This design comes from an exercise in tuning for small area on the open sky130 flow, not from production work.
Where RTL was checked, it was by simulation tests only, not by an equivalence proof against the original.
Some runs may be left out. An edit can pass the tests and still lose a function that they never use.
Function not checked in runs 2 to 8: the RTL went through the layout flow alone.

File: design/flow/design.v
module debounce #(
    parameter counter_size = 19    
) (
    input  wire clk,       
    input  wire rst,       
    input  wire button,    
    output reg  result     
);
    reg [1:0]            flipflops;     
    reg [counter_size:0] counter_out;   
    wire counter_set = flipflops[0] ^ flipflops[1];   
    always @(posedge clk) begin
        if (rst) begin
            flipflops   <= 2'b00;
            counter_out <= {(counter_size+1){1'b0}};
            result      <= 1'b0;
        end else begin
            flipflops[0] <= button;
            flipflops[1] <= flipflops[0];
            if (counter_set)                     
                counter_out <= {(counter_size+1){1'b0}};
            else if (!counter_out[counter_size])  
                counter_out <= counter_out + 1'b1;
            else                                 
                result <= flipflops[1];
        end
    end
endmodule
module ps2_keyboard #(
    parameter clk_freq              = 50_000_000,  
    parameter debounce_counter_size = 8            
) (
    input  wire       clk,           
    input  wire       rst,           
    input  wire       ps2_clk,       
    input  wire       ps2_data,      
    output reg        ps2_code_new,  
    output reg  [7:0] ps2_code       
);
    localparam IDLE_MAX = clk_freq / 18_000;
    reg  [1:0]  sync_ffs;         
    wire        ps2_clk_int;      
    wire        ps2_data_int;     
    reg         ps2_clk_int_d;    
    reg  [10:0] ps2_word;         
    wire        error;            
    reg  [$clog2(IDLE_MAX+1)-1:0] count_idle;  
    always @(posedge clk) begin
        if (rst) begin
            sync_ffs <= 2'b00;
        end else begin
            sync_ffs[0] <= ps2_clk;    
            sync_ffs[1] <= ps2_data;   
        end
    end
    debounce #(.counter_size(debounce_counter_size)) debounce_ps2_clk (
        .clk(clk), .rst(rst), .button(sync_ffs[0]), .result(ps2_clk_int));
    debounce #(.counter_size(debounce_counter_size)) debounce_ps2_data (
        .clk(clk), .rst(rst), .button(sync_ffs[1]), .result(ps2_data_int));
    always @(posedge clk) begin
        if (rst) begin
            ps2_clk_int_d <= 1'b0;
            ps2_word      <= 11'd0;
        end else begin
            ps2_clk_int_d <= ps2_clk_int;
            if (ps2_clk_int_d && !ps2_clk_int)
                ps2_word <= {ps2_data_int, ps2_word[10:1]};   
        end
    end
    assign error = ~(~ps2_word[0] & ps2_word[10] & (^ps2_word[9:1]));
    always @(posedge clk) begin
        if (rst) begin
            count_idle   <= 0;
            ps2_code_new <= 1'b0;
            ps2_code     <= 8'd0;
        end else begin
            if (!ps2_clk_int)                    
                count_idle <= 0;                 
            else if (count_idle != IDLE_MAX)     
                count_idle <= count_idle + 1'b1;  
            if (count_idle == IDLE_MAX && !error) begin  
                ps2_code_new <= 1'b1;                  
                ps2_code     <= ps2_word[8:1];         
            end else begin                            
                ps2_code_new <= 1'b0;                  
            end
        end
    end
endmodule
module ps2_keyboard_to_ascii #(
    parameter clk_freq                  = 50_000_000,  
    parameter ps2_debounce_counter_size = 8            
) (
    input  wire       clk,         
    input  wire       rst,         
    input  wire       ps2_clk,     
    input  wire       ps2_data,    
    output reg        ascii_new,   
    output reg  [6:0] ascii_code   
);
    localparam [2:0] S_READY = 3'd0, S_NEW_CODE = 3'd1, S_TRANSLATE = 3'd2, S_OUTPUT = 3'd3,
                     S_WAIT1 = 3'd4, S_WAIT2 = 3'd5, S_WAIT3 = 3'd6, S_WAIT4 = 3'd7;
    reg  [2:0] state;               
    wire       ps2_code_new;        
    wire [7:0] ps2_code;            
    reg        prev_ps2_code_new;   
    reg        break_code;          
    reg        e0_code;             
    reg        caps_lock;           
    reg        control_r;           
    reg        control_l;           
    reg        shift_r;             
    reg        shift_l;             
    reg  [7:0] ascii;               
    ps2_keyboard #(.clk_freq(clk_freq), .debounce_counter_size(ps2_debounce_counter_size)) ps2_keyboard_0 (
        .clk(clk), .rst(rst), .ps2_clk(ps2_clk), .ps2_data(ps2_data),
        .ps2_code_new(ps2_code_new), .ps2_code(ps2_code));
    always @(posedge clk) begin
        if (rst) begin
            state             <= S_READY;
            prev_ps2_code_new <= 1'b1;
            break_code        <= 1'b0;
            e0_code           <= 1'b0;
            caps_lock         <= 1'b0;
            control_r         <= 1'b0;
            control_l         <= 1'b0;
            shift_r           <= 1'b0;
            shift_l           <= 1'b0;
            ascii             <= 8'hFF;
            ascii_new         <= 1'b0;
            ascii_code        <= 7'd0;
        end else begin
            prev_ps2_code_new <= ps2_code_new;  
            case (state)
            S_READY: begin
                ascii_new <= 1'b0;
                if (!prev_ps2_code_new && ps2_code_new)  
                    state <= S_NEW_CODE;                 
                else                                     
                    state <= S_READY;                    
            end
            S_NEW_CODE: begin
                if (ps2_code == 8'hF0) begin         
                    break_code <= 1'b1;              
                    state      <= S_READY;           
                end else if (ps2_code == 8'hE0) begin  
                    e0_code <= 1'b1;                 
                    state   <= S_READY;              
                end else begin                       
                    ascii[7] <= 1'b1;                
                    state    <= S_TRANSLATE;         
                end
            end
            S_TRANSLATE: begin
                break_code <= 1'b0;   
                e0_code    <= 1'b0;   
                case (ps2_code)
                8'h58: if (!break_code) caps_lock <= ~caps_lock;   
                8'h14: if (e0_code) control_r <= ~break_code;      
                       else         control_l <= ~break_code;      
                8'h12: shift_l <= ~break_code;                     
                8'h59: shift_r <= ~break_code;                     
                default: ;
                endcase
                if (control_l || control_r) begin
                    case (ps2_code)
                    8'h1E: ascii <= 8'h00;  
                    8'h1C: ascii <= 8'h01;  
                    8'h32: ascii <= 8'h02;  
                    8'h21: ascii <= 8'h03;  
                    8'h23: ascii <= 8'h04;  
                    8'h24: ascii <= 8'h05;  
                    8'h2B: ascii <= 8'h06;  
                    8'h34: ascii <= 8'h07;  
                    8'h33: ascii <= 8'h08;  
                    8'h43: ascii <= 8'h09;  
                    8'h3B: ascii <= 8'h0A;  
                    8'h42: ascii <= 8'h0B;  
                    8'h4B: ascii <= 8'h0C;  
                    8'h3A: ascii <= 8'h0D;  
                    8'h31: ascii <= 8'h0E;  
                    8'h44: ascii <= 8'h0F;  
                    8'h4D: ascii <= 8'h10;  
                    8'h15: ascii <= 8'h11;  
                    8'h2D: ascii <= 8'h12;  
                    8'h1B: ascii <= 8'h13;  
                    8'h2C: ascii <= 8'h14;  
                    8'h3C: ascii <= 8'h15;  
                    8'h2A: ascii <= 8'h16;  
                    8'h1D: ascii <= 8'h17;  
                    8'h22: ascii <= 8'h18;  
                    8'h35: ascii <= 8'h19;  
                    8'h1A: ascii <= 8'h1A;  
                    8'h54: ascii <= 8'h1B;  
                    8'h5D: ascii <= 8'h1C;  
                    8'h5B: ascii <= 8'h1D;  
                    8'h36: ascii <= 8'h1E;  
                    8'h4E: ascii <= 8'h1F;  
                    8'h4A: ascii <= 8'h7F;  
                    default: ;
                    endcase
                end else begin
                    case (ps2_code)
                    8'h29: ascii <= 8'h20;  
                    8'h66: ascii <= 8'h08;  
                    8'h0D: ascii <= 8'h09;  
                    8'h5A: ascii <= 8'h0D;  
                    8'h76: ascii <= 8'h1B;  
                    8'h71: if (e0_code) ascii <= 8'h7F;  
                    default: ;
                    endcase
                    if ((!shift_r && !shift_l && !caps_lock) ||
                        ((shift_r || shift_l) && caps_lock)) begin  
                        case (ps2_code)
                        8'h1C: ascii <= 8'h41;  
                        8'h32: ascii <= 8'h42;  
                        8'h21: ascii <= 8'h43;  
                        8'h23: ascii <= 8'h44;  
                        8'h24: ascii <= 8'h45;  
                        8'h2B: ascii <= 8'h46;  
                        8'h34: ascii <= 8'h47;  
                        8'h33: ascii <= 8'h48;  
                        8'h43: ascii <= 8'h49;  
                        8'h3B: ascii <= 8'h4A;  
                        8'h42: ascii <= 8'h4B;  
                        8'h4B: ascii <= 8'h4C;  
                        8'h3A: ascii <= 8'h4D;  
                        8'h31: ascii <= 8'h4E;  
                        8'h44: ascii <= 8'h4F;  
                        8'h4D: ascii <= 8'h50;  
                        8'h15: ascii <= 8'h51;  
                        8'h2D: ascii <= 8'h52;  
                        8'h1B: ascii <= 8'h53;  
                        8'h2C: ascii <= 8'h54;  
                        8'h3C: ascii <= 8'h55;  
                        8'h2A: ascii <= 8'h56;  
                        8'h1D: ascii <= 8'h57;  
                        8'h22: ascii <= 8'h58;  
                        8'h35: ascii <= 8'h59;  
                        8'h1A: ascii <= 8'h5A;  
                        default: ;
                        endcase
                    end else begin                                   
                        case (ps2_code)
                        8'h1C: ascii <= 8'h41;  
                        8'h32: ascii <= 8'h42;  
                        8'h21: ascii <= 8'h43;  
                        8'h23: ascii <= 8'h44;  
                        8'h24: ascii <= 8'h45;  
                        8'h2B: ascii <= 8'h46;  
                        8'h34: ascii <= 8'h47;  
                        8'h33: ascii <= 8'h48;  
                        8'h43: ascii <= 8'h49;  
                        8'h3B: ascii <= 8'h4A;  
                        8'h42: ascii <= 8'h4B;  
                        8'h4B: ascii <= 8'h4C;  
                        8'h3A: ascii <= 8'h4D;  
                        8'h31: ascii <= 8'h4E;  
                        8'h44: ascii <= 8'h4F;  
                        8'h4D: ascii <= 8'h50;  
                        8'h15: ascii <= 8'h51;  
                        8'h2D: ascii <= 8'h52;  
                        8'h1B: ascii <= 8'h53;  
                        8'h2C: ascii <= 8'h54;  
                        8'h3C: ascii <= 8'h55;  
                        8'h2A: ascii <= 8'h56;  
                        8'h1D: ascii <= 8'h57;  
                        8'h22: ascii <= 8'h58;  
                        8'h35: ascii <= 8'h59;  
                        8'h1A: ascii <= 8'h5A;  
                        default: ;
                        endcase
                    end
                    if (shift_l || shift_r) begin   
                        case (ps2_code)
                        8'h16: ascii <= 8'h21;  
                        8'h52: ascii <= 8'h22;  
                        8'h26: ascii <= 8'h23;  
                        8'h25: ascii <= 8'h24;  
                        8'h2E: ascii <= 8'h25;  
                        8'h3D: ascii <= 8'h26;  
                        8'h46: ascii <= 8'h28;  
                        8'h45: ascii <= 8'h29;  
                        8'h3E: ascii <= 8'h2A;  
                        8'h55: ascii <= 8'h2B;  
                        8'h4C: ascii <= 8'h3A;  
                        8'h41: ascii <= 8'h3C;  
                        8'h49: ascii <= 8'h3E;  
                        8'h4A: ascii <= 8'h3F;  
                        8'h1E: ascii <= 8'h40;  
                        8'h36: ascii <= 8'h5E;  
                        8'h4E: ascii <= 8'h5F;  
                        8'h54: ascii <= 8'h7B;  
                        8'h5D: ascii <= 8'h7C;  
                        8'h5B: ascii <= 8'h7D;  
                        8'h0E: ascii <= 8'h7E;  
                        default: ;
                        endcase
                    end else begin                  
                        case (ps2_code)
                        8'h45: ascii <= 8'h30;  
                        8'h16: ascii <= 8'h31;  
                        8'h1E: ascii <= 8'h32;  
                        8'h26: ascii <= 8'h33;  
                        8'h25: ascii <= 8'h34;  
                        8'h2E: ascii <= 8'h35;  
                        8'h36: ascii <= 8'h36;  
                        8'h3D: ascii <= 8'h37;  
                        8'h3E: ascii <= 8'h38;  
                        8'h46: ascii <= 8'h39;  
                        8'h52: ascii <= 8'h27;  
                        8'h41: ascii <= 8'h2C;  
                        8'h4E: ascii <= 8'h2D;  
                        8'h49: ascii <= 8'h2E;  
                        8'h4A: ascii <= 8'h2F;  
                        8'h4C: ascii <= 8'h3B;  
                        8'h55: ascii <= 8'h3D;  
                        8'h54: ascii <= 8'h5B;  
                        8'h5D: ascii <= 8'h5C;  
                        8'h5B: ascii <= 8'h5D;  
                        8'h0E: ascii <= 8'h60;  
                        default: ;
                        endcase
                    end
                end
                if (!break_code)        
                    state <= S_OUTPUT;  
                else                    
                    state <= S_READY;   
            end
            S_OUTPUT: begin
                if (!ascii[7]) begin           
                    ascii_new  <= 1'b1;        
                    ascii_code <= ascii[6:0];  
                end
                state <= S_WAIT1;
            end
            S_WAIT1: state <= S_WAIT2;
            S_WAIT2: state <= S_WAIT3;
            S_WAIT3: state <= S_WAIT4;
            S_WAIT4: state <= S_READY;
            default: state <= S_READY;
            endcase
        end
    end
endmodule
module top_ps2(input wire clk, input wire rst, input wire ps2_clk, input wire ps2_data,
           output wire ascii_new, output wire [6:0] ascii_code);
    ps2_keyboard_to_ascii ps2ascii  (.clk(clk), .rst(rst), .ps2_clk(ps2_clk),
                               .ps2_data(ps2_data), .ascii_code(ascii_code),
                               .ascii_new(ascii_new)) ;
endmodule
File: design/flow/run.sh
#!/bin/bash
# synth_recipe.tcl (not shown) runs the flow's synth.tcl, then flattens the netlist and writes it again
# the make line also repeats each setting of config.mk as NAME=value (left out here)
make -C /OpenROAD-flow-scripts/flow DESIGN_CONFIG=/design/flow/config.mk WORK_HOME=/design/flow/orfs CLKGATE_MAP_FILE= SYNTH_SCRIPT=/design/flow/synth_recipe.tcl finish
File: design/flow/config.mk
export PLATFORM = sky130hd
export DESIGN_NAME = top_ps2
export DESIGN_NICKNAME = top_ps2
export VERILOG_FILES = /design/flow/design.v
export SDC_FILE = /design/flow/constraint.sdc
export NUM_CORES = 4
export LEC_CHECK = 0
export CAP_MARGIN = 20
export CORE_MARGIN = 2
export CORE_UTILIZATION = 40
export PLACE_DENSITY = 0.6
export SLEW_MARGIN = 20
File: design/flow/constraint.sdc
create_clock -name core_clock -period 20.0 [get_ports {clk}]
set_input_delay 4.0000 -clock core_clock [delete_from_list [all_inputs] [get_ports {clk}]]
set_output_delay 4.0000 -clock core_clock [all_outputs]
set_load 0.01 [all_outputs]
### The metal 1 layer, run 1

The bar under the picture is 20 um long. Supply wires on this layer in gray.
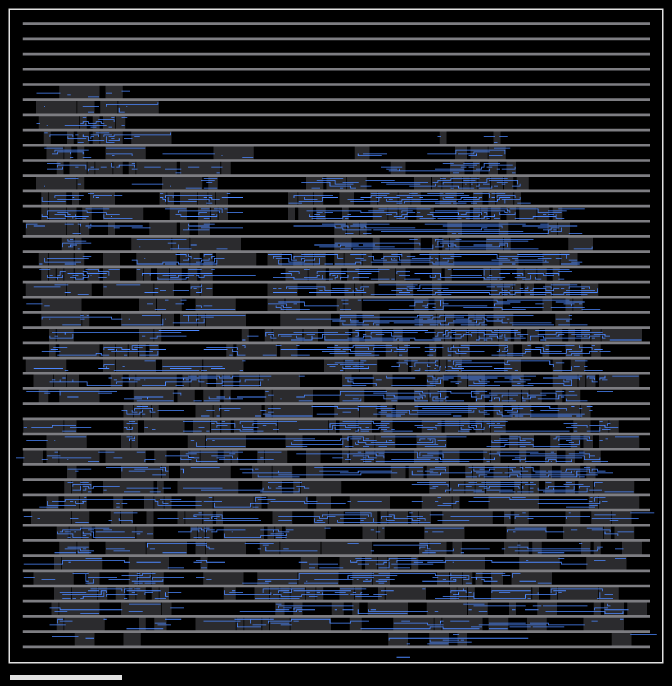
- longest straight run: 25.3 um
- wire length on this layer: 5720 um

### M2 wires, run 1

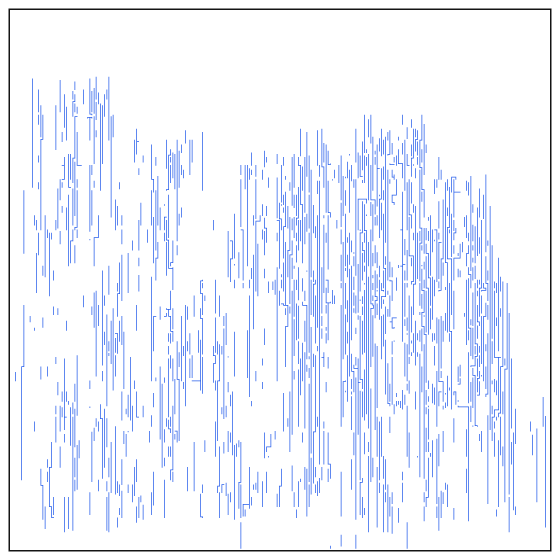
- main direction: vertical
- share of all routed wire: 47%

==> out/results.ini, run 1 <==
[global_routing]
met3_usage = 0.0457
top_usage_layer = met2
grt_pass1_vias = 4390
grt_max_degree = 59

[synth]
ys_ff_latch = 85
synth-edff-count = 0
synth_adder_area_share = 0.00985
synthesis.nets = 656
synth_top_area_cell = dfxtp_1
syn_area_per_cell_sq_um = 7.84
yosysMostFrequentCell = dfxtp_1
synth-seq-area-share = 0.335
synth.mux.area_fraction = 0.0377

[floorplan]
core_area_sq_um = 12500
initial_core_util = 0.406
die_area_sq_um = 13600
fp-row-count = 41
die_height_um = 117

[outcome]
status = complete, no violations

[final_layout]
num-multi-input-gates = 508
largest-register = ps2ascii.ps2_keyboard_0.count_idle
fillers = 1292
design.seq.count = 85
seq_area_sq_um = 1700
clock_area_frac = 0.0561

[setup_path]
cp_num_cells = 1
crit_type = reg -> out
r2r_start = ps2ascii.ps2_keyboard_0.ps2_code[4]
slowest_stage = clkdlybuf4s50_1
crit_family = buffers and inverters

[drt]
wl_met3_um = 771
final_antenna_net_count = 0
top_layer = met4
met1_length_um = 5720
wl_met2_um = 6070

[clock_network]
clockBufferDepth = 2
cts.clk_slew.worst_paths_ps = 70
clock_tree.htree_level_count = 3
clock-root-buffer = clkbuf_16

[sta]
finalSetupViolations = 0
tightest_slew_ps = 1010
finalMaxSlewViolations = 0

[place]
placed_cell_area_sq_um = 5280

### Metal 3, run 1

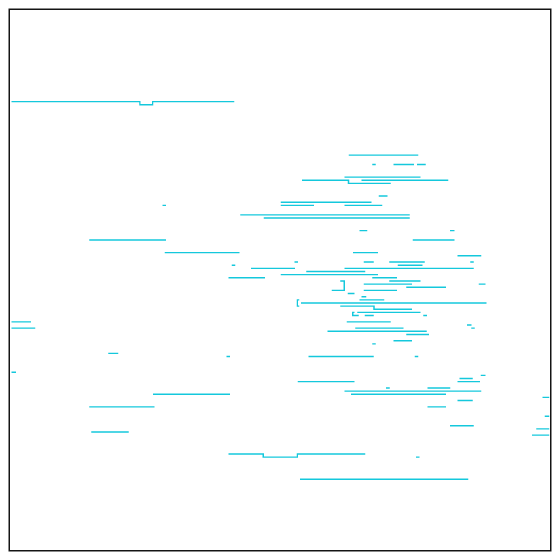
- share of all routed wire: 5.9%
- longest straight run: 39.8 um
- main direction: horizontal
- wire length on this layer: 771 um

-- run 1: per-stage QoR --
| step | std cells | hold slack, ps |
|---|---|---|
| after floorplan | 648 | 408 |
| after global placement | 799 | 421 |
| after detailed placement | 799 | 431 |
| after CTS | 815 | 449 |
| after global routing | 815 | 460 |
| final | 815 | 440 |
-- run 1: how the worst min path moves through the flow --
| stage | start | to | slack [ps] | depth (start not counted) |
|---|---|---|---|---|
| 6_report | ps2ascii.ps2_keyboard_0.sync_ffs[1] | flop | 440 | 1 |
| 3_3_place_gp | ps2ascii.ps2_keyboard_0.sync_ffs[1] | flop | 420 | 1 |
| 5_1_grt | ps2ascii.ps2_keyboard_0.sync_ffs[1] | flop | 460 | 1 |
| 4_1_cts | ps2ascii.ps2_keyboard_0.sync_ffs[1] | flop | 450 | 1 |
| 3_5_place_dp | ps2ascii.ps2_keyboard_0.ps2_code_new | ps2ascii.prev_ps2_code_new | 430 | 1 |
| 2_1_floorplan | ps2ascii.ps2_keyboard_0.ps2_code_new | ps2ascii.prev_ps2_code_new | 410 | 1 |
==> run 2: a larger rewrite; changed files in full <==
removed: design/flow/run.sh
==> design/flow/design.v <==
module top_ps2(input wire clk, input wire rst, input wire ps2_clk, input wire ps2_data,
           output wire ascii_new, output wire [6:0] ascii_code);
    reg break_code, control_l, control_r, e0_code, kb_dc_cnt_0, kb_dc_cnt_1, kb_dc_cnt_2__n, kb_dc_cnt_3, kb_dc_cnt_4__n, kb_dc_cnt_5__n, kb_dc_cnt_6, kb_dc_cnt_7__n, kb_dc_cnt_8, kb_dc_flipflops_0, kb_dc_flipflops_1__n, kb_dc_result_n, kb_dc_sync_ff_n, kb_dd_cnt_0, kb_dd_cnt_1, kb_dd_cnt_2__n, kb_dd_cnt_3, kb_dd_cnt_4__n, kb_dd_cnt_5__n, kb_dd_cnt_6, kb_dd_cnt_7__n, kb_dd_cnt_8, kb_dd_flipflops_0, kb_dd_flipflops_1, kb_dd_result_n, kb_dd_sync_ff_n, kb_idle_0, kb_idle_10, kb_idle_11, kb_idle_1__n, kb_idle_2, kb_idle_3, kb_idle_4, kb_idle_5, kb_idle_6, kb_idle_7, kb_idle_8, kb_idle_9, kb_parity_n, kb_ps2_word_0__n, kb_ps2_word_1, kb_ps2_word_10, kb_ps2_word_2, kb_ps2_word_3, kb_ps2_word_4__n, kb_ps2_word_5__n, kb_ps2_word_6__n, kb_ps2_word_7__n, kb_ps2_word_8__n, kb_ps2_word_9__n, kb_tail, out_char_n, shift_l, shift_r;
    wire n101, n106, n111, n116, n121, n126, n131, n136, n141, n146, n151, n156, n161, n166, n171, n176, n181, n186, n191, n196, n201, n206, n211, n216, n221, n226, n231, n236, n241, n246, n251, n256, n26, n261, n266, n271, n276, n281, n286, n291, n296, n301, n306, n31, n311, n36, n41, n46, n51, n56, n61, n66, n71, n76, n81, n86, n91, n96, new_n187, new_n188, new_n189, new_n190, new_n191_1, new_n192, new_n193, new_n195, new_n196_1, new_n197, new_n198, new_n199, new_n200, new_n201_1, new_n202, new_n203, new_n204, new_n205, new_n206_1, new_n207, new_n208, new_n209, new_n210, new_n211_1, new_n212, new_n213, new_n214, new_n215, new_n216_1, new_n217, new_n218, new_n219, new_n220, new_n221_1, new_n222, new_n223, new_n224, new_n225, new_n226_1, new_n227, new_n228, new_n229, new_n230, new_n231_1, new_n232, new_n233, new_n234, new_n235, new_n236_1, new_n237, new_n238, new_n239, new_n240, new_n241_1, new_n242, new_n243, new_n244, new_n245, new_n246_1, new_n247, new_n248, new_n249, new_n250, new_n251_1, new_n252, new_n253, new_n254, new_n255, new_n256_1, new_n257, new_n258, new_n259, new_n260, new_n261_1, new_n262, new_n263, new_n264, new_n265, new_n266_1, new_n267, new_n268, new_n269, new_n270, new_n271_1, new_n272, new_n273, new_n275, new_n276_1, new_n277, new_n278, new_n279, new_n280, new_n281_1, new_n282, new_n283, new_n284, new_n285, new_n286_1, new_n287, new_n288, new_n289, new_n290, new_n291_1, new_n292, new_n293, new_n294, new_n295, new_n296_1, new_n297, new_n298, new_n299, new_n300, new_n301_1, new_n302, new_n303, new_n304, new_n305, new_n306_1, new_n307, new_n308, new_n309, new_n310, new_n311_1, new_n312, new_n313, new_n314, new_n315, new_n316, new_n317, new_n318, new_n319, new_n320, new_n321, new_n322, new_n323, new_n325, new_n326, new_n327, new_n328, new_n329, new_n330, new_n331, new_n332, new_n333, new_n334, new_n335, new_n336, new_n337, new_n338, new_n339, new_n340, new_n341, new_n342, new_n343, new_n344, new_n345, new_n346, new_n347, new_n348, new_n349, new_n350, new_n352, new_n353, new_n354, new_n355, new_n356, new_n357, new_n358, new_n359, new_n360, new_n361, new_n362, new_n363, new_n364, new_n365, new_n366, new_n367, new_n368, new_n369, new_n371, new_n372, new_n373, new_n374, new_n375, new_n376, new_n377, new_n378, new_n380, new_n381, new_n382, new_n383, new_n384, new_n385, new_n386, new_n387, new_n388, new_n389, new_n390, new_n391, new_n392, new_n393, new_n394, new_n395, new_n396, new_n397, new_n398, new_n399, new_n400, new_n401, new_n402, new_n403, new_n404, new_n405, new_n406, new_n407, new_n408, new_n409, new_n411, new_n412, new_n413, new_n414, new_n415, new_n416, new_n418, new_n419, new_n420, new_n421, new_n422, new_n423, new_n424, new_n425, new_n426, new_n427, new_n428, new_n429, new_n430, new_n431, new_n432, new_n433, new_n434, new_n435, new_n436, new_n437, new_n438, new_n439, new_n440, new_n441, new_n442, new_n443, new_n444, new_n445, new_n446, new_n447, new_n448, new_n449, new_n450, new_n451, new_n452, new_n453, new_n454, new_n455, new_n456, new_n457, new_n458, new_n459, new_n460, new_n461, new_n463, new_n464, new_n465, new_n466, new_n467, new_n468, new_n470, new_n471, new_n473, new_n474, new_n475, new_n476, new_n477, new_n478, new_n479, new_n481, new_n482, new_n483, new_n484, new_n486, new_n487, new_n488, new_n489, new_n490, new_n492, new_n493, new_n494, new_n495, new_n497, new_n498, new_n499, new_n501, new_n502, new_n503, new_n504, new_n505, new_n506, new_n507, new_n512, new_n513, new_n522, new_n523, new_n524, new_n526, new_n527, new_n528, new_n529, new_n530, new_n531, new_n532, new_n537, new_n538, new_n547, new_n548, new_n549, new_n550, new_n551, new_n552, new_n553, new_n554, new_n556, new_n557, new_n558, new_n559, new_n561, new_n562, new_n564, new_n565, new_n567, new_n568, new_n570, new_n571, new_n573, new_n574, new_n576, new_n577, new_n579, new_n580, new_n582, new_n583, new_n585, new_n586, new_n588, new_n589, new_n591, new_n592, new_n593, new_n594, new_n595, new_n597, new_n609, new_n610, new_n611;
    assign new_n187 = ~kb_idle_4 & ~kb_idle_6;
    assign new_n188 = ~kb_idle_0 & new_n187;
    assign new_n189 = ~kb_idle_3 & ~kb_idle_5;
    assign new_n190 = kb_idle_1__n & ~kb_idle_2;
    assign new_n191_1 = new_n189 & new_n190;
    assign new_n192 = new_n188 & new_n191_1;
    assign new_n193 = ~out_char_n & kb_tail;
    assign ascii_new = new_n192 & new_n193;
    assign new_n195 = ~kb_dc_result_n & ~kb_ps2_word_2;
    assign new_n196_1 = kb_dc_result_n & ~kb_ps2_word_1;
    assign new_n197 = ~new_n195 & ~new_n196_1;
    assign new_n198 = ~kb_dc_result_n & kb_ps2_word_5__n;
    assign new_n199 = kb_dc_result_n & kb_ps2_word_4__n;
    assign new_n200 = ~new_n198 & ~new_n199;
    assign new_n201_1 = ~new_n197 & new_n200;
    assign new_n202 = ~kb_dc_result_n & kb_ps2_word_7__n;
    assign new_n203 = kb_dc_result_n & kb_ps2_word_6__n;
    assign new_n204 = ~new_n202 & ~new_n203;
    assign new_n205 = ~kb_dc_result_n & ~kb_ps2_word_1;
    assign new_n206_1 = kb_dc_result_n & kb_ps2_word_0__n;
    assign new_n207 = ~new_n205 & ~new_n206_1;
    assign new_n208 = new_n204 & ~new_n207;
    assign new_n209 = ~kb_dc_result_n & kb_ps2_word_4__n;
    assign new_n210 = kb_dc_result_n & ~kb_ps2_word_3;
    assign new_n211_1 = ~new_n209 & ~new_n210;
    assign new_n212 = ~kb_dc_result_n & kb_ps2_word_6__n;
    assign new_n213 = kb_dc_result_n & kb_ps2_word_5__n;
    assign new_n214 = ~new_n212 & ~new_n213;
    assign new_n215 = ~new_n211_1 & new_n214;
    assign new_n216_1 = new_n208 & new_n215;
    assign new_n217 = ~kb_dc_result_n & ~kb_ps2_word_3;
    assign new_n218 = kb_dc_result_n & ~kb_ps2_word_2;
    assign new_n219 = ~new_n217 & ~new_n218;
    assign new_n220 = ~new_n197 & ~new_n207;
    assign new_n221_1 = new_n219 & ~new_n220;
    assign new_n222 = ~new_n216_1 & new_n221_1;
    assign new_n223 = ~shift_r & ~shift_l;
    assign new_n224 = new_n211_1 & ~new_n214;
    assign new_n225 = new_n223 & ~new_n224;
    assign new_n226_1 = new_n222 & new_n225;
    assign new_n227 = ~new_n211_1 & new_n219;
    assign new_n228 = ~new_n204 & new_n207;
    assign new_n229 = new_n200 & new_n228;
    assign new_n230 = new_n227 & new_n229;
    assign new_n231_1 = new_n200 & new_n219;
    assign new_n232 = new_n208 & new_n231_1;
    assign new_n233 = ~new_n230 & ~new_n232;
    assign new_n234 = ~new_n226_1 & new_n233;
    assign new_n235 = new_n201_1 & ~new_n234;
    assign new_n236_1 = ~new_n207 & ~new_n219;
    assign new_n237 = new_n211_1 & new_n214;
    assign new_n238 = new_n236_1 & new_n237;
    assign new_n239 = new_n207 & ~new_n214;
    assign new_n240 = ~new_n219 & new_n239;
    assign new_n241_1 = new_n204 & new_n214;
    assign new_n242 = ~new_n240 & ~new_n241_1;
    assign new_n243 = ~new_n238 & new_n242;
    assign new_n244 = new_n200 & ~new_n243;
    assign new_n245 = ~new_n200 & new_n214;
    assign new_n246_1 = ~new_n197 & ~new_n219;
    assign new_n247 = new_n215 & new_n246_1;
    assign new_n248 = new_n197 & ~new_n200;
    assign new_n249 = new_n219 & new_n248;
    assign new_n250 = ~new_n204 & new_n249;
    assign new_n251_1 = ~new_n247 & ~new_n250;
    assign new_n252 = new_n245 & ~new_n251_1;
    assign new_n253 = new_n197 & new_n211_1;
    assign new_n254 = ~new_n214 & new_n223;
    assign new_n255 = ~new_n253 & ~new_n254;
    assign new_n256_1 = new_n208 & ~new_n255;
    assign new_n257 = new_n207 & ~new_n211_1;
    assign new_n258 = new_n204 & ~new_n223;
    assign new_n259 = new_n219 & new_n258;
    assign new_n260 = new_n257 & new_n259;
    assign new_n261_1 = ~new_n256_1 & ~new_n260;
    assign new_n262 = ~new_n211_1 & ~new_n214;
    assign new_n263 = ~new_n219 & new_n248;
    assign new_n264 = new_n262 & new_n263;
    assign new_n265 = ~new_n204 & ~new_n214;
    assign new_n266_1 = ~new_n220 & ~new_n265;
    assign new_n267 = ~new_n207 & new_n211_1;
    assign new_n268 = ~new_n201_1 & new_n267;
    assign new_n269 = ~new_n266_1 & ~new_n268;
    assign new_n270 = ~new_n264 & ~new_n269;
    assign new_n271_1 = new_n261_1 & new_n270;
    assign new_n272 = ~new_n252 & new_n271_1;
    assign new_n273 = ~new_n244 & new_n272;
    assign ascii_code[0] = ~(~new_n235 & new_n273);
    assign new_n275 = ~new_n197 & new_n204;
    assign new_n276_1 = ~new_n227 & new_n275;
    assign new_n277 = new_n200 & new_n211_1;
    assign new_n278 = new_n197 & new_n219;
    assign new_n279 = ~control_r & ~control_l;
    assign new_n280 = new_n223 & new_n279;
    assign new_n281_1 = ~new_n262 & ~new_n280;
    assign new_n282 = new_n278 & ~new_n281_1;
    assign new_n283 = new_n277 & new_n282;
    assign new_n284 = ~new_n276_1 & ~new_n283;
    assign new_n285 = ~new_n219 & new_n223;
    assign new_n286_1 = ~new_n284 & ~new_n285;
    assign new_n287 = ~new_n207 & new_n277;
    assign new_n288 = ~new_n214 & ~new_n287;
    assign new_n289 = new_n277 & new_n288;
    assign new_n290 = ~new_n241_1 & ~new_n265;
    assign new_n291_1 = ~new_n219 & ~new_n290;
    assign new_n292 = ~new_n289 & ~new_n291_1;
    assign new_n293 = ~new_n286_1 & new_n292;
    assign new_n294 = new_n265 & ~new_n293;
    assign new_n295 = new_n207 & ~new_n258;
    assign new_n296_1 = new_n200 & ~new_n265;
    assign new_n297 = ~new_n295 & new_n296_1;
    assign new_n298 = ~new_n211_1 & ~new_n250;
    assign new_n299 = ~new_n297 & new_n298;
    assign new_n300 = new_n207 & new_n219;
    assign new_n301_1 = ~new_n263 & ~new_n300;
    assign new_n302 = new_n214 & ~new_n301_1;
    assign new_n303 = new_n275 & ~new_n300;
    assign new_n304 = new_n211_1 & ~new_n303;
    assign new_n305 = ~new_n229 & new_n304;
    assign new_n306_1 = ~new_n302 & new_n305;
    assign new_n307 = ~new_n299 & ~new_n306_1;
    assign new_n308 = new_n200 & ~new_n211_1;
    assign new_n309 = new_n207 & new_n308;
    assign new_n310 = new_n288 & ~new_n309;
    assign new_n311_1 = ~new_n223 & new_n267;
    assign new_n312 = new_n310 & new_n311_1;
    assign new_n313 = ~new_n200 & ~new_n278;
    assign new_n314 = new_n279 & ~new_n313;
    assign new_n315 = new_n208 & ~new_n314;
    assign new_n316 = new_n219 & ~new_n223;
    assign new_n317 = new_n197 & new_n200;
    assign new_n318 = new_n214 & new_n317;
    assign new_n319 = new_n316 & new_n318;
    assign new_n320 = ~new_n247 & ~new_n319;
    assign new_n321 = ~new_n315 & new_n320;
    assign new_n322 = ~new_n312 & new_n321;
    assign new_n323 = ~new_n307 & new_n322;
    assign ascii_code[1] = ~(~new_n294 & new_n323);
    assign new_n325 = new_n227 & new_n318;
    assign new_n326 = new_n300 & new_n313;
    assign new_n327 = ~new_n220 & ~new_n326;
    assign new_n328 = new_n237 & ~new_n327;
    assign new_n329 = ~new_n325 & ~new_n328;
    assign new_n330 = ~new_n204 & new_n329;
    assign new_n331 = new_n200 & ~new_n258;
    assign new_n332 = ~new_n232 & new_n331;
    assign new_n333 = ~new_n253 & ~new_n332;
    assign new_n334 = ~new_n330 & ~new_n333;
    assign new_n335 = ~new_n197 & new_n227;
    assign new_n336 = ~new_n253 & ~new_n335;
    assign new_n337 = new_n245 & ~new_n336;
    assign new_n338 = ~new_n245 & new_n246_1;
    assign new_n339 = new_n277 & new_n300;
    assign new_n340 = ~new_n238 & ~new_n339;
    assign new_n341 = ~new_n338 & new_n340;
    assign new_n342 = new_n200 & ~new_n214;
    assign new_n343 = new_n220 & ~new_n224;
    assign new_n344 = ~new_n342 & new_n343;
    assign new_n345 = new_n211_1 & ~new_n223;
    assign new_n346 = ~new_n228 & ~new_n345;
    assign new_n347 = new_n248 & ~new_n346;
    assign new_n348 = ~new_n344 & ~new_n347;
    assign new_n349 = new_n341 & new_n348;
    assign new_n350 = ~new_n337 & new_n349;
    assign ascii_code[2] = ~(~new_n334 & new_n350);
    assign new_n352 = new_n236_1 & ~new_n237;
    assign new_n353 = ~new_n308 & new_n352;
    assign new_n354 = ~new_n200 & new_n265;
    assign new_n355 = new_n197 & new_n223;
    assign new_n356 = new_n354 & ~new_n355;
    assign new_n357 = new_n200 & new_n214;
    assign new_n358 = ~new_n258 & ~new_n357;
    assign new_n359 = ~new_n253 & ~new_n257;
    assign new_n360 = ~new_n358 & ~new_n359;
    assign new_n361 = ~new_n356 & ~new_n360;
    assign new_n362 = ~new_n353 & new_n361;
    assign new_n363 = new_n236_1 & new_n317;
    assign new_n364 = new_n204 & ~new_n363;
    assign new_n365 = ~new_n326 & new_n364;
    assign new_n366 = ~new_n211_1 & ~new_n279;
    assign new_n367 = new_n278 & new_n366;
    assign new_n368 = ~new_n319 & ~new_n367;
    assign new_n369 = ~new_n365 & new_n368;
    assign ascii_code[3] = ~(new_n362 & new_n369);
    assign new_n371 = ~new_n200 & new_n236_1;
    assign new_n372 = ~new_n204 & new_n371;
    assign new_n373 = new_n211_1 & ~new_n279;
    assign new_n374 = new_n208 & new_n373;
    assign new_n375 = ~new_n372 & ~new_n374;
    assign new_n376 = new_n234 & new_n375;
    assign new_n377 = ~new_n312 & new_n376;
    assign new_n378 = new_n329 & new_n377;
    assign ascii_code[4] = ~(new_n293 & new_n378);
    assign new_n380 = new_n207 & new_n275;
    assign new_n381 = new_n200 & new_n204;
    assign new_n382 = ~new_n219 & new_n381;
    assign new_n383 = ~new_n380 & ~new_n382;
    assign new_n384 = ~new_n211_1 & ~new_n383;
    assign new_n385 = ~new_n197 & new_n211_1;
    assign new_n386 = new_n222 & ~new_n308;
    assign new_n387 = ~new_n385 & ~new_n386;
    assign new_n388 = new_n214 & new_n327;
    assign new_n389 = new_n219 & new_n304;
    assign new_n390 = ~new_n388 & new_n389;
    assign new_n391 = ~new_n387 & ~new_n390;
    assign new_n392 = ~new_n384 & ~new_n391;
    assign new_n393 = new_n211_1 & ~new_n316;
    assign new_n394 = ~new_n317 & ~new_n393;
    assign new_n395 = new_n208 & ~new_n394;
    assign new_n396 = new_n197 & ~new_n204;
    assign new_n397 = ~new_n380 & ~new_n396;
    assign new_n398 = new_n262 & ~new_n397;
    assign new_n399 = ~new_n197 & new_n354;
    assign new_n400 = new_n279 & ~new_n399;
    assign new_n401 = ~new_n398 & new_n400;
    assign new_n402 = ~new_n395 & new_n401;
    assign new_n403 = new_n200 & new_n258;
    assign new_n404 = new_n402 & new_n403;
    assign new_n405 = ~new_n241_1 & new_n282;
    assign new_n406 = new_n224 & new_n371;
    assign new_n407 = ~new_n250 & ~new_n406;
    assign new_n408 = ~new_n405 & new_n407;
    assign new_n409 = ~new_n404 & new_n408;
    assign ascii_code[5] = ~(new_n392 & new_n409);
    assign new_n411 = new_n371 & new_n374;
    assign new_n412 = ~new_n402 & ~new_n411;
    assign new_n413 = ~new_n211_1 & new_n249;
    assign new_n414 = new_n231_1 & new_n355;
    assign new_n415 = ~new_n413 & ~new_n414;
    assign new_n416 = ~new_n391 & new_n415;
    assign ascii_code[6] = ~new_n412 & new_n416;
    assign new_n418 = ~kb_idle_11 & ~kb_idle_0;
    assign new_n419 = ~kb_idle_7 & ~kb_idle_9;
    assign new_n420 = new_n189 & new_n419;
    assign new_n421 = new_n418 & new_n420;
    assign new_n422 = kb_idle_6 & kb_idle_8;
    assign new_n423 = kb_idle_10 & new_n422;
    assign new_n424 = ~kb_dc_result_n & ~kb_idle_1__n;
    assign new_n425 = kb_idle_2 & kb_idle_4;
    assign new_n426 = new_n424 & new_n425;
    assign new_n427 = new_n423 & new_n426;
    assign new_n428 = new_n421 & new_n427;
    assign new_n429 = ~out_char_n & ~new_n428;
    assign new_n430 = ~new_n279 & ~new_n392;
    assign new_n431 = e0_code & ~kb_ps2_word_2;
    assign new_n432 = ~kb_ps2_word_3 & new_n431;
    assign new_n433 = new_n200 & new_n432;
    assign new_n434 = new_n204 & ~new_n433;
    assign new_n435 = ~new_n310 & new_n434;
    assign new_n436 = ~new_n430 & ~new_n435;
    assign new_n437 = ~new_n243 & ~new_n278;
    assign new_n438 = new_n279 & ~new_n437;
    assign new_n439 = ~new_n391 & new_n438;
    assign new_n440 = ~new_n436 & ~new_n439;
    assign new_n441 = ~new_n366 & ~new_n381;
    assign new_n442 = kb_ps2_word_6__n & ~new_n441;
    assign new_n443 = ~new_n207 & ~new_n442;
    assign new_n444 = new_n278 & ~new_n443;
    assign new_n445 = new_n265 & ~new_n277;
    assign new_n446 = ~new_n221_1 & new_n445;
    assign new_n447 = new_n211_1 & new_n279;
    assign new_n448 = new_n354 & ~new_n447;
    assign new_n449 = ~break_code & ~new_n448;
    assign new_n450 = ~new_n446 & new_n449;
    assign new_n451 = new_n200 & ~new_n215;
    assign new_n452 = new_n207 & ~new_n451;
    assign new_n453 = new_n246_1 & ~new_n452;
    assign new_n454 = ~kb_parity_n & kb_ps2_word_0__n;
    assign new_n455 = kb_ps2_word_10 & new_n454;
    assign new_n456 = new_n428 & new_n455;
    assign new_n457 = kb_ps2_word_8__n & new_n456;
    assign new_n458 = ~new_n453 & new_n457;
    assign new_n459 = new_n450 & new_n458;
    assign new_n460 = ~new_n444 & new_n459;
    assign new_n461 = ~new_n440 & new_n460;
    assign n26 = ~new_n429 & ~new_n461;
    assign new_n463 = ~kb_ps2_word_8__n & new_n208;
    assign new_n464 = new_n247 & new_n463;
    assign new_n465 = new_n456 & ~new_n464;
    assign new_n466 = ~rst & ~new_n465;
    assign new_n467 = new_n200 & new_n456;
    assign new_n468 = ~break_code & ~new_n467;
    assign n31 = new_n466 & ~new_n468;
    assign new_n470 = new_n252 & new_n456;
    assign new_n471 = ~e0_code & ~new_n470;
    assign n36 = new_n466 & ~new_n471;
    assign new_n473 = new_n446 & new_n457;
    assign new_n474 = new_n231_1 & new_n473;
    assign new_n475 = e0_code & new_n474;
    assign new_n476 = ~rst & ~break_code;
    assign new_n477 = new_n475 & new_n476;
    assign new_n478 = ~rst & control_r;
    assign new_n479 = ~new_n475 & new_n478;
    assign n41 = ~(~new_n477 & ~new_n479);
    assign new_n481 = ~e0_code & new_n474;
    assign new_n482 = new_n476 & new_n481;
    assign new_n483 = ~rst & control_l;
    assign new_n484 = ~new_n481 & new_n483;
    assign n46 = ~(~new_n482 & ~new_n484);
    assign new_n486 = new_n289 & new_n303;
    assign new_n487 = new_n457 & new_n486;
    assign new_n488 = new_n476 & new_n487;
    assign new_n489 = ~rst & shift_r;
    assign new_n490 = ~new_n487 & new_n489;
    assign n51 = ~(~new_n488 & ~new_n490);
    assign new_n492 = new_n363 & new_n473;
    assign new_n493 = new_n476 & new_n492;
    assign new_n494 = ~rst & shift_l;
    assign new_n495 = ~new_n492 & new_n494;
    assign n56 = ~(~new_n493 & ~new_n495);
    assign new_n497 = ~kb_dd_flipflops_0 & ~kb_dd_flipflops_1;
    assign new_n498 = kb_dd_flipflops_0 & kb_dd_flipflops_1;
    assign new_n499 = ~new_n497 & ~new_n498;
    assign n96 = ~kb_dd_cnt_2__n & ~new_n499;
    assign new_n501 = ~kb_dd_cnt_1 & ~kb_dd_cnt_8;
    assign new_n502 = ~kb_dd_cnt_3 & kb_dd_cnt_5__n;
    assign new_n503 = new_n501 & new_n502;
    assign new_n504 = n96 & new_n503;
    assign new_n505 = ~kb_dd_flipflops_1 & new_n504;
    assign new_n506 = kb_dd_result_n & ~new_n504;
    assign new_n507 = ~rst & ~new_n506;
    assign n61 = ~(~new_n505 & new_n507);
    assign n66 = ~(~rst & ps2_data);
    assign n71 = ~rst & ~kb_dd_sync_ff_n;
    assign n76 = ~rst & kb_dd_flipflops_0;
    assign new_n512 = kb_dd_cnt_1 & kb_dd_cnt_8;
    assign new_n513 = ~new_n501 & ~new_n512;
    assign n81 = ~new_n499 & new_n513;
    assign n86 = ~(~kb_dd_cnt_0 & ~new_n499);
    assign n91 = ~kb_dd_cnt_1 & ~new_n499;
    assign n101 = ~kb_dd_cnt_3 & ~new_n499;
    assign n106 = kb_dd_cnt_4__n & ~new_n499;
    assign n111 = ~kb_dd_cnt_5__n & ~new_n499;
    assign n116 = ~kb_dd_cnt_6 & ~new_n499;
    assign n121 = ~kb_dd_cnt_7__n & ~new_n499;
    assign new_n522 = ~kb_dc_flipflops_0 & kb_dc_flipflops_1__n;
    assign new_n523 = kb_dc_flipflops_0 & ~kb_dc_flipflops_1__n;
    assign new_n524 = ~new_n522 & ~new_n523;
    assign n161 = ~kb_dc_cnt_2__n & ~new_n524;
    assign new_n526 = ~kb_dc_cnt_1 & ~kb_dc_cnt_8;
    assign new_n527 = ~kb_dc_cnt_3 & kb_dc_cnt_5__n;
    assign new_n528 = new_n526 & new_n527;
    assign new_n529 = n161 & new_n528;
    assign new_n530 = kb_dc_flipflops_1__n & new_n529;
    assign new_n531 = kb_dc_result_n & ~new_n529;
    assign new_n532 = ~rst & ~new_n531;
    assign n126 = ~(~new_n530 & new_n532);
    assign n131 = ~(~rst & ps2_clk);
    assign n136 = ~rst & ~kb_dc_sync_ff_n;
    assign n141 = ~(~rst & kb_dc_flipflops_0);
    assign new_n537 = kb_dc_cnt_1 & kb_dc_cnt_8;
    assign new_n538 = ~new_n526 & ~new_n537;
    assign n146 = ~new_n524 & new_n538;
    assign n151 = ~(~kb_dc_cnt_0 & ~new_n524);
    assign n156 = ~kb_dc_cnt_1 & ~new_n524;
    assign n166 = ~kb_dc_cnt_3 & ~new_n524;
    assign n171 = kb_dc_cnt_4__n & ~new_n524;
    assign n176 = ~kb_dc_cnt_5__n & ~new_n524;
    assign n181 = ~kb_dc_cnt_6 & ~new_n524;
    assign n186 = ~kb_dc_cnt_7__n & ~new_n524;
    assign new_n547 = ~kb_dc_result_n & new_n530;
    assign new_n548 = kb_ps2_word_1 & ~kb_ps2_word_10;
    assign new_n549 = ~kb_ps2_word_1 & kb_ps2_word_10;
    assign new_n550 = ~new_n548 & ~new_n549;
    assign new_n551 = new_n547 & ~new_n550;
    assign new_n552 = kb_parity_n & ~new_n551;
    assign new_n553 = ~kb_parity_n & new_n551;
    assign new_n554 = ~rst & ~new_n553;
    assign n191 = ~(~new_n552 & new_n554);
    assign new_n556 = ~rst & ~new_n547;
    assign new_n557 = ~kb_ps2_word_0__n & new_n556;
    assign new_n558 = ~rst & new_n547;
    assign new_n559 = kb_ps2_word_1 & new_n558;
    assign n196 = ~new_n557 & ~new_n559;
    assign new_n561 = kb_ps2_word_1 & new_n556;
    assign new_n562 = kb_ps2_word_2 & new_n558;
    assign n201 = ~(~new_n561 & ~new_n562);
    assign new_n564 = kb_ps2_word_2 & new_n556;
    assign new_n565 = kb_ps2_word_3 & new_n558;
    assign n206 = ~(~new_n564 & ~new_n565);
    assign new_n567 = kb_ps2_word_3 & new_n556;
    assign new_n568 = ~kb_ps2_word_4__n & new_n558;
    assign n211 = ~(~new_n567 & ~new_n568);
    assign new_n570 = ~kb_ps2_word_4__n & new_n556;
    assign new_n571 = ~kb_ps2_word_5__n & new_n558;
    assign n216 = ~new_n570 & ~new_n571;
    assign new_n573 = ~kb_ps2_word_5__n & new_n556;
    assign new_n574 = ~kb_ps2_word_6__n & new_n558;
    assign n221 = ~new_n573 & ~new_n574;
    assign new_n576 = ~kb_ps2_word_6__n & new_n556;
    assign new_n577 = ~kb_ps2_word_7__n & new_n558;
    assign n226 = ~new_n576 & ~new_n577;
    assign new_n579 = ~kb_ps2_word_7__n & new_n556;
    assign new_n580 = ~kb_ps2_word_8__n & new_n558;
    assign n231 = ~new_n579 & ~new_n580;
    assign new_n582 = ~kb_ps2_word_8__n & new_n556;
    assign new_n583 = ~kb_ps2_word_9__n & new_n558;
    assign n236 = ~new_n582 & ~new_n583;
    assign new_n585 = ~kb_ps2_word_9__n & new_n556;
    assign new_n586 = kb_ps2_word_10 & new_n558;
    assign n241 = ~new_n585 & ~new_n586;
    assign new_n588 = kb_ps2_word_10 & new_n556;
    assign new_n589 = ~n61 & new_n547;
    assign n246 = ~(~new_n588 & ~new_n589);
    assign new_n591 = ~kb_tail & ~new_n428;
    assign new_n592 = ~kb_idle_8 & ~kb_idle_10;
    assign new_n593 = new_n419 & new_n592;
    assign new_n594 = new_n192 & new_n593;
    assign new_n595 = ~rst & ~new_n594;
    assign n251 = ~new_n591 & new_n595;
    assign new_n597 = kb_dc_result_n & ~kb_tail;
    assign n256 = ~kb_idle_0 & ~new_n597;
    assign n261 = ~kb_idle_1__n & ~new_n597;
    assign n266 = ~(~kb_idle_2 & ~new_n597);
    assign n271 = ~(~kb_idle_3 & ~new_n597);
    assign n276 = kb_idle_4 & ~new_n597;
    assign n281 = ~(~kb_idle_5 & ~new_n597);
    assign n286 = kb_idle_6 & ~new_n597;
    assign n291 = kb_idle_7 & ~new_n597;
    assign n296 = kb_idle_8 & ~new_n597;
    assign n301 = ~(~kb_idle_9 & ~new_n597);
    assign n306 = ~(~kb_idle_10 & ~new_n597);
    assign new_n609 = kb_idle_11 & kb_idle_0;
    assign new_n610 = ~kb_dc_result_n & ~kb_tail;
    assign new_n611 = ~new_n418 & new_n610;
    assign n311 = ~new_n609 & new_n611;
    always @(posedge clk) begin
        out_char_n <= n26;
        break_code <= n31;
        e0_code <= n36;
        control_r <= n41;
        control_l <= n46;
        shift_r <= n51;
        shift_l <= n56;
        kb_dd_result_n <= n61;
        kb_dd_sync_ff_n <= n66;
        kb_dd_flipflops_0 <= n71;
        kb_dd_flipflops_1 <= n76;
        kb_dd_cnt_0 <= n81;
        kb_dd_cnt_1 <= n86;
        kb_dd_cnt_2__n <= n91;
        kb_dd_cnt_3 <= n96;
        kb_dd_cnt_4__n <= n101;
        kb_dd_cnt_5__n <= n106;
        kb_dd_cnt_6 <= n111;
        kb_dd_cnt_7__n <= n116;
        kb_dd_cnt_8 <= n121;
        kb_dc_result_n <= n126;
        kb_dc_sync_ff_n <= n131;
        kb_dc_flipflops_0 <= n136;
        kb_dc_flipflops_1__n <= n141;
        kb_dc_cnt_0 <= n146;
        kb_dc_cnt_1 <= n151;
        kb_dc_cnt_2__n <= n156;
        kb_dc_cnt_3 <= n161;
        kb_dc_cnt_4__n <= n166;
        kb_dc_cnt_5__n <= n171;
        kb_dc_cnt_6 <= n176;
        kb_dc_cnt_7__n <= n181;
        kb_dc_cnt_8 <= n186;
        kb_parity_n <= n191;
        kb_ps2_word_0__n <= n196;
        kb_ps2_word_1 <= n201;
        kb_ps2_word_2 <= n206;
        kb_ps2_word_3 <= n211;
        kb_ps2_word_4__n <= n216;
        kb_ps2_word_5__n <= n221;
        kb_ps2_word_6__n <= n226;
        kb_ps2_word_7__n <= n231;
        kb_ps2_word_8__n <= n236;
        kb_ps2_word_9__n <= n241;
        kb_ps2_word_10 <= n246;
        kb_tail <= n251;
        kb_idle_1__n <= n256;
        kb_idle_2 <= n261;
        kb_idle_3 <= n266;
        kb_idle_4 <= n271;
        kb_idle_5 <= n276;
        kb_idle_6 <= n281;
        kb_idle_7 <= n286;
        kb_idle_8 <= n291;
        kb_idle_9 <= n296;
        kb_idle_10 <= n301;
        kb_idle_11 <= n306;
        kb_idle_0 <= n311;
    end
endmodule
==> design/flow/flow/run.sh <==
#!/bin/bash
# Own layout flow: the standard synthesis, then the combinational logic between the
# (unchanged) registers is mapped again with an area-oriented ABC script, then the standard flow's
# standard layout steps from that netlist on. Each tool's output goes to its own log here.
set -euo pipefail
W=$(pwd)
F=$W/flow
R=$W/orfs/results/$FLOW_PLATFORM/top_ps2/base
LIB=$FLOW_HOME/platforms/$FLOW_PLATFORM/lib/sky130_fd_sc_hd__tt_025C_1v80.lib
YOSYS=$FLOW_HOME/../tools/install/yosys/bin/yosys
[ -x "$YOSYS" ] || YOSYS=yosys

bash standard.sh "$R/1_2_yosys.v" > synth_standard.log 2>&1
cp "$R/1_2_yosys.v" netlist_standard.v

# 2. map the logic between the registers again (registers kept as black boxes)
DONT_USE=$(sed -n '/DONT_USE_CELLS += /,/^#/p' "$FLOW_HOME/platforms/$FLOW_PLATFORM/config.mk" \
  | grep -o 'sky130_fd_sc_hd__[a-z0-9_]*' | sed 's/^/-dont_use /' | tr '\n' ' ')
cat > remap.ys <<EOY
read_liberty -ignore_miss_func $LIB
read_verilog netlist_standard.v
hierarchy -top $FLOW_TOP
blackbox sky130_fd_sc_hd__dfxtp_1
flatten
opt -purge
abc -liberty $LIB $DONT_USE -script $F/remap.abc
opt_clean -purge
splitnets
opt_clean -purge
hilomap -singleton -hicell sky130_fd_sc_hd__conb_1 HI -locell sky130_fd_sc_hd__conb_1 LO
insbuf -buf sky130_fd_sc_hd__buf_4 A X
stat -liberty $LIB
write_verilog -noattr -nohex -nodec netlist_remapped.v
EOY
"$YOSYS" -l remap.log -q -s remap.ys
cp netlist_remapped.v "$R/1_2_yosys.v"
touch "$R/1_2_yosys.v"

# 3. the standard layout steps on the remapped netlist
source "$F/layout_env.sh"
bash standard.sh finish > layout.log 2>&1
==> design/flow/flow/layout_env.sh <==
export CTS_ARGS="-sink_clustering_enable -repair_clock_nets -dont_use_dummy_load -buf_list {sky130_fd_sc_hd__clkbuf_4 sky130_fd_sc_hd__clkbuf_2}"
# Port buffers: the smallest buffer (the ports are lightly loaded).
export BUFFER_PORTS_ARGS="-buffer_cell sky130_fd_sc_hd__buf_1"
==> design/flow/flow/remap.abc <==
strash
dch -f
amap
topo
stime -c
==> design/flow/standard.sh <==
#!/bin/bash
# synth_recipe.tcl (not shown) runs the flow's synth.tcl, then flattens the netlist and writes it again
# the make line also repeats each setting of config.mk as NAME=value (left out here)
make -C /OpenROAD-flow-scripts/flow DESIGN_CONFIG=/design/flow/config.mk WORK_HOME=/design/flow/orfs CLKGATE_MAP_FILE= SYNTH_SCRIPT=/design/flow/synth_recipe.tcl "${@:-finish}"
==> design/flow/config.mk <==
export PLATFORM = sky130hd
export DESIGN_NAME = top_ps2
export DESIGN_NICKNAME = top_ps2
export VERILOG_FILES = /design/flow/design.v
export SDC_FILE = /design/flow/constraint.sdc
export NUM_CORES = 4
export LEC_CHECK = 0
export ABC_AREA = 1
export CAP_MARGIN = 20
export CORE_MARGIN = 2
export CORE_UTILIZATION = 40
export PLACE_DENSITY = 0.6
export SLEW_MARGIN = 20
### M4 wires, run 2

The bar under the picture is 20 um long. Supply wires on this layer in gray.
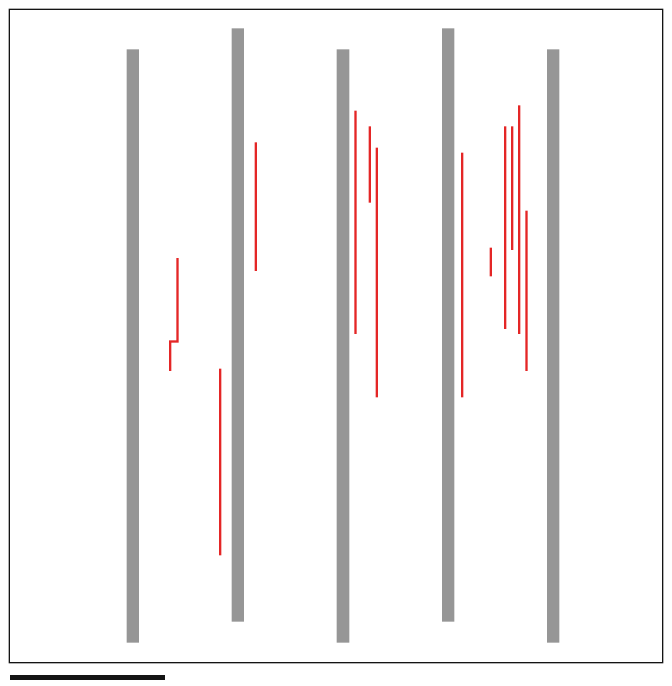
- main direction: vertical
- wire length on this layer: 251 um

### The metal 1 layer, run 2

The bar under the picture is 20 um long. Supply wires on this layer in gray.
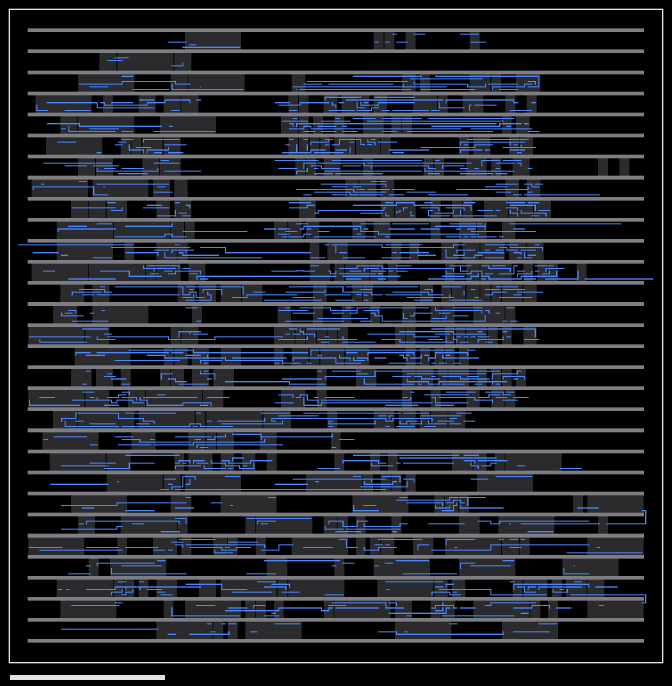
- share of all routed wire: 45%
- nets with wire on the layer: 349
- longest straight run: 27.1 um
- main direction: horizontal
- wire length on this layer: 3230 um

==> out/results.ini, run 2 <==
[outcome]
status = complete, no violations

[place]
place_inst = 425
routabilityCongestion = 1.01
numPortBuffers = 11

[clock_network]
clock_tree.htree_level_count = 3
clock-root-buffer = clkbuf_4
clockBufferDepth = 2
cts.clk_slew.worst_paths_ps = 100

[setup_path]
path_cells = clkinv_1 -> o22ai_1 -> clkinv_1 -> nor2_1 -> clkinv_1 -> o31ai_1 -> a211oi_1 -> a221oi_1 -> o211ai_1 -> or3_1 -> buf_1
crit_family = compound AO/OA/AOI/OAI gates
r2r_start = kb_dc_result_n
slowest_stage = o22ai_1
reg2reg_depth = 13
crit_buf_inv = 4
crit_type = reg -> out
cp_num_cells = 11

[sta]
finalSetupViolations = 0
fin_skew_ps = 35.5
fin_crit_sh = 0.413
tightest_slew_ps = 918
finalMaxSlewViolations = 0

[global_routing]
track_usage = 0.210
antenna_found_initial = 0
grt_max_degree = 16
grt_pass1_vias = 2454

[flow_run]
maxCapViolCount = 0

[drt]
drc_errors = 0
final_antenna_net_count = 0
routed_via_density = 6.05

[hold_path]
hp-start = kb_dc_cnt_6
worstHoldPathCells = 1

[floorplan]
initial_core_util = 0.410
core_area_sq_um = 6280
die_area_sq_um = 7090
io_pins = 12
fp-row-count = 29
die_height_um = 84.2

[synth]
syn_area_sq_um = 2570
syn_area_per_cell_sq_um = 7.73
synthesis.nets = 337

[final_layout]
layoutNonFillerInstCount = 434

### M2 wires, run 2

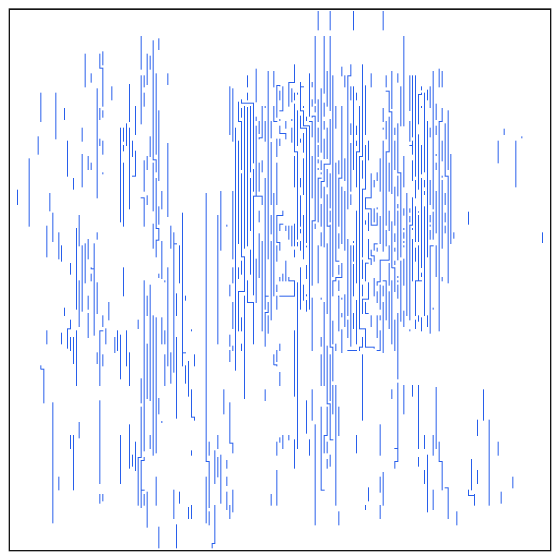
- share of all routed wire: 44%
- main direction: vertical

run 2: cell type report:
class,count,area (sq um)
fillers,678,3470
multi-input cells,250,1320
flip-flops and latches,58,1160
well taps,77,96.3
inverters,25,93.8
repair buffers,15,71.3
clock buffers,9,67.6
run 2: final timing paths:
check / end / slack (ps)
hold reg to reg: kb_dc_cnt_7__n / 390
setup reg to reg: out_char_n / 15950
setup / recovery: ascii_code[4] / 11750
hold / removal: kb_dc_cnt_7__n / 390
run 2: metal layers:
| metal | global-route usage | part of all wire | up-vias |
|---|---|---|---|
| met4 | 0.0953 | 0.035 | 0 |
| met5 | 0 | 0 | - |
| met1 | 0.276 | 0.45 | 1220 |
| li1 | - | - | 1246 |
| met3 | 0.0570 | 0.069 | 27 |
| met2 | 0.322 | 0.44 | 132 |
run 2: stage by stage:
stage | hold WS (ps) | worst slack [ps] | cell area, sq um
after global placement | 363 | 12120 | 2740
after detailed placement | 371 | 12230 | 2740
after floorplan | 363 | 13130 | 2570
final | 389 | 11750 | 2810
after CTS | 384 | 11840 | 2810
after global routing | 412 | 11510 | 2810
==> run 2 -> run 3 <==
--- a/design/flow/config.mk
+++ b/design/flow/config.mk
@@ -9,5 +9,6 @@
 export CAP_MARGIN = 20
 export CORE_MARGIN = 2
 export CORE_UTILIZATION = 40
+export GPL_TIMING_DRIVEN = 0
 export PLACE_DENSITY = 0.6
 export SLEW_MARGIN = 20
### M4 wires, run 3

The bar under the picture is 20 um long. Supply wires on this layer in gray.
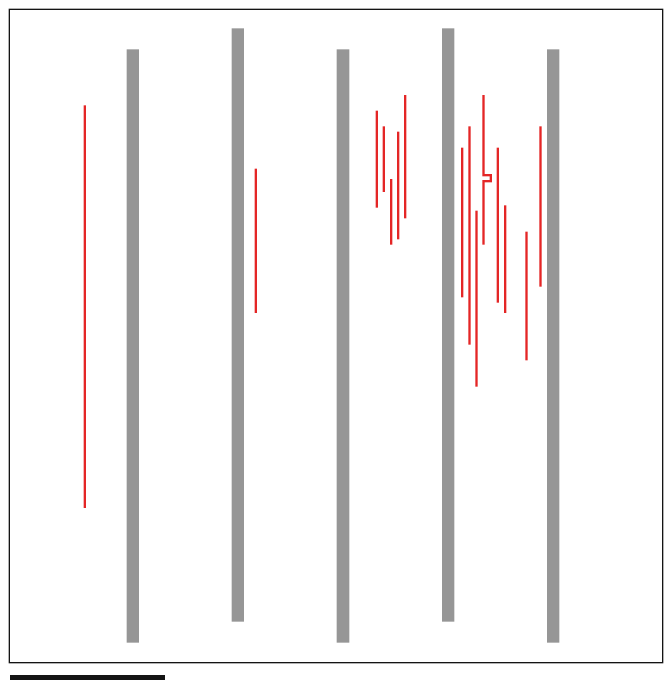
- main direction: vertical
- longest straight run: 51.7 um
- share of all routed wire: 4.2%
- wire length on this layer: 288 um

### Metal 3, run 3

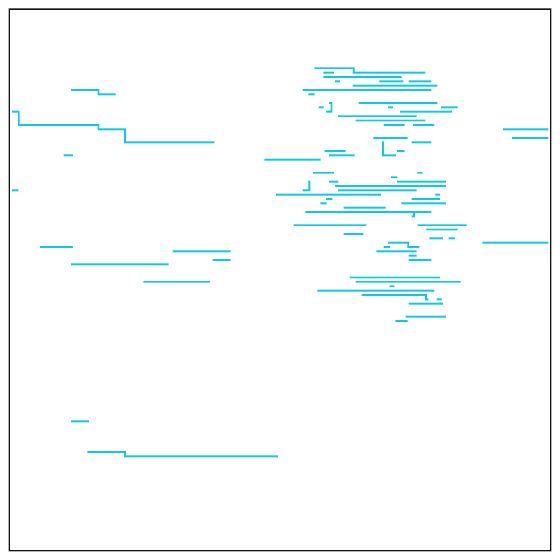
DRT Wirelength: 6860 um
met3 usage: 0.0580
vias: 2528

==> out/results.ini, run 3 <==
[outcome]
status = complete, no violations

[hold_path]
hold_path_end = kb_dc_cnt_8
hp-start = kb_dc_cnt_7__n
min_path_type = reg -> reg
worstHoldPathCells = 1

[sta]
fin_crit_sh = 0.435
tightest_slew_ps = 1160
slew_headroom = 0.229
finalMaxSlewViolations = 0
fin_ws_ps = 11290
setup-tns-final_ps = 0
hold_viol = 0
fin_skew_ps = 29.9
grt_setup_unrepaired = false
fin_crit_ps = 8710
hold_slack_ps = 365
finalSetupViolations = 0
max_freq_mhz = 115

[setup_path]
end_kind = primary output
worst_setup_path_start_kind = flop
worstSetupStartpoint = kb_dc_result_n
cp_common_cell = clkinv_1
r2r_start = kb_dc_result_n
reg2reg_to = out_char_n
slowest_stage = o22ai_1
reg2reg_depth = 13
crit_path_max_incr_delay_ps = 910
worstPathArrival_ps = 4710
path_cells = clkinv_1 -> o22ai_1 -> clkinv_1 -> nor2_1 -> clkinv_1 -> o22ai_1 -> o21a_1 -> nor2_1 -> o21ai_0 -> a2111o_1 -> buf_1
endpoint = ascii_code[1]
crit_type = reg -> out
required_ps = 16000
reg2reg_slack_ps = 15740

[drt]
final_antenna_net_count = 0
wl_per_cell_um = 15.9
routed_via_density = 5.87
first_pass_iters = 5
drc_errors = 0
drtIter0Drc = 274

[final_layout]
fin_area_sq_um = 2790
syn2layout_area_growth_pct = 8.41
final_common_cell = nor2_1
drive_above_1_share = 0.0311
fillers = 647
seq_area_sq_um = 1160
final_nets = 360
layout_common_cells = nor2_1 (84), dfxtp_1 (58), nand2_1 (27), clkinv_1 (25)
multi_input_area_sq_um = 1330

[synth]
yosysWarningCount = 1
syn_area_per_cell_sq_um = 7.73
syn_area_sq_um = 2570
postSynthCellCount = 333
synthesis.nets = 337

[clock_network]
clock_tree.htree_level_count = 3
cts_buffers = 9
clock-root-buffer = clkbuf_4
ctsResizeCount = 0
cts.sinks = 58
cts_tree = done
clockBufferDepth = 2
postCtsHoldBufs = 0
cts.clk_slew.worst_paths_ps = 100

[flow_run]
maxCapViolCount = 0

[global_routing]
grt_pass1_wl_um = 11600
track_usage = 0.204
antenna_found_initial = 0
grt_pass1_vias = 2428
grt_max_degree = 16
grt.overflow.total = 0

[floorplan]
initial_core_util = 0.410
io_pins = 12
core_area_sq_um = 6280
die_area_sq_um = 7090
fp.dieW_um = 84.2
fp-row-count = 29
die_height_um = 84.2

[place]
routabilityCongestion = 0.942
placed_cell_area_sq_um = 2720
pre_cts_slack_ps = 11950
dp_hpwl_um = 4890
numPortBuffers = 11

### M2 wires, run 3

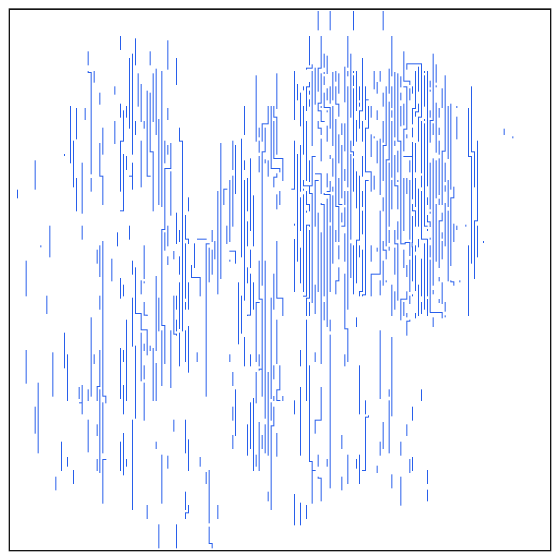
- longest straight run: 29.6 um
- wire length on this layer: 2950 um
- main direction: vertical
- nets with wire on the layer: 299

run 3: critical path: cells and delay by family, from the launching register on:
family	cells	cell delay [ps]
buffers and inverters	4	1490
flip-flops	1	550
AND/OR/NAND/NOR	2	620
AO/OA/AOI/OAI	5	1650
run 3: final cells by class:
cell class | count | area share
clock buffers | 9 | 0.0242
flip-flops and latches | 58 | 0.416
multi-input cells | 250 | 0.475
inverters | 25 | 0.0336
well taps | 77 | 0.0345
repair buffers | 12 | 0.0166
run 3: routing by layer:
layer	share of wire	up-vias	GRT usage
met3	0.074	34	0.0580
met4	0.042	0	0.120
met5	0	-	0
li1	-	1234	-
met1	0.45	1132	0.271
met2	0.43	128	0.297
run 3: per-stage QoR:
step | utilization | std cells
5_1_grt | 0.444 | 431
2_1_floorplan | - | 333
3_3_place_gp | 0.432 | 421
3_5_place_dp | 0.433 | 421
6_report | 0.444 | 431
4_1_cts | 0.444 | 430
==> run 3 -> run 4 <==
--- a/design/flow/config.mk
+++ b/design/flow/config.mk
@@ -6,9 +6,8 @@
 export NUM_CORES = 4
 export LEC_CHECK = 0
 export ABC_AREA = 1
-export CAP_MARGIN = 20
+export CAP_MARGIN = 0
 export CORE_MARGIN = 2
 export CORE_UTILIZATION = 40
-export GPL_TIMING_DRIVEN = 0
 export PLACE_DENSITY = 0.6
-export SLEW_MARGIN = 20
+export SLEW_MARGIN = 0
### Wires after detailed routing, run 4

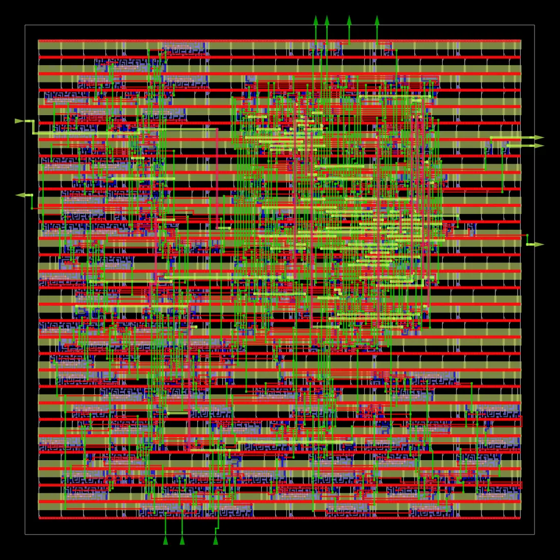
All-Layer GR Usage: 0.210
WL per Instance: 16.5 um
Post-Route M1 WL: 3230 um
max layer used: met4
DRT Wirelength: 7140 um

==> out/results.ini, run 4 <==
[outcome]
status = complete, no violations

[setup_path]
required_ps = 16000
path_cells = clkinv_1 -> o22ai_1 -> clkinv_1 -> nor2_1 -> clkinv_1 -> o31ai_1 -> a211oi_1 -> a221oi_1 -> o211ai_1 -> or3_1 -> buf_1
crit_buf_inv = 4
worstPathArrival_ps = 4250
cp_common_cell = clkinv_1
reg2reg_slack_ps = 15950
worst_setup_path_start_kind = flop
crit_path_max_incr_delay_ps = 640
slowest_stage = o22ai_1
crit_type = reg -> out
reg2reg_depth = 13
reg2reg_to = out_char_n
endpoint = ascii_code[4]
cp_num_cells = 11
r2r_start = kb_dc_result_n

[place]
routabilityCongestion = 1.01
place_inst = 425
pre_cts_slack_ps = 12230
numPortBuffers = 11
placed_cell_area_sq_um = 2740

[sta]
fin_crit_ps = 8250
hold_slack_ps = 389
setup-tns-final_ps = 0
hold_viol = 0
grt_setup_unrepaired = false
fin_skew_ps = 35.5
tightest_slew_ps = 918
finalMaxSlewViolations = 0
slew_headroom = 0.388
fin_crit_sh = 0.413
finalSetupViolations = 0

[synth]
postSynthCellCount = 333
synthesis.nets = 337
syn_area_per_cell_sq_um = 7.73
yosysWarningCount = 1
syn_area_sq_um = 2570

[drt]
final_antenna_net_count = 0
vias = 2625
drtIter0Drc = 279
first_pass_iters = 7

[floorplan]
initial_core_util = 0.410
fp.dieW_um = 84.2
io_pins = 12
fp-row-count = 29
core_area_sq_um = 6280
die_area_sq_um = 7090
die_height_um = 84.2

[final_layout]
layout_common_cells = nor2_1 (84), dfxtp_1 (58), nand2_1 (27), clkinv_1 (25), o22ai_1 (16)
final_common_cell = nor2_1
syn2layout_area_growth_pct = 9.14
drive_above_1_share = 0.0364
final_util = 0.447
layoutNonFillerInstCount = 434
fin_area_sq_um = 2810

[global_routing]
grt_max_degree = 16
antenna_found_initial = 0
grt.overflow.total = 0

[hold_path]
min_path_type = reg -> reg

[clock_network]
clock_tree.htree_level_count = 3
cts.clk_slew.worst_paths_ps = 100
cts_buffers = 9
ctsResizeCount = 0
clock-root-buffer = clkbuf_4
clockBufferDepth = 2
cts_tree = done
postCtsHoldBufs = 0

[flow_run]
maxCapViolCount = 0

### Metal 3, run 4

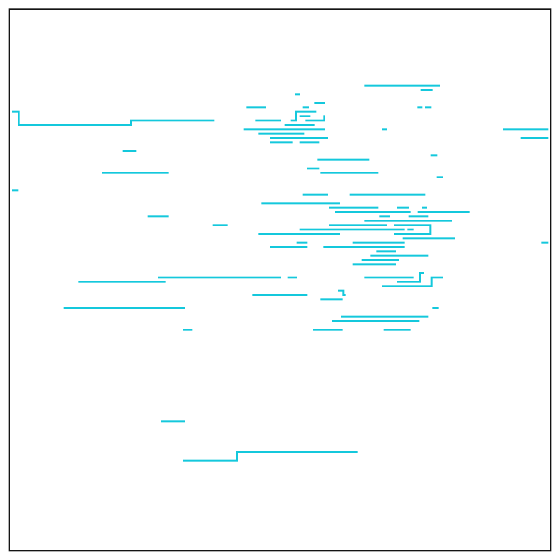
- longest straight run: 18.9 um
- main direction: horizontal

==> run 4: worst min path at each step <==
stage               cells after the start       startpoint                end
floorplan                               1  kb_dc_sync_ff_n  kb_dc_flipflops_0
global placement                        1  kb_dd_sync_ff_n  kb_dd_flipflops_0
detailed placement                      1  kb_dd_sync_ff_n  kb_dd_flipflops_0
CTS                                     1  kb_dd_sync_ff_n  kb_dd_flipflops_0
global route                            1   kb_dd_cnt_7__n        kb_dd_cnt_8
finish                                  1      kb_dc_cnt_6     kb_dc_cnt_7__n
==> run 4: area by class of cell <==
class	count	area, sq um
well taps	77	96.3
flip-flops and latches	58	1160
repair buffers	15	71.3
inverters	25	93.8
fillers	678	3470
multi-input cells	250	1320
clock buffers	9	67.6
==> run 4: metal layers <==
metal,vias up,GRT usage,part of all wire
met5,-,0,0
met4,0,0.0953,0.035
met3,27,0.0570,0.069
met2,132,0.322,0.44
met1,1220,0.276,0.45
li1,1246,-,-
==> run 4 -> run 5 <==
--- a/design/flow/config.mk
+++ b/design/flow/config.mk
@@ -8,6 +8,6 @@
 export ABC_AREA = 1
 export CAP_MARGIN = 0
 export CORE_MARGIN = 2
-export CORE_UTILIZATION = 40
-export PLACE_DENSITY = 0.6
+export CORE_UTILIZATION = 65
+export PLACE_DENSITY = 0.8
 export SLEW_MARGIN = 0
### M4 wires, run 5

The bar under the picture is 20 um long. Supply wires on this layer in gray.
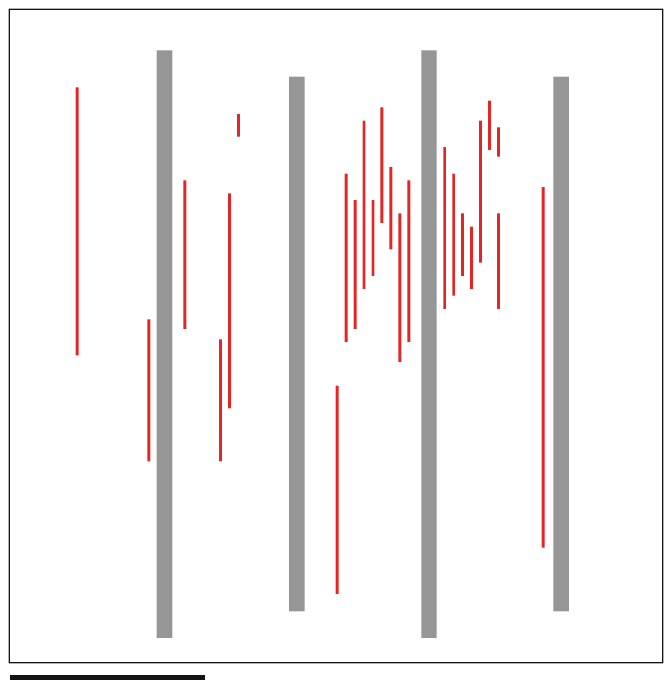
- share of all routed wire: 4.5%
- longest straight run: 36.7 um
- main direction: vertical

### The metal 1 layer, run 5

The bar under the picture is 20 um long. Supply wires on this layer in gray.
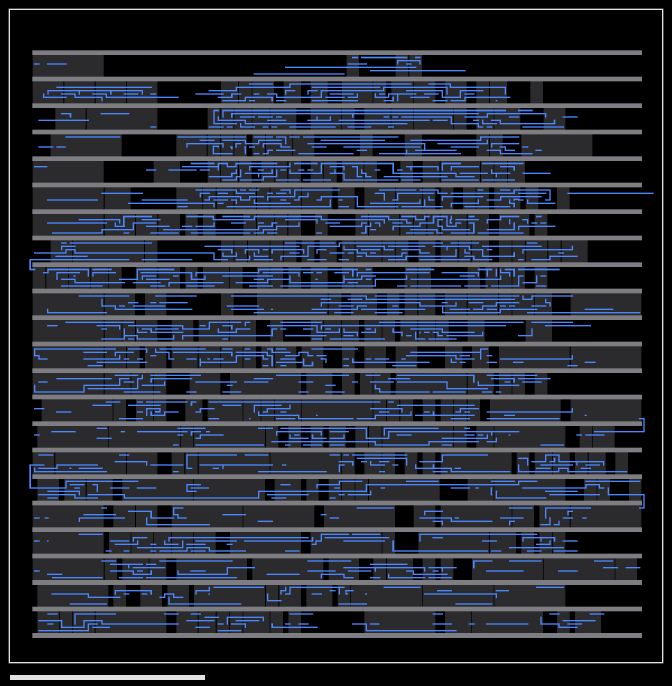
vias: 2720
M1 GR Usage: 0.439
DRT Wirelength: 7260 um

==> out/results.ini, run 5 <==
[outcome]
status = complete, no violations

[drt]
drtIter0Drc = 509
final_antenna_net_count = 0
routed_via_density = 6.72
first_pass_iters = 7
wl_per_cell_um = 17.9
drc_errors = 0

[sta]
fin_crit_sh = 0.400
hold_viol = 0
slew_headroom = 0.513
finalSetupViolations = 0
finalMaxSlewViolations = 0
max_freq_mhz = 125
fin_ws_ps = 11990
grt_setup_unrepaired = false
tightest_slew_ps = 731
fin_skew_ps = 31.8
setup-tns-final_ps = 0
hold_slack_ps = 379

[setup_path]
path_cells = clkinv_1 -> o22ai_1 -> clkinv_1 -> nor2_1 -> clkinv_1 -> o31ai_1 -> a211oi_1 -> a221oi_1 -> o211ai_1 -> or3_1 -> buf_1
slowest_stage = o22ai_1
worst_setup_path_start_kind = flop
crit_family = compound AO/OA/AOI/OAI gates
end_kind = primary output
cp_common_cell = clkinv_1
required_ps = 16000
crit_path_max_incr_delay_ps = 560
worstPathArrival_ps = 4010
crit_buf_inv = 4
crit_type = reg -> out

[floorplan]
core_area_sq_um = 3740
initial_core_util = 0.687
die_area_sq_um = 4480
die_height_um = 66.9
io_pins = 12
fp.dieW_um = 66.9
fp-row-count = 22

[synth]
yosysWarningCount = 1
postSynthCellCount = 333
syn_area_sq_um = 2570
syn_area_per_cell_sq_um = 7.73
synthesis.nets = 337

[clock_network]
cts.clk_slew.worst_paths_ps = 90
clockBufferDepth = 2
clock-root-buffer = clkbuf_4
cts_tree = done
clkLatencyLatePin_ps = 390
ctsResizeCount = 0
clock_tree.htree_level_count = 3
cts_buffers = 9
cts.sinks = 58

[final_layout]
syn2layout_area_growth_pct = 7.73
fillers = 288
layout_common_cells = nor2_1 (84), dfxtp_1 (58), nand2_1 (27), clkinv_1 (25), o22ai_1 (16)
final_common_cell = nor2_1
layoutNonFillerInstCount = 405
final_nets = 363
drive_above_1_share = 0.0364

[place]
routabilityCongestion = 1.09
dp_hpwl_um = 5340
pre_cts_slack_ps = 12510
place_inst = 396
numPortBuffers = 11

[global_routing]
met3_usage = 0.106
grt_max_degree = 16
grt.overflow.total = 0
track_usage = 0.366
top_usage_layer = met2
antenna_found_initial = 0
grt_pass1_vias = 2579
grt_pass1_wl_um = 12100

[hold_path]
min_path_type = reg -> reg

[flow_run]
maxCapViolCount = 0

### M2 wires, run 5

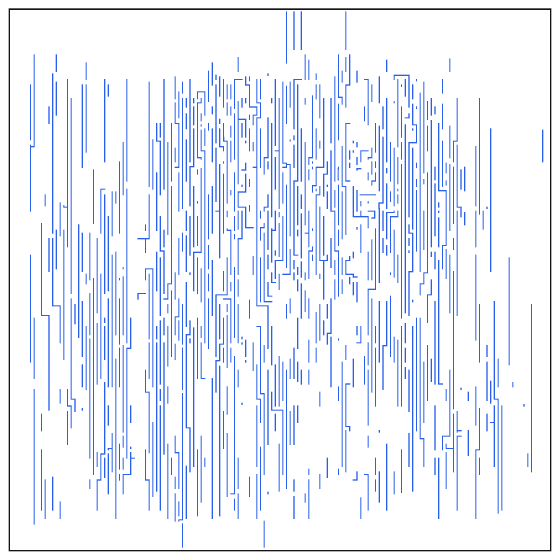
M2 GR Usage: 0.581

## run 5: per-stage QoR
stage	cell area (sq um)	util
floorplan	2570	-
global placement	2710	0.723
detailed placement	2710	0.723
CTS	2770	0.741
global route	2770	0.741
finish	2770	0.741
## run 5: area by class of cell
| cell class | count | area [sq um] | area share |
|---|---|---|---|
| multi-input combinational | 250 | 1320 | 0.476 |
| tap | 48 | 60.1 | 0.0217 |
| timing repair buffer | 15 | 71.3 | 0.0257 |
| clock buffer | 9 | 67.6 | 0.0244 |
| sequential | 58 | 1160 | 0.419 |
| inverter | 25 | 93.8 | 0.0338 |
## run 5: per-layer routing
layer  wire [um]  vias up
li1            -     1247
met1        2790     1196
met2        3220      227
met3         917       50
met4         327        0
met5           0        -
## run 5: worst paths after layout
check            startpoint             to  slack (ps)  depth (start not counted)
max          kb_dc_result_n  ascii_code[4]       11990                         11
min          kb_dc_cnt_7__n    kb_dc_cnt_8         380                          1
max reg2reg  kb_dc_result_n     out_char_n       16220                         13
min reg2reg  kb_dc_cnt_7__n    kb_dc_cnt_8         380                          1
==> run 5 -> run 6 <==
==> design/flow/flow/layout_env.sh (replaced) <==
export CTS_ARGS="-sink_clustering_enable -repair_clock_nets -dont_use_dummy_load -buf_list {sky130_fd_sc_hd__clkbuf_8 sky130_fd_sc_hd__clkbuf_4} -sink_clustering_size 30 -sink_clustering_max_diameter 300"
# Port buffers: the smallest buffer (the ports are lightly loaded).
export BUFFER_PORTS_ARGS="-buffer_cell sky130_fd_sc_hd__buf_1"
==> design/flow/config.mk (replaced) <==
export PLATFORM = sky130hd
export DESIGN_NAME = top_ps2
export DESIGN_NICKNAME = top_ps2
export VERILOG_FILES = /design/flow/design.v
export SDC_FILE = /design/flow/constraint.sdc
export NUM_CORES = 4
export LEC_CHECK = 0
export ABC_AREA = 1
export CAP_MARGIN = 20
export CORE_MARGIN = 2
export CORE_UTILIZATION = 40
export PLACE_DENSITY = 0.6
export SLEW_MARGIN = 20
### M2 wires, run 6

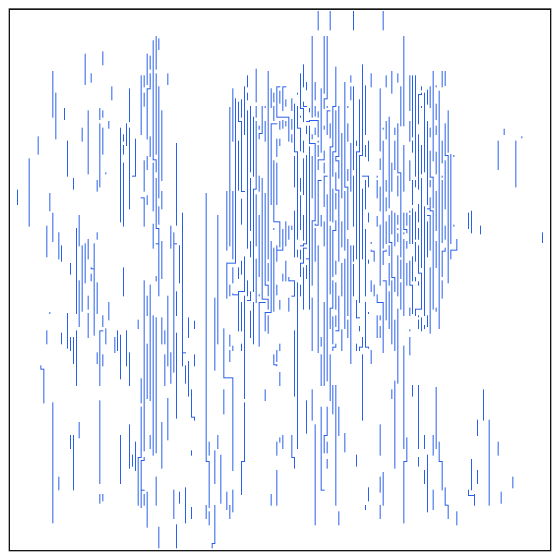
vias: 2598
M2 GR Usage: 0.323
DRT Wirelength: 7220 um

### M4 wires, run 6

The bar under the picture is 20 um long. Supply wires on this layer in gray.
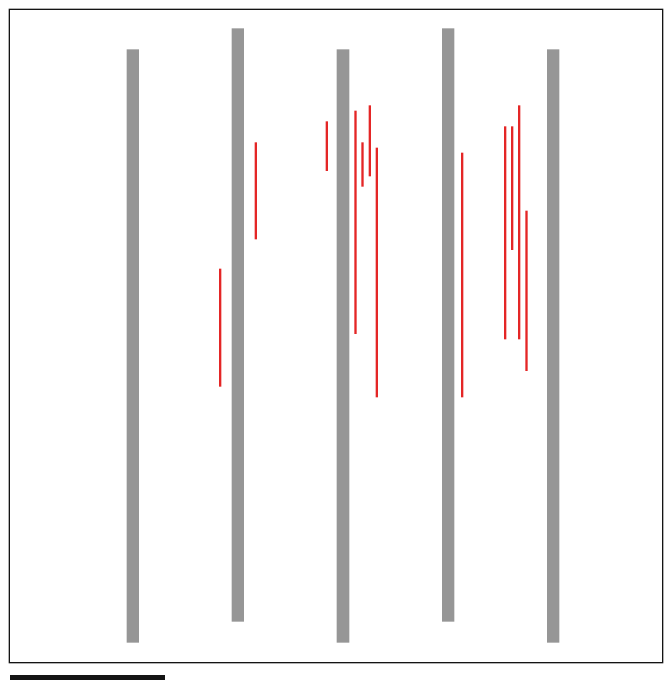
- wire length on this layer: 233 um
- share of all routed wire: 3.2%
- main direction: vertical
- nets with wire on the layer: 11

==> out/results.ini, run 6 <==
[clock_network]
ctsResizeCount = 0
cts.sinks = 58
cts_tree = done
clockBufferDepth = 2
cts_buffers = 9
clock_tree.htree_level_count = 3
clkLatencyLatePin_ps = 330
cts.clk_slew.worst_paths_ps = 60

[drt]
routed_via_density = 5.99
drc_errors = 0
final_antenna_net_count = 0
drtIter0Drc = 262
top_layer = met4

[sta]
tightest_slew_ps = 920
max_freq_mhz = 123
fin_crit_ps = 8160
grt_setup_unrepaired = false
finalMaxSlewViolations = 0
fin_skew_ps = 24.0
fin_crit_sh = 0.408
hold_slack_ps = 381
setup-tns-final_ps = 0
hold_viol = 0
slew_headroom = 0.386

[final_layout]
syn2layout_area_growth_pct = 11.3
fillers = 667
drive_above_1_share = 0.0364
final_util = 0.456
final_common_cell = nor2_1
final_nets = 363
layout_common_cells = nor2_1 (84), dfxtp_1 (58), nand2_1 (27), clkinv_1 (25), o22ai_1 (16)

[flow_run]
maxCapViolCount = 0

[floorplan]
io_pins = 12
fp-row-count = 29
core_area_sq_um = 6280
initial_core_util = 0.410
fp.dieW_um = 84.2
die_area_sq_um = 7090
die_height_um = 84.2

[setup_path]
worst_setup_path_start_kind = flop
path_cells = clkinv_1 -> o22ai_1 -> clkinv_1 -> nor2_1 -> clkinv_1 -> o31ai_1 -> a211oi_1 -> a221oi_1 -> o211ai_1 -> or3_1 -> buf_1
worstPathArrival_ps = 4160
cp_common_cell = clkinv_1
crit_path_max_incr_delay_ps = 610
end_kind = primary output
required_ps = 16000
crit_type = reg -> out

[global_routing]
top_usage_layer = met2
grt_max_degree = 16
met3_usage = 0.0600
grt_pass1_wl_um = 11900
antenna_found_initial = 0

[synth]
synthesis.nets = 337
postSynthCellCount = 333
syn_area_per_cell_sq_um = 7.73
syn_area_sq_um = 2570

[place]
routabilityCongestion = 1.01
numPortBuffers = 11
dp_hpwl_um = 5290

[outcome]
status = complete, no violations

[hold_path]
min_path_type = reg -> reg

### Wires after detailed routing, run 6

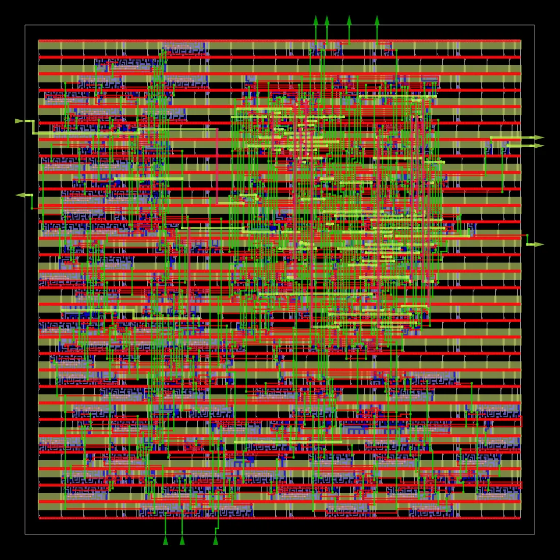
met2 wire length: 3220 um
DR WL met3: 426 um
Post-Route M1 WL: 3340 um
WL per Instance: 16.6 um
All-Layer GR Usage: 0.211

run 6: worst paths after layout:
check / from / slack (ps) / endpoint / cells after the start
setup reg to reg: kb_dc_result_n / 15990 / out_char_n / 13
hold / removal: kb_dd_sync_ff_n / 380 / kb_dd_flipflops_0 / 1
setup / recovery: kb_dc_result_n / 11840 / ascii_code[4] / 11
hold reg to reg: kb_dd_sync_ff_n / 380 / kb_dd_flipflops_0 / 1
run 6: metrics by stage:
step                instances  setup slack [ps]  instance area, sq um
finish                    434             11840                  2870
global route              434             11570                  2870
CTS                       434             11890                  2870
detailed placement        425             12230                  2740
global placement          425             12120                  2740
floorplan                 333             13130                  2570
run 6: area by class of cell:
class                   count  area (sq um)  share of cell area
multi-input cells         250          1320               0.460
clock buffers               9           124              0.0432
well taps                  77          96.3              0.0336
repair buffers             15          71.3              0.0249
flip-flops and latches     58          1160               0.405
inverters                  25          93.8              0.0328
run 6: critical path, delay by kind of cell, from the launching register on:
kind                   cells  cell delay, ps
DFF                        1             490
AOI/OAI and AO/OA          5            1480
and+or+nand+nor            2             690
buffers and inverters      4            1200
==> run 6 -> run 7 <==
==> design/flow/flow/layout_env.sh (replaced) <==
export CTS_ARGS="-sink_clustering_enable -repair_clock_nets -dont_use_dummy_load -buf_list {sky130_fd_sc_hd__clkbuf_16} -sink_clustering_size 60 -sink_clustering_max_diameter 500"
# Port buffers: the smallest buffer (the ports are lightly loaded).
export BUFFER_PORTS_ARGS="-buffer_cell sky130_fd_sc_hd__buf_1"
### Wires after detailed routing, run 7

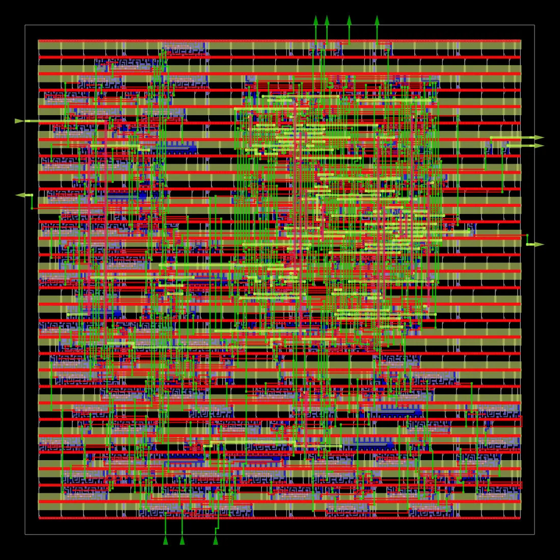
DRT Wirelength: 7310 um
All-Layer GR Usage: 0.214

### Metal 3, run 7

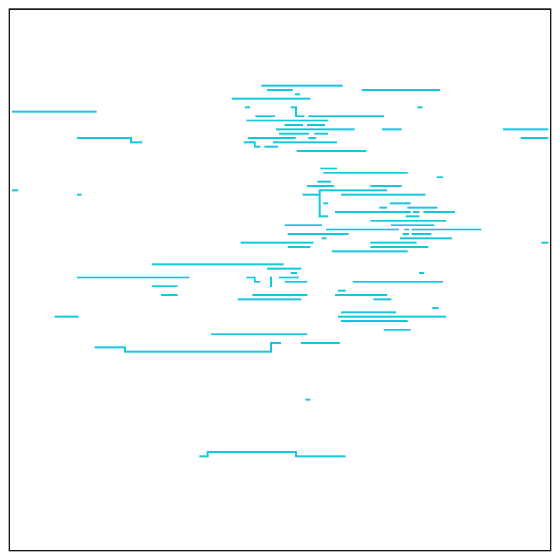
met3 usage: 0.0541
vias: 2618

==> out/results.ini, run 7 <==
[outcome]
status = complete, no violations

[floorplan]
io_pins = 12
die_area_sq_um = 7090
core_area_sq_um = 6280
initial_core_util = 0.410
taps = 77
fp.dieW_um = 84.2
die_height_um = 84.2
fp-row-count = 29

[setup_path]
r2r_start = kb_dc_result_n
slowest_stage = o22ai_1
worst_setup_path_start_kind = flop
end_kind = primary output
crit_type = reg -> out
required_ps = 16000
reg2reg_to = out_char_n
reg2reg_depth = 13
path_cells = clkinv_1 -> o22ai_1 -> clkinv_1 -> nor2_1 -> clkinv_1 -> o22ai_1 -> o21a_1 -> nor2_1 -> o21ai_0 -> a2111o_1 -> buf_1
reg2reg_slack_ps = 15980
worstPathArrival_ps = 4170
cp_common_cell = clkinv_1
crit_path_max_incr_delay_ps = 790

[sta]
slew_headroom = 0.376
fin_skew_ps = 14.9
grt_setup_unrepaired = false
max_freq_mhz = 122
hold_viol = 0
fin_crit_sh = 0.409
tightest_slew_ps = 935
setup-tns-final_ps = 0
finalMaxSlewViolations = 0
fin_crit_ps = 8170
finalSetupViolations = 0
hold_slack_ps = 380

[final_layout]
seq_area_sq_um = 1160
final_common_cell = nor2_1
design.seq.count = 58
multi_input_area_share = 0.445
layout_common_cells = nor2_1 (84), dfxtp_1 (58), nand2_1 (27), clkinv_1 (25), o22ai_1 (16)
syn2layout_area_growth_pct = 15.3
num-multi-input-gates = 250
nNonClkBuffers = 15
fillers = 660
largestClassByArea = multi-input gates
area_share_nonclk_buffers = 0.0240
multi_input_area_sq_um = 1320
non_clock_inverter_count = 25
n_clock_buffer = 9
clock_area_frac = 0.0759
layoutNonFillerInstCount = 434
sh_seq_area = 0.391

[place]
routabilityCongestion = 1.01
numPortBuffers = 11
place_inst = 425
dp_hpwl_um = 5290

[clock_network]
clock_tree.htree_level_count = 3
cts.clk_slew.worst_paths_ps = 50
clockBufferDepth = 2
cts_buffers = 9
clkLatencyLatePin_ps = 320
postCtsHoldBufs = 0
clock-root-buffer = clkbuf_16
cts.sinks = 58
cts_tree = done
ctsResizeCount = 0

[global_routing]
grt_pass1_vias = 2476
grt.overflow.total = 0
top_usage_layer = met2
grt_pass1_wl_um = 12100
use_met2 = 0.328
antenna_found_initial = 0
grt_max_degree = 16

[drt]
drtIter0Drc = 241
first_pass_iters = 6
routed_via_density = 6.03
wl_per_cell_um = 16.8
final_antenna_net_count = 0

[hold_path]
hold_path_end = kb_dd_flipflops_0
worstHoldPathCells = 1
hp-start = kb_dd_sync_ff_n
min_path_type = reg -> reg

[synth]
synthesis.nets = 337
syn_area_per_cell_sq_um = 7.73
yosysWarningCount = 1
syn_area_sq_um = 2570
postSynthCellCount = 333

[flow_run]
maxCapViolCount = 0

### The metal 1 layer, run 7

The bar under the picture is 20 um long. Supply wires on this layer in gray.
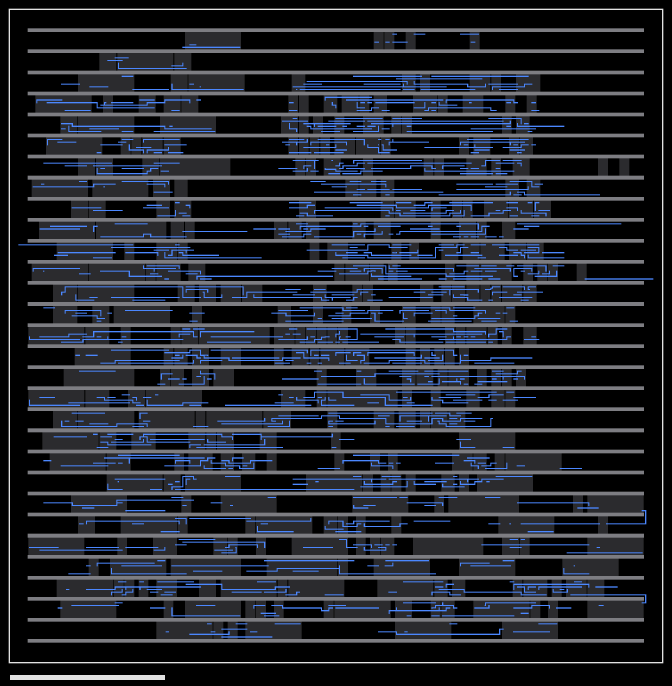
M1 GR Usage: 0.278

[run 7: worst max-delay path, delay by kind of cell (launching register included)]
kind                   cells  cell delay (ps)
AOI/OAI and AO/OA          5             1490
buffers and inverters      4             1360
and+or+nand+nor            2              540
DFF                        1              480
[run 7: how the worst max path moves through the flow]
stage	endpoint	slack (ps)	depth (start not counted)	start
2_1_floorplan	ascii_code[1]	13130	7	kb_dc_result_n
3_3_place_gp	ascii_code[4]	12120	11	kb_dc_result_n
3_5_place_dp	ascii_code[4]	12230	11	kb_dc_result_n
4_1_cts	ascii_code[4]	11910	11	kb_dc_result_n
5_1_grt	ascii_code[1]	11580	11	kb_dc_result_n
6_report	ascii_code[1]	11830	11	kb_dc_result_n
[run 7: per-stage QoR]
step	util	area [sq um]	setup WS, ps
3_3_place_gp	0.437	2740	12120
4_1_cts	0.473	2970	11910
5_1_grt	0.473	2970	11580
2_1_floorplan	-	2570	13130
6_report	0.473	2970	11830
3_5_place_dp	0.437	2740	12230
[run 7: routing by layer]
metal / share of wire / routed length (um)
met1: 0.44 / 3230
met5: 0 / 0
met3: 0.079 / 578
met4: 0.035 / 253
met2: 0.44 / 3250
==> run 7 -> run 8 <==
==> design/flow/flow/layout_env.sh (replaced) <==
export CTS_ARGS="-sink_clustering_enable -repair_clock_nets -dont_use_dummy_load -buf_list {sky130_fd_sc_hd__clkbuf_4 sky130_fd_sc_hd__clkbuf_2} -wire_unit 40"
# Port buffers: the smallest buffer (the ports are lightly loaded).
export BUFFER_PORTS_ARGS="-buffer_cell sky130_fd_sc_hd__buf_1"
==> out/results.ini, run 8 <==
[drt]
drtIter0Drc = 279
routed_via_density = 6.05
wl_per_cell_um = 16.5
wl_met3_um = 492
final_antenna_net_count = 0
wl_met2_um = 3170
first_pass_iters = 7
vias = 2625

[setup_path]
end_kind = primary output
crit_family = compound AO/OA/AOI/OAI gates
crit_path_max_incr_delay_ps = 640
slowest_stage = o22ai_1
crit_type = reg -> out
crit_buf_inv = 4
worst_setup_path_start_kind = flop
path_cells = clkinv_1 -> o22ai_1 -> clkinv_1 -> nor2_1 -> clkinv_1 -> o31ai_1 -> a211oi_1 -> a221oi_1 -> o211ai_1 -> or3_1 -> buf_1
r2r_start = kb_dc_result_n
reg2reg_to = out_char_n

[clock_network]
clockBufferDepth = 2
postCtsHoldBufs = 0
cts_buffers = 9
clock_tree.htree_level_count = 3
clkLatencyLatePin_ps = 390
clock-root-buffer = clkbuf_4
cts.clk_slew.worst_paths_ps = 100

[sta]
fin_crit_sh = 0.413
setup-tns-final_ps = 0
finalMaxSlewViolations = 0
max_freq_mhz = 121
finalSetupViolations = 0
grt_setup_unrepaired = false
hold_slack_ps = 389

[final_layout]
drive_above_1_share = 0.0364
fillers = 678
final_nets = 363
layout_common_cells = nor2_1 (84), dfxtp_1 (58), nand2_1 (27), clkinv_1 (25), o22ai_1 (16)
fin_area_sq_um = 2810
layoutNonFillerInstCount = 434
final_common_cell = nor2_1

[global_routing]
top_usage_layer = met2
met3_usage = 0.0570
grt.overflow.total = 0
grt_pass1_wl_um = 11900
grt_pass1_vias = 2454
track_usage = 0.210

[floorplan]
fp.dieW_um = 84.2
die_height_um = 84.2
core_area_sq_um = 6280
io_pins = 12

[synth]
yosysWarningCount = 1
syn_area_per_cell_sq_um = 7.73
syn_area_sq_um = 2570

[place]
numPortBuffers = 11

[flow_run]
maxCapViolCount = 0

[outcome]
status = complete, no violations

[hold_path]
min_path_type = reg -> reg

[run 8: cell types whose count changed in the layout (fill, tap and decap cells not counted)]
cell       change
clkbuf_4       +9
clkbuf_16      -9
[run 8: worst max-delay path by stage]
stage              startpoint             to  slack [ps]  cells after the start
2_1_floorplan  kb_dc_result_n  ascii_code[1]       13130                      7
3_3_place_gp   kb_dc_result_n  ascii_code[4]       12120                     11
3_5_place_dp   kb_dc_result_n  ascii_code[4]       12230                     11
4_1_cts        kb_dc_result_n  ascii_code[4]       11840                     11
5_1_grt        kb_dc_result_n  ascii_code[1]       11510                     11
6_report       kb_dc_result_n  ascii_code[4]       11750                     11
[run 8: cell type report]
class | instances | area [sq um] | share of cell area
multi-input cells | 250 | 1320 | 0.469
flip-flops and latches | 58 | 1160 | 0.413
well taps | 77 | 96.3 | 0.0343
inverters | 25 | 93.8 | 0.0334
repair buffers | 15 | 71.3 | 0.0254
clock buffers | 9 | 67.6 | 0.0241
--- run 9 (changed files replaced; the others as in run 8) ---
removed: design/flow/flow/run.sh
removed: design/flow/flow/layout_env.sh
removed: design/flow/flow/remap.abc
removed: design/flow/standard.sh
==> design/flow/design.v <==
module debounce (
    input  wire clk,
    input  wire rst,
    input  wire button,      
    output reg  result,      
    output wire result_nx    
);
    reg       sync_ff;
    reg [1:0] flipflops;
    reg [8:0] cnt;
    wire set = flipflops[0] ^ flipflops[1];
    wire hit = ~cnt[8] & ~cnt[5] & ~cnt[3] & cnt[2] & ~cnt[1];
    assign result_nx = (hit & ~set) ? flipflops[1] : result;
    always @(posedge clk) begin
        if (rst) begin
            sync_ff   <= 1'b0;
            flipflops <= 2'b00;
            result    <= 1'b0;
        end else begin
            sync_ff   <= button;
            flipflops <= {flipflops[0], sync_ff};
            result    <= result_nx;
        end
        if (set) cnt <= 9'b010110110;
        else     cnt <= {cnt[7:0], cnt[8] ^ cnt[1]};
    end
endmodule
module ps2_keyboard (
    input  wire       clk,
    input  wire       rst,
    input  wire       ps2_clk,
    input  wire       ps2_data,
    output wire       new_code,
    output wire       clk_int,    
    output wire [10:0] word
);
    wire clk_nx, data_nx, data_int;
    reg  [10:0] ps2_word;
    reg  [11:0] idle;
    debounce debounce_ps2_clk  (.clk(clk), .rst(rst), .button(ps2_clk),  .result(clk_int),  .result_nx(clk_nx));
    debounce debounce_ps2_data (.clk(clk), .rst(rst), .button(ps2_data), .result(data_int), .result_nx(data_nx));
    wire fall = clk_int & ~clk_nx;
    always @(posedge clk) begin
        if (rst)
            ps2_word <= 11'd0;
        else if (fall)
            ps2_word <= {data_nx, ps2_word[10:1]};
    end
    wire idle_low0 = ~|idle[10:0];
    always @(posedge clk) begin
        if (!clk_int) idle <= 12'h8d3;
        else          idle <= {idle[10:0], (idle[11] ^ idle[0]) & ~idle_low0};
    end
    assign new_code = idle_low0 & idle[11] & clk_int &
                      ~ps2_word[0] & ps2_word[10] & (^ps2_word[9:1]);
    assign word = ps2_word;
endmodule
module ps2_keyboard_to_ascii (
    input  wire       clk,
    input  wire       rst,
    input  wire       ps2_clk,
    input  wire       ps2_data,
    output wire       ascii_new,
    output reg  [6:0] ascii_code
);
    wire        new_code, clk_int;
    wire [10:0] word;
    reg         break_code, e0_code, control_r, control_l, shift_r, shift_l;
    reg  [3:0]  timer;
    ps2_keyboard ps2_keyboard_0 (.clk(clk), .rst(rst), .ps2_clk(ps2_clk), .ps2_data(ps2_data),
                                 .new_code(new_code), .clk_int(clk_int), .word(word));
    wire [7:0] code  = clk_int ? word[8:1] : word[7:0];
    wire       ctrl  = control_l | control_r;
    wire       shift = shift_l | shift_r;
    reg in_ctrl, in_plain;
    always @(*) begin
        case (code)
        8'h15, 8'h1A, 8'h1B, 8'h1C, 8'h1D, 8'h1E, 8'h21, 8'h22, 8'h23, 8'h24, 8'h2A,
        8'h2B, 8'h2C, 8'h2D, 8'h31, 8'h32, 8'h33, 8'h34, 8'h35, 8'h36, 8'h3A, 8'h3B,
        8'h3C, 8'h42, 8'h43, 8'h44, 8'h4A, 8'h4B, 8'h4D, 8'h4E, 8'h54, 8'h5B, 8'h5D:
            in_ctrl = 1'b1;
        default: in_ctrl = 1'b0;
        endcase
        case (code)
        8'h0D, 8'h0E, 8'h15, 8'h16, 8'h1A, 8'h1B, 8'h1C, 8'h1D, 8'h1E, 8'h21, 8'h22,
        8'h23, 8'h24, 8'h25, 8'h26, 8'h29, 8'h2A, 8'h2B, 8'h2C, 8'h2D, 8'h2E, 8'h31,
        8'h32, 8'h33, 8'h34, 8'h35, 8'h36, 8'h3A, 8'h3B, 8'h3C, 8'h3D, 8'h3E, 8'h41,
        8'h42, 8'h43, 8'h44, 8'h45, 8'h46, 8'h49, 8'h4A, 8'h4B, 8'h4C, 8'h4D, 8'h4E,
        8'h52, 8'h54, 8'h55, 8'h5A, 8'h5B, 8'h5D, 8'h66, 8'h76:
            in_plain = 1'b1;
        default: in_plain = 1'b0;
        endcase
    end
    wire valid = ctrl ? in_ctrl : (in_plain | (code == 8'h71 && e0_code));
    wire is_f0 = code == 8'hF0;
    wire is_e0 = code == 8'hE0;
    wire last  = ~is_f0 & ~is_e0;    
    always @(posedge clk) begin
        if (rst) begin
            break_code <= 1'b0;
            e0_code    <= 1'b0;
            control_r  <= 1'b0;
            control_l  <= 1'b0;
            shift_r    <= 1'b0;
            shift_l    <= 1'b0;
        end else if (new_code) begin
            if (is_f0) break_code <= 1'b1;
            if (is_e0) e0_code    <= 1'b1;
            if (last) begin
                break_code <= 1'b0;
                e0_code    <= 1'b0;
                if (code == 8'h14 &&  e0_code) control_r <= ~break_code;
                if (code == 8'h14 && !e0_code) control_l <= ~break_code;
                if (code == 8'h12) shift_l <= ~break_code;
                if (code == 8'h59) shift_r <= ~break_code;
            end
        end
    end
    reg [3:0] timer_nx;
    always @(*) begin
        case (timer)
        4'd1: timer_nx = 4'd2;   4'd2: timer_nx = 4'd3;   4'd3: timer_nx = 4'd4;
        4'd4: timer_nx = 4'd5;   4'd5: timer_nx = 4'd6;   4'd6: timer_nx = 4'd7;
        4'd7: timer_nx = 4'd8;   4'd8: timer_nx = 4'd9;   4'd9: timer_nx = 4'd10;
        default: timer_nx = 4'd0;
        endcase
    end
    always @(posedge clk) begin
        if (rst)
            timer <= 4'd0;
        else if (new_code && !break_code && valid)
            timer <= 4'd1;
        else
            timer <= timer_nx;
    end
    assign ascii_new = (timer[3] & ~timer[2]) | (timer[2] & timer[1]);
    wire [6:0] tr;
    assign tr[0] = (~code[0] & ~code[2] & code[3] & code[4] & code[5]) | (~code[0] & ~code[1] & code[4]) | (code[0] & ~code[5] & ~code[6]) | (~code[0] & ~code[5] & code[6] & ~shift) | (~code[0] & ~code[1] & ~code[3]) | (~code[1] & code[2] & ~code[3] & code[4]) | (code[0] & ~code[2] & code[4] & code[6]) | (code[1] & ~code[2] & ~code[3] & ~code[4] & ~code[5]) | (~code[0] & code[1] & code[3] & code[6]) | (code[1] & code[2] & ~code[4] & code[5] & ~code[6]) | (~code[1] & ~code[2] & ~code[3] & ~code[4] & code[5]) | (~code[3] & ~code[5] & ~code[6]) | (code[4] & code[5] & code[6]) | (~code[1] & code[2] & code[4] & code[5] & ~shift) | (code[0] & code[2] & ~code[3] & code[6] & shift);
    assign tr[1] = (code[0] & code[3] & code[4] & ~code[6]) | (code[0] & code[2] & code[3] & code[5]) | (~code[2] & ~code[5] & ~code[6]) | (code[1] & code[2] & code[4] & code[5] & shift) | (~code[3] & code[4] & code[6] & shift) | (~code[0] & ~code[3] & code[4] & code[5]) | (~code[0] & code[6] & ctrl) | (~code[1] & ~code[2] & ~code[3] & code[5]) | (code[1] & ~code[2] & code[3] & ~code[4] & code[5]) | (~code[0] & ~code[1] & code[6]) | (~code[0] & ~code[2] & ~code[4] & code[6]) | (~code[1] & ~code[2] & code[3] & code[6]) | (code[1] & code[2] & ~code[3] & ~code[4] & ~code[6]) | (~code[0] & code[3] & ~code[4] & ~code[5] & shift) | (~code[0] & ~code[3] & code[4] & code[6]) | (code[1] & code[3] & code[4] & ~code[5] & ~code[6] & ~ctrl & ~shift);
    assign tr[2] = (~code[1] & ~code[2] & code[4]) | (~code[0] & ~code[2] & code[3] & code[5]) | (~code[0] & ~code[1] & ~code[3] & ~code[4]) | (code[1] & code[3] & code[6]) | (code[0] & code[4] & code[6] & ~shift) | (~code[0] & ~code[1] & code[5]) | (code[0] & code[2] & code[3] & code[4]) | (code[0] & code[1] & ~code[4] & ~code[6]) | (~code[1] & ~code[2] & ~code[5]) | (code[1] & code[2] & ~code[3] & code[4] & code[5] & ~code[6]) | (~code[0] & code[3] & ~code[4] & code[5]) | (~code[1] & code[2] & ~code[3] & ~code[4] & code[5]) | (~code[2] & code[4] & code[6] & ~shift) | (code[1] & code[3] & ~code[4] & shift);
    assign tr[3] = (~code[0] & ~code[2] & ~code[3] & ~code[4]) | (code[0] & ~code[3] & code[4] & code[5]) | (code[1] & code[3] & code[4] & code[5]) | (code[1] & code[2] & code[4] & code[5] & shift) | (code[1] & ~code[4] & code[6]) | (code[2] & code[4] & code[6]) | (code[0] & ~code[2] & code[6]) | (~code[0] & ~code[1] & code[6]) | (~code[0] & ~code[2] & code[3] & ~code[5]) | (~code[4] & ~code[5] & ~code[6] & shift) | (~code[1] & ~code[3] & code[6] & shift) | (code[1] & code[2] & ~code[3] & ctrl) | (~code[1] & ~code[4] & ~code[5] & ~code[6]);
    assign tr[4] = (code[1] & code[2] & ~code[3] & ~code[5] & ~shift) | (~code[2] & ~code[5] & ~code[6]) | (code[1] & code[2] & ~code[3] & code[4] & code[5]) | (~code[0] & ~code[1] & code[3] & code[5]) | (~code[0] & ~code[2] & ~code[4] & code[5]) | (code[0] & code[3] & code[4] & ~code[5]) | (~code[0] & code[3] & ~code[4] & ~code[5] & shift) | (code[0] & code[2] & ~code[3] & ~shift) | (~code[0] & code[2] & code[4] & code[6]) | (code[2] & code[3] & code[5] & ~shift) | (~code[1] & ~code[2] & code[6] & shift) | (~code[1] & code[2] & code[3] & code[6]) | (~code[0] & code[3] & code[6] & ctrl) | (code[0] & code[2] & ~code[3] & code[4] & ~code[6]) | (~code[2] & code[5] & code[6]) | (code[1] & code[2] & code[4] & ~ctrl & ~shift) | (code[1] & code[2] & code[5] & ~code[6] & ~shift) | (~code[1] & code[2] & code[3] & ~code[4] & code[5]);
    assign tr[5] = (code[0] & code[2] & ~code[3] & ~code[4]) | (code[1] & code[2] & ~code[4] & ~code[6]) | (~code[1] & ~code[2] & code[3]) | (code[1] & code[2] & ~code[6] & ~ctrl & ~shift) | (code[1] & code[2] & code[3] & code[5]) | (code[1] & code[2] & ~code[3] & ~code[5]) | (code[0] & code[4] & code[6] & ~ctrl & shift) | (code[0] & ~code[1] & ~code[3] & code[6]) | (~code[0] & ~code[2] & code[3] & ~code[4] & ~code[5]) | (~code[0] & ~code[1] & code[3] & code[6]) | (~code[2] & ~code[3] & code[4] & code[6]) | (code[0] & code[2] & code[3] & code[4] & code[5]) | (code[1] & code[2] & code[3] & ~ctrl & ~shift) | (~code[1] & code[4] & code[6] & ~ctrl & shift);
    assign tr[6] = ~((code[1] & code[2] & code[4] & ~shift) | (code[0] & code[2] & ~code[3] & ~code[4]) | (~code[1] & ~code[2] & code[3]) | (~code[3] & ctrl) | (code[0] & ctrl) | (code[1] & code[2] & code[3] & code[5]) | (code[2] & ctrl) | (~code[6] & ctrl) | (code[1] & code[2] & ~code[3] & ~code[4]) | (~code[0] & code[1] & code[4] & code[6]) | (code[0] & ~code[1] & ~code[3] & ~code[5] & code[6]) | (~code[0] & code[3] & code[6] & ~ctrl & ~shift) | (~code[1] & ~code[4] & ~code[5] & ~code[6]) | (code[0] & code[2] & code[3] & code[4] & code[5]) | (~code[0] & ~code[1] & code[3] & code[6]) | (code[1] & ~code[3] & ~code[5] & ~code[6]) | (~code[0] & ~code[2] & code[3] & code[6] & ~ctrl));
    always @(*) ascii_code = tr;
endmodule
module top_ps2(input wire clk, input wire rst, input wire ps2_clk, input wire ps2_data,
           output wire ascii_new, output wire [6:0] ascii_code);
    ps2_keyboard_to_ascii ps2ascii  (.clk(clk), .rst(rst), .ps2_clk(ps2_clk),
                               .ps2_data(ps2_data), .ascii_code(ascii_code),
                               .ascii_new(ascii_new)) ;
endmodule
==> design/flow/run.sh <==
#!/bin/bash
# synth_recipe.tcl (not shown) runs the flow's synth.tcl, then flattens the netlist and writes it again
# the make line also repeats each setting of config.mk as NAME=value (left out here)
make -C /OpenROAD-flow-scripts/flow DESIGN_CONFIG=/design/flow/config.mk WORK_HOME=/design/flow/orfs CLKGATE_MAP_FILE= SYNTH_SCRIPT=/design/flow/synth_recipe.tcl finish
==> design/flow/config.mk <==
export PLATFORM = sky130hd
export DESIGN_NAME = top_ps2
export DESIGN_NICKNAME = top_ps2
export VERILOG_FILES = /design/flow/design.v
export SDC_FILE = /design/flow/constraint.sdc
export NUM_CORES = 4
export LEC_CHECK = 0
export CAP_MARGIN = 20
export CORE_MARGIN = 2
export CORE_UTILIZATION = 40
export PLACE_DENSITY = 0.6
export SLEW_MARGIN = 20
### The metal 1 layer, run 9

The bar under the picture is 20 um long. Supply wires on this layer in gray.
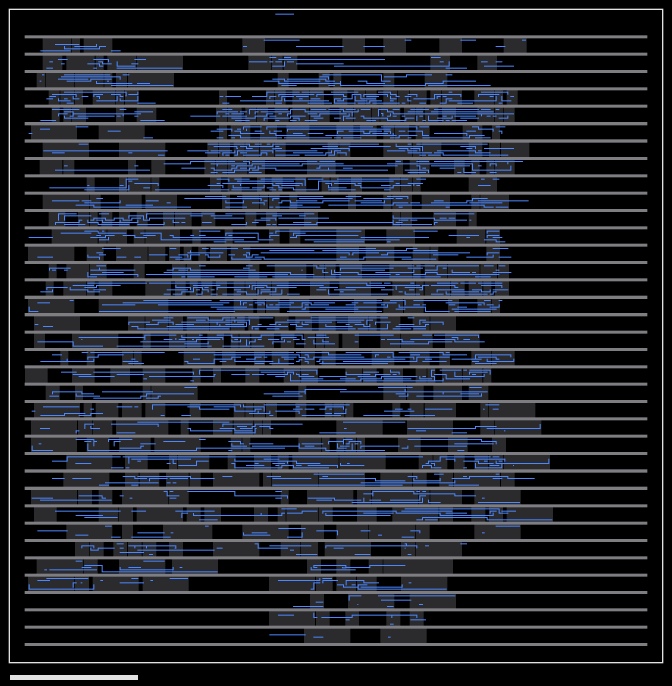
vias: 3512
M1 GR Usage: 0.306
DRT Wirelength: 10000 um

### Wires after detailed routing, run 9

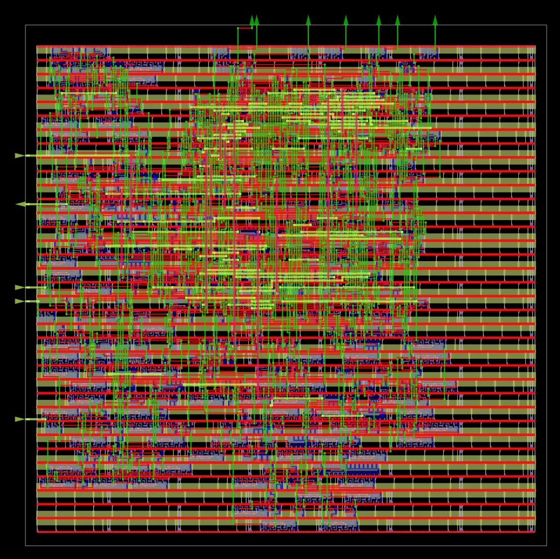
WL per Instance: 16.8 um
met2 wire length: 4230 um

==> out/results.ini, run 9 <==
[outcome]
status = complete, no violations

[global_routing]
grt_max_degree = 65
grt_pass1_wl_um = 16800
antenna_found_initial = 0

[setup_path]
crit_path_max_incr_delay_ps = 800
crit_type = reg -> out
required_ps = 16000
r2r_start = ps2ascii.ps2_keyboard_0.debounce_ps2_clk.result
worst_setup_path_start_kind = flop
crit_family = buffers and inverters
worstSetupStartpoint = ps2ascii.ps2_keyboard_0.debounce_ps2_clk.result

[clock_network]
ctsResizeCount = 0
clock-root-buffer = clkbuf_8
cts.clk_slew.worst_paths_ps = 70
clockBufferDepth = 2
cts_buffers = 9

[synth]
syn_area_sq_um = 3850
ys_ff_latch = 59
synth-edff-count = 0
synth_top_area_cell = dfxtp_1
synth-seq-area-share = 0.307
synth_adder_area_share = 0.0517
synth.mux.area_fraction = 0.0734
synthesis.nets = 494
yosysMostFrequentCell = dfxtp_1

[hold_path]
min_path_type = reg -> reg
hp-start = ps2ascii.ps2_keyboard_0.debounce_ps2_data.cnt[6]

[drt]
drtIter0Drc = 420
drc_errors = 0
routed_via_density = 5.87

[sta]
setup-tns-final_ps = 0
hold_viol = 0
fin_crit_sh = 0.402
fin_skew_ps = 6.84
grt_setup_unrepaired = false
finalSetupViolations = 0
tightest_slew_ps = 872
fin_crit_ps = 8040
slew_headroom = 0.407

[place]
numPortBuffers = 11
place_inst = 582
routabilityCongestion = 0.964

[final_layout]
layoutNonFillerInstCount = 598
layout_common_cells = dfxtp_1 (58), nor2_1 (37), nand2_1 (35), a21oi_1 (31), o21ai_0 (24)
final_util = 0.452
syn2layout_area_growth_pct = 8.93
final_nets = 483
drive_above_1_share = 0.0853
final_common_cell = dfxtp_1
largest-register = ps2ascii.ps2_keyboard_0.idle

[floorplan]
fp-row-count = 35
core_area_sq_um = 9280
io_pins = 12
die_area_sq_um = 10400
initial_core_util = 0.415

[flow_run]
maxCapViolCount = 0

### Metal 3, run 9

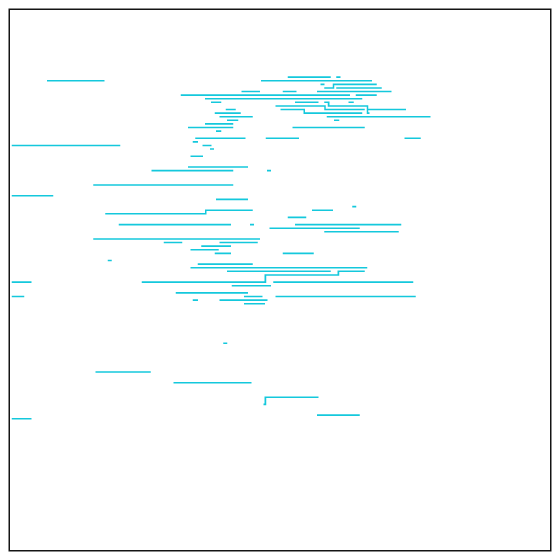
met3 usage: 0.0492

-- run 9: worst paths after layout --
| check | end | slack (ps) | cells past startpoint |
|---|---|---|---|
| setup / recovery | ascii_code[3] | 11960 | 9 |
| hold / removal | ps2ascii.ps2_keyboard_0.debounce_ps2_data.cnt[7] | 400 | 1 |
| setup reg to reg | ps2ascii.timer[3] | 15960 | 10 |
| hold reg to reg | ps2ascii.ps2_keyboard_0.debounce_ps2_data.cnt[7] | 400 | 1 |
-- run 9: stage by stage --
step	hold slack, ps	worst slack [ps]
after detailed placement	395	12370
after floorplan	386	13640
after global routing	420	11650
final	403	11960
after global placement	389	12430
after CTS	408	12000
-- run 9: area by class of cell --
class                           instances  area [sq um]
Fill cell                             966          5090
Sequential cell                        59          1180
Clock inverter                          6          88.8
Multi-Input combinational cell        364          2430
Inverter                               15          56.3
Timing Repair Buffer                   15           135
Clock buffer                           10           138
Tap cell                              129           161
-- run 9: metal layers --
metal  wire length (um)  vias to the layer above  GRT usage
met4                262                        0     0.0697
met5                  0                        -          0
li1                   -                     1690          -
met3                785                       26     0.0492
met1               4740                     1648      0.306
met2               4230                      148      0.282

==> gallery <==
Wires after detailed routing.
(a)
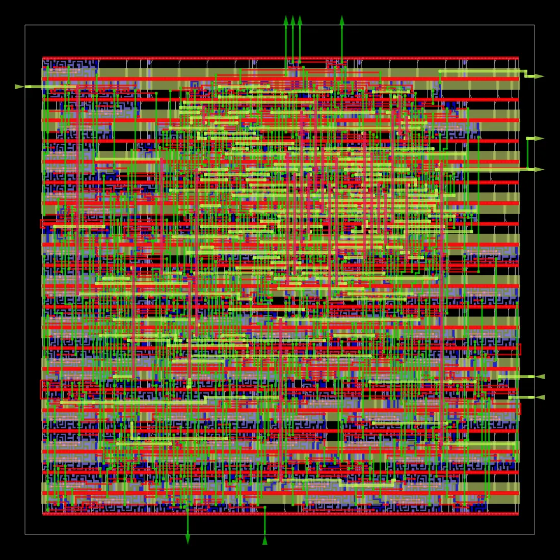
(b)
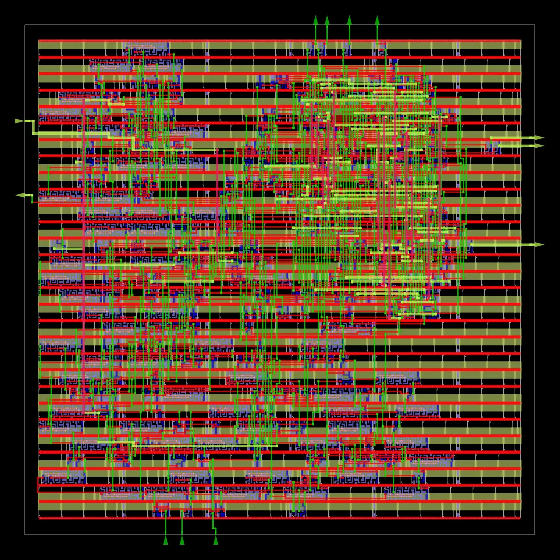
(c)
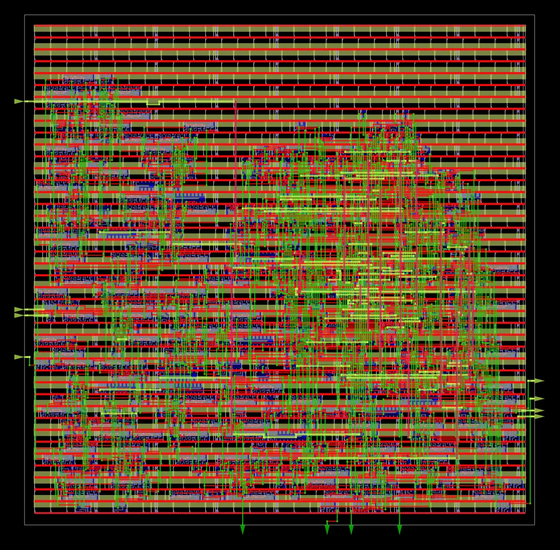
For run 1, see (c).
For run 3, see (b).
For run 5, see (a).
Of these, most wire: (c)


## Gallery

M4 wires.
The bar under the picture is 20 um long. Supply wires on this layer in gray.
panel A
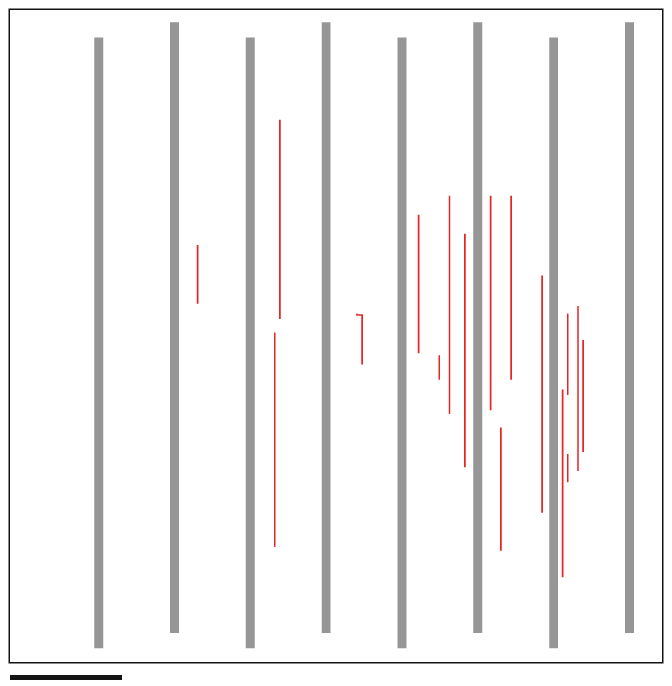
panel B
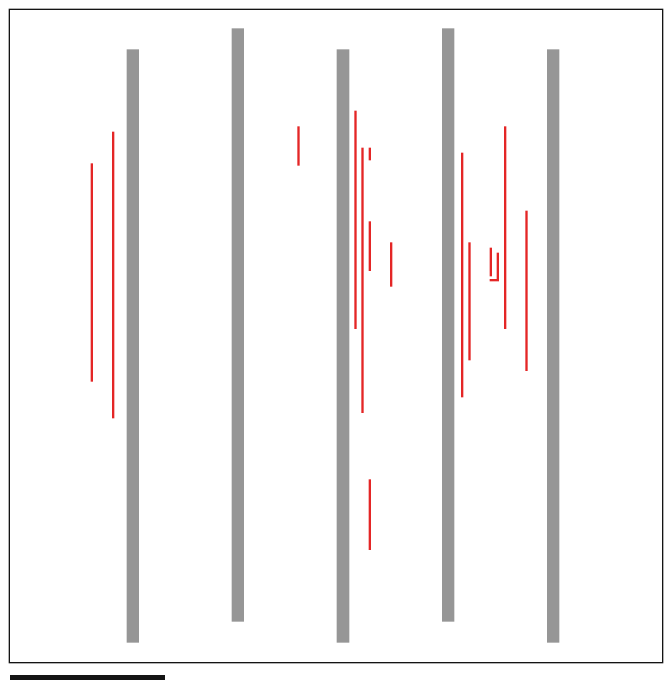
panel C
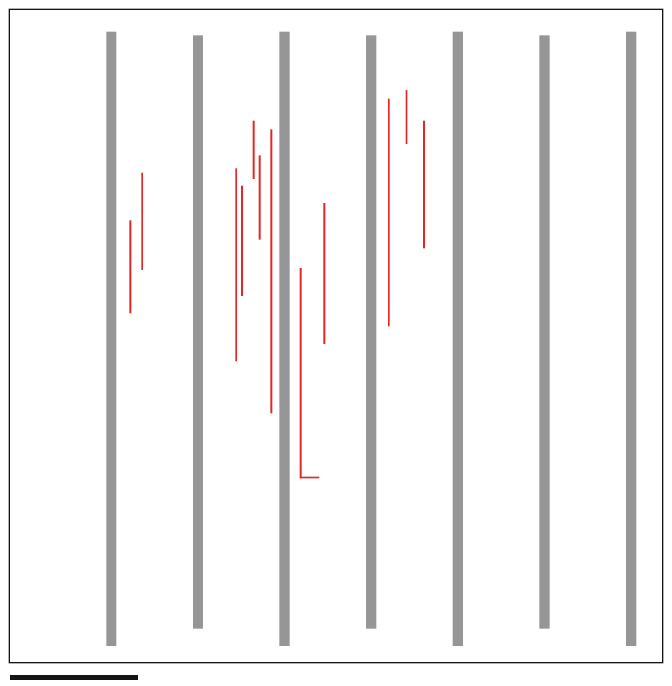
| from | picture |
|---|---|
| run 7 | panel B |
| run 9 | panel C |
| run 1 | panel A |
Of these, smallest die: panel B
Of these, largest die: panel A

Key to panel B:
- share of all routed wire: 3.5%
- wire length on this layer: 253 um

-- static timing again, ports no longer ideal --
Ports are ideal in the flow. The routed layouts listed here were re-timed in OpenROAD.
Step 1 assumes that a clkbuf_16 drives the clock port and a buf_2 every other input.
Step 2 adds t to the input delays and takes it off the output delays; t is the mean of the earliest and latest rising clock arrival at the registers after step 1. Input paths then give back, and output paths get back, about the clock's delay inside the block.
Three values: ideal ports, drivers, drivers and shift; two values: the first two.
run | t (ns) | setup slack, ns | worst register clock-pin slew, ns
run 1 | 0.368 | 14.778 / 14.743 / 14.495 | 0.07 / 0.07
run 2 | 0.393 | 11.750 / 11.725 / 12.118 | 0.10 / 0.10
run 3 | 0.401 | 11.294 / 11.269 / 11.670 | 0.10 / 0.10
run 4 | 0.393 | 11.750 / 11.725 / 12.118 | 0.10 / 0.10
run 5 | 0.398 | 11.991 / 11.964 / 12.362 | 0.09 / 0.09
run 6 | 0.344 | 11.840 / 11.814 / 12.158 | 0.06 / 0.06
run 7 | 0.350 | 11.828 / 11.792 / 12.141 | 0.05 / 0.05
run 8 | 0.393 | 11.750 / 11.725 / 12.118 | 0.10 / 0.10
run 9 | 0.359 | 11.961 / 11.934 / 12.294 | 0.07 / 0.07
After both steps every run listed still meets setup and hold. For run 1, which loses most, drivers alone change the setup slack by -0.035 ns; drivers and shift together by -0.283 ns.
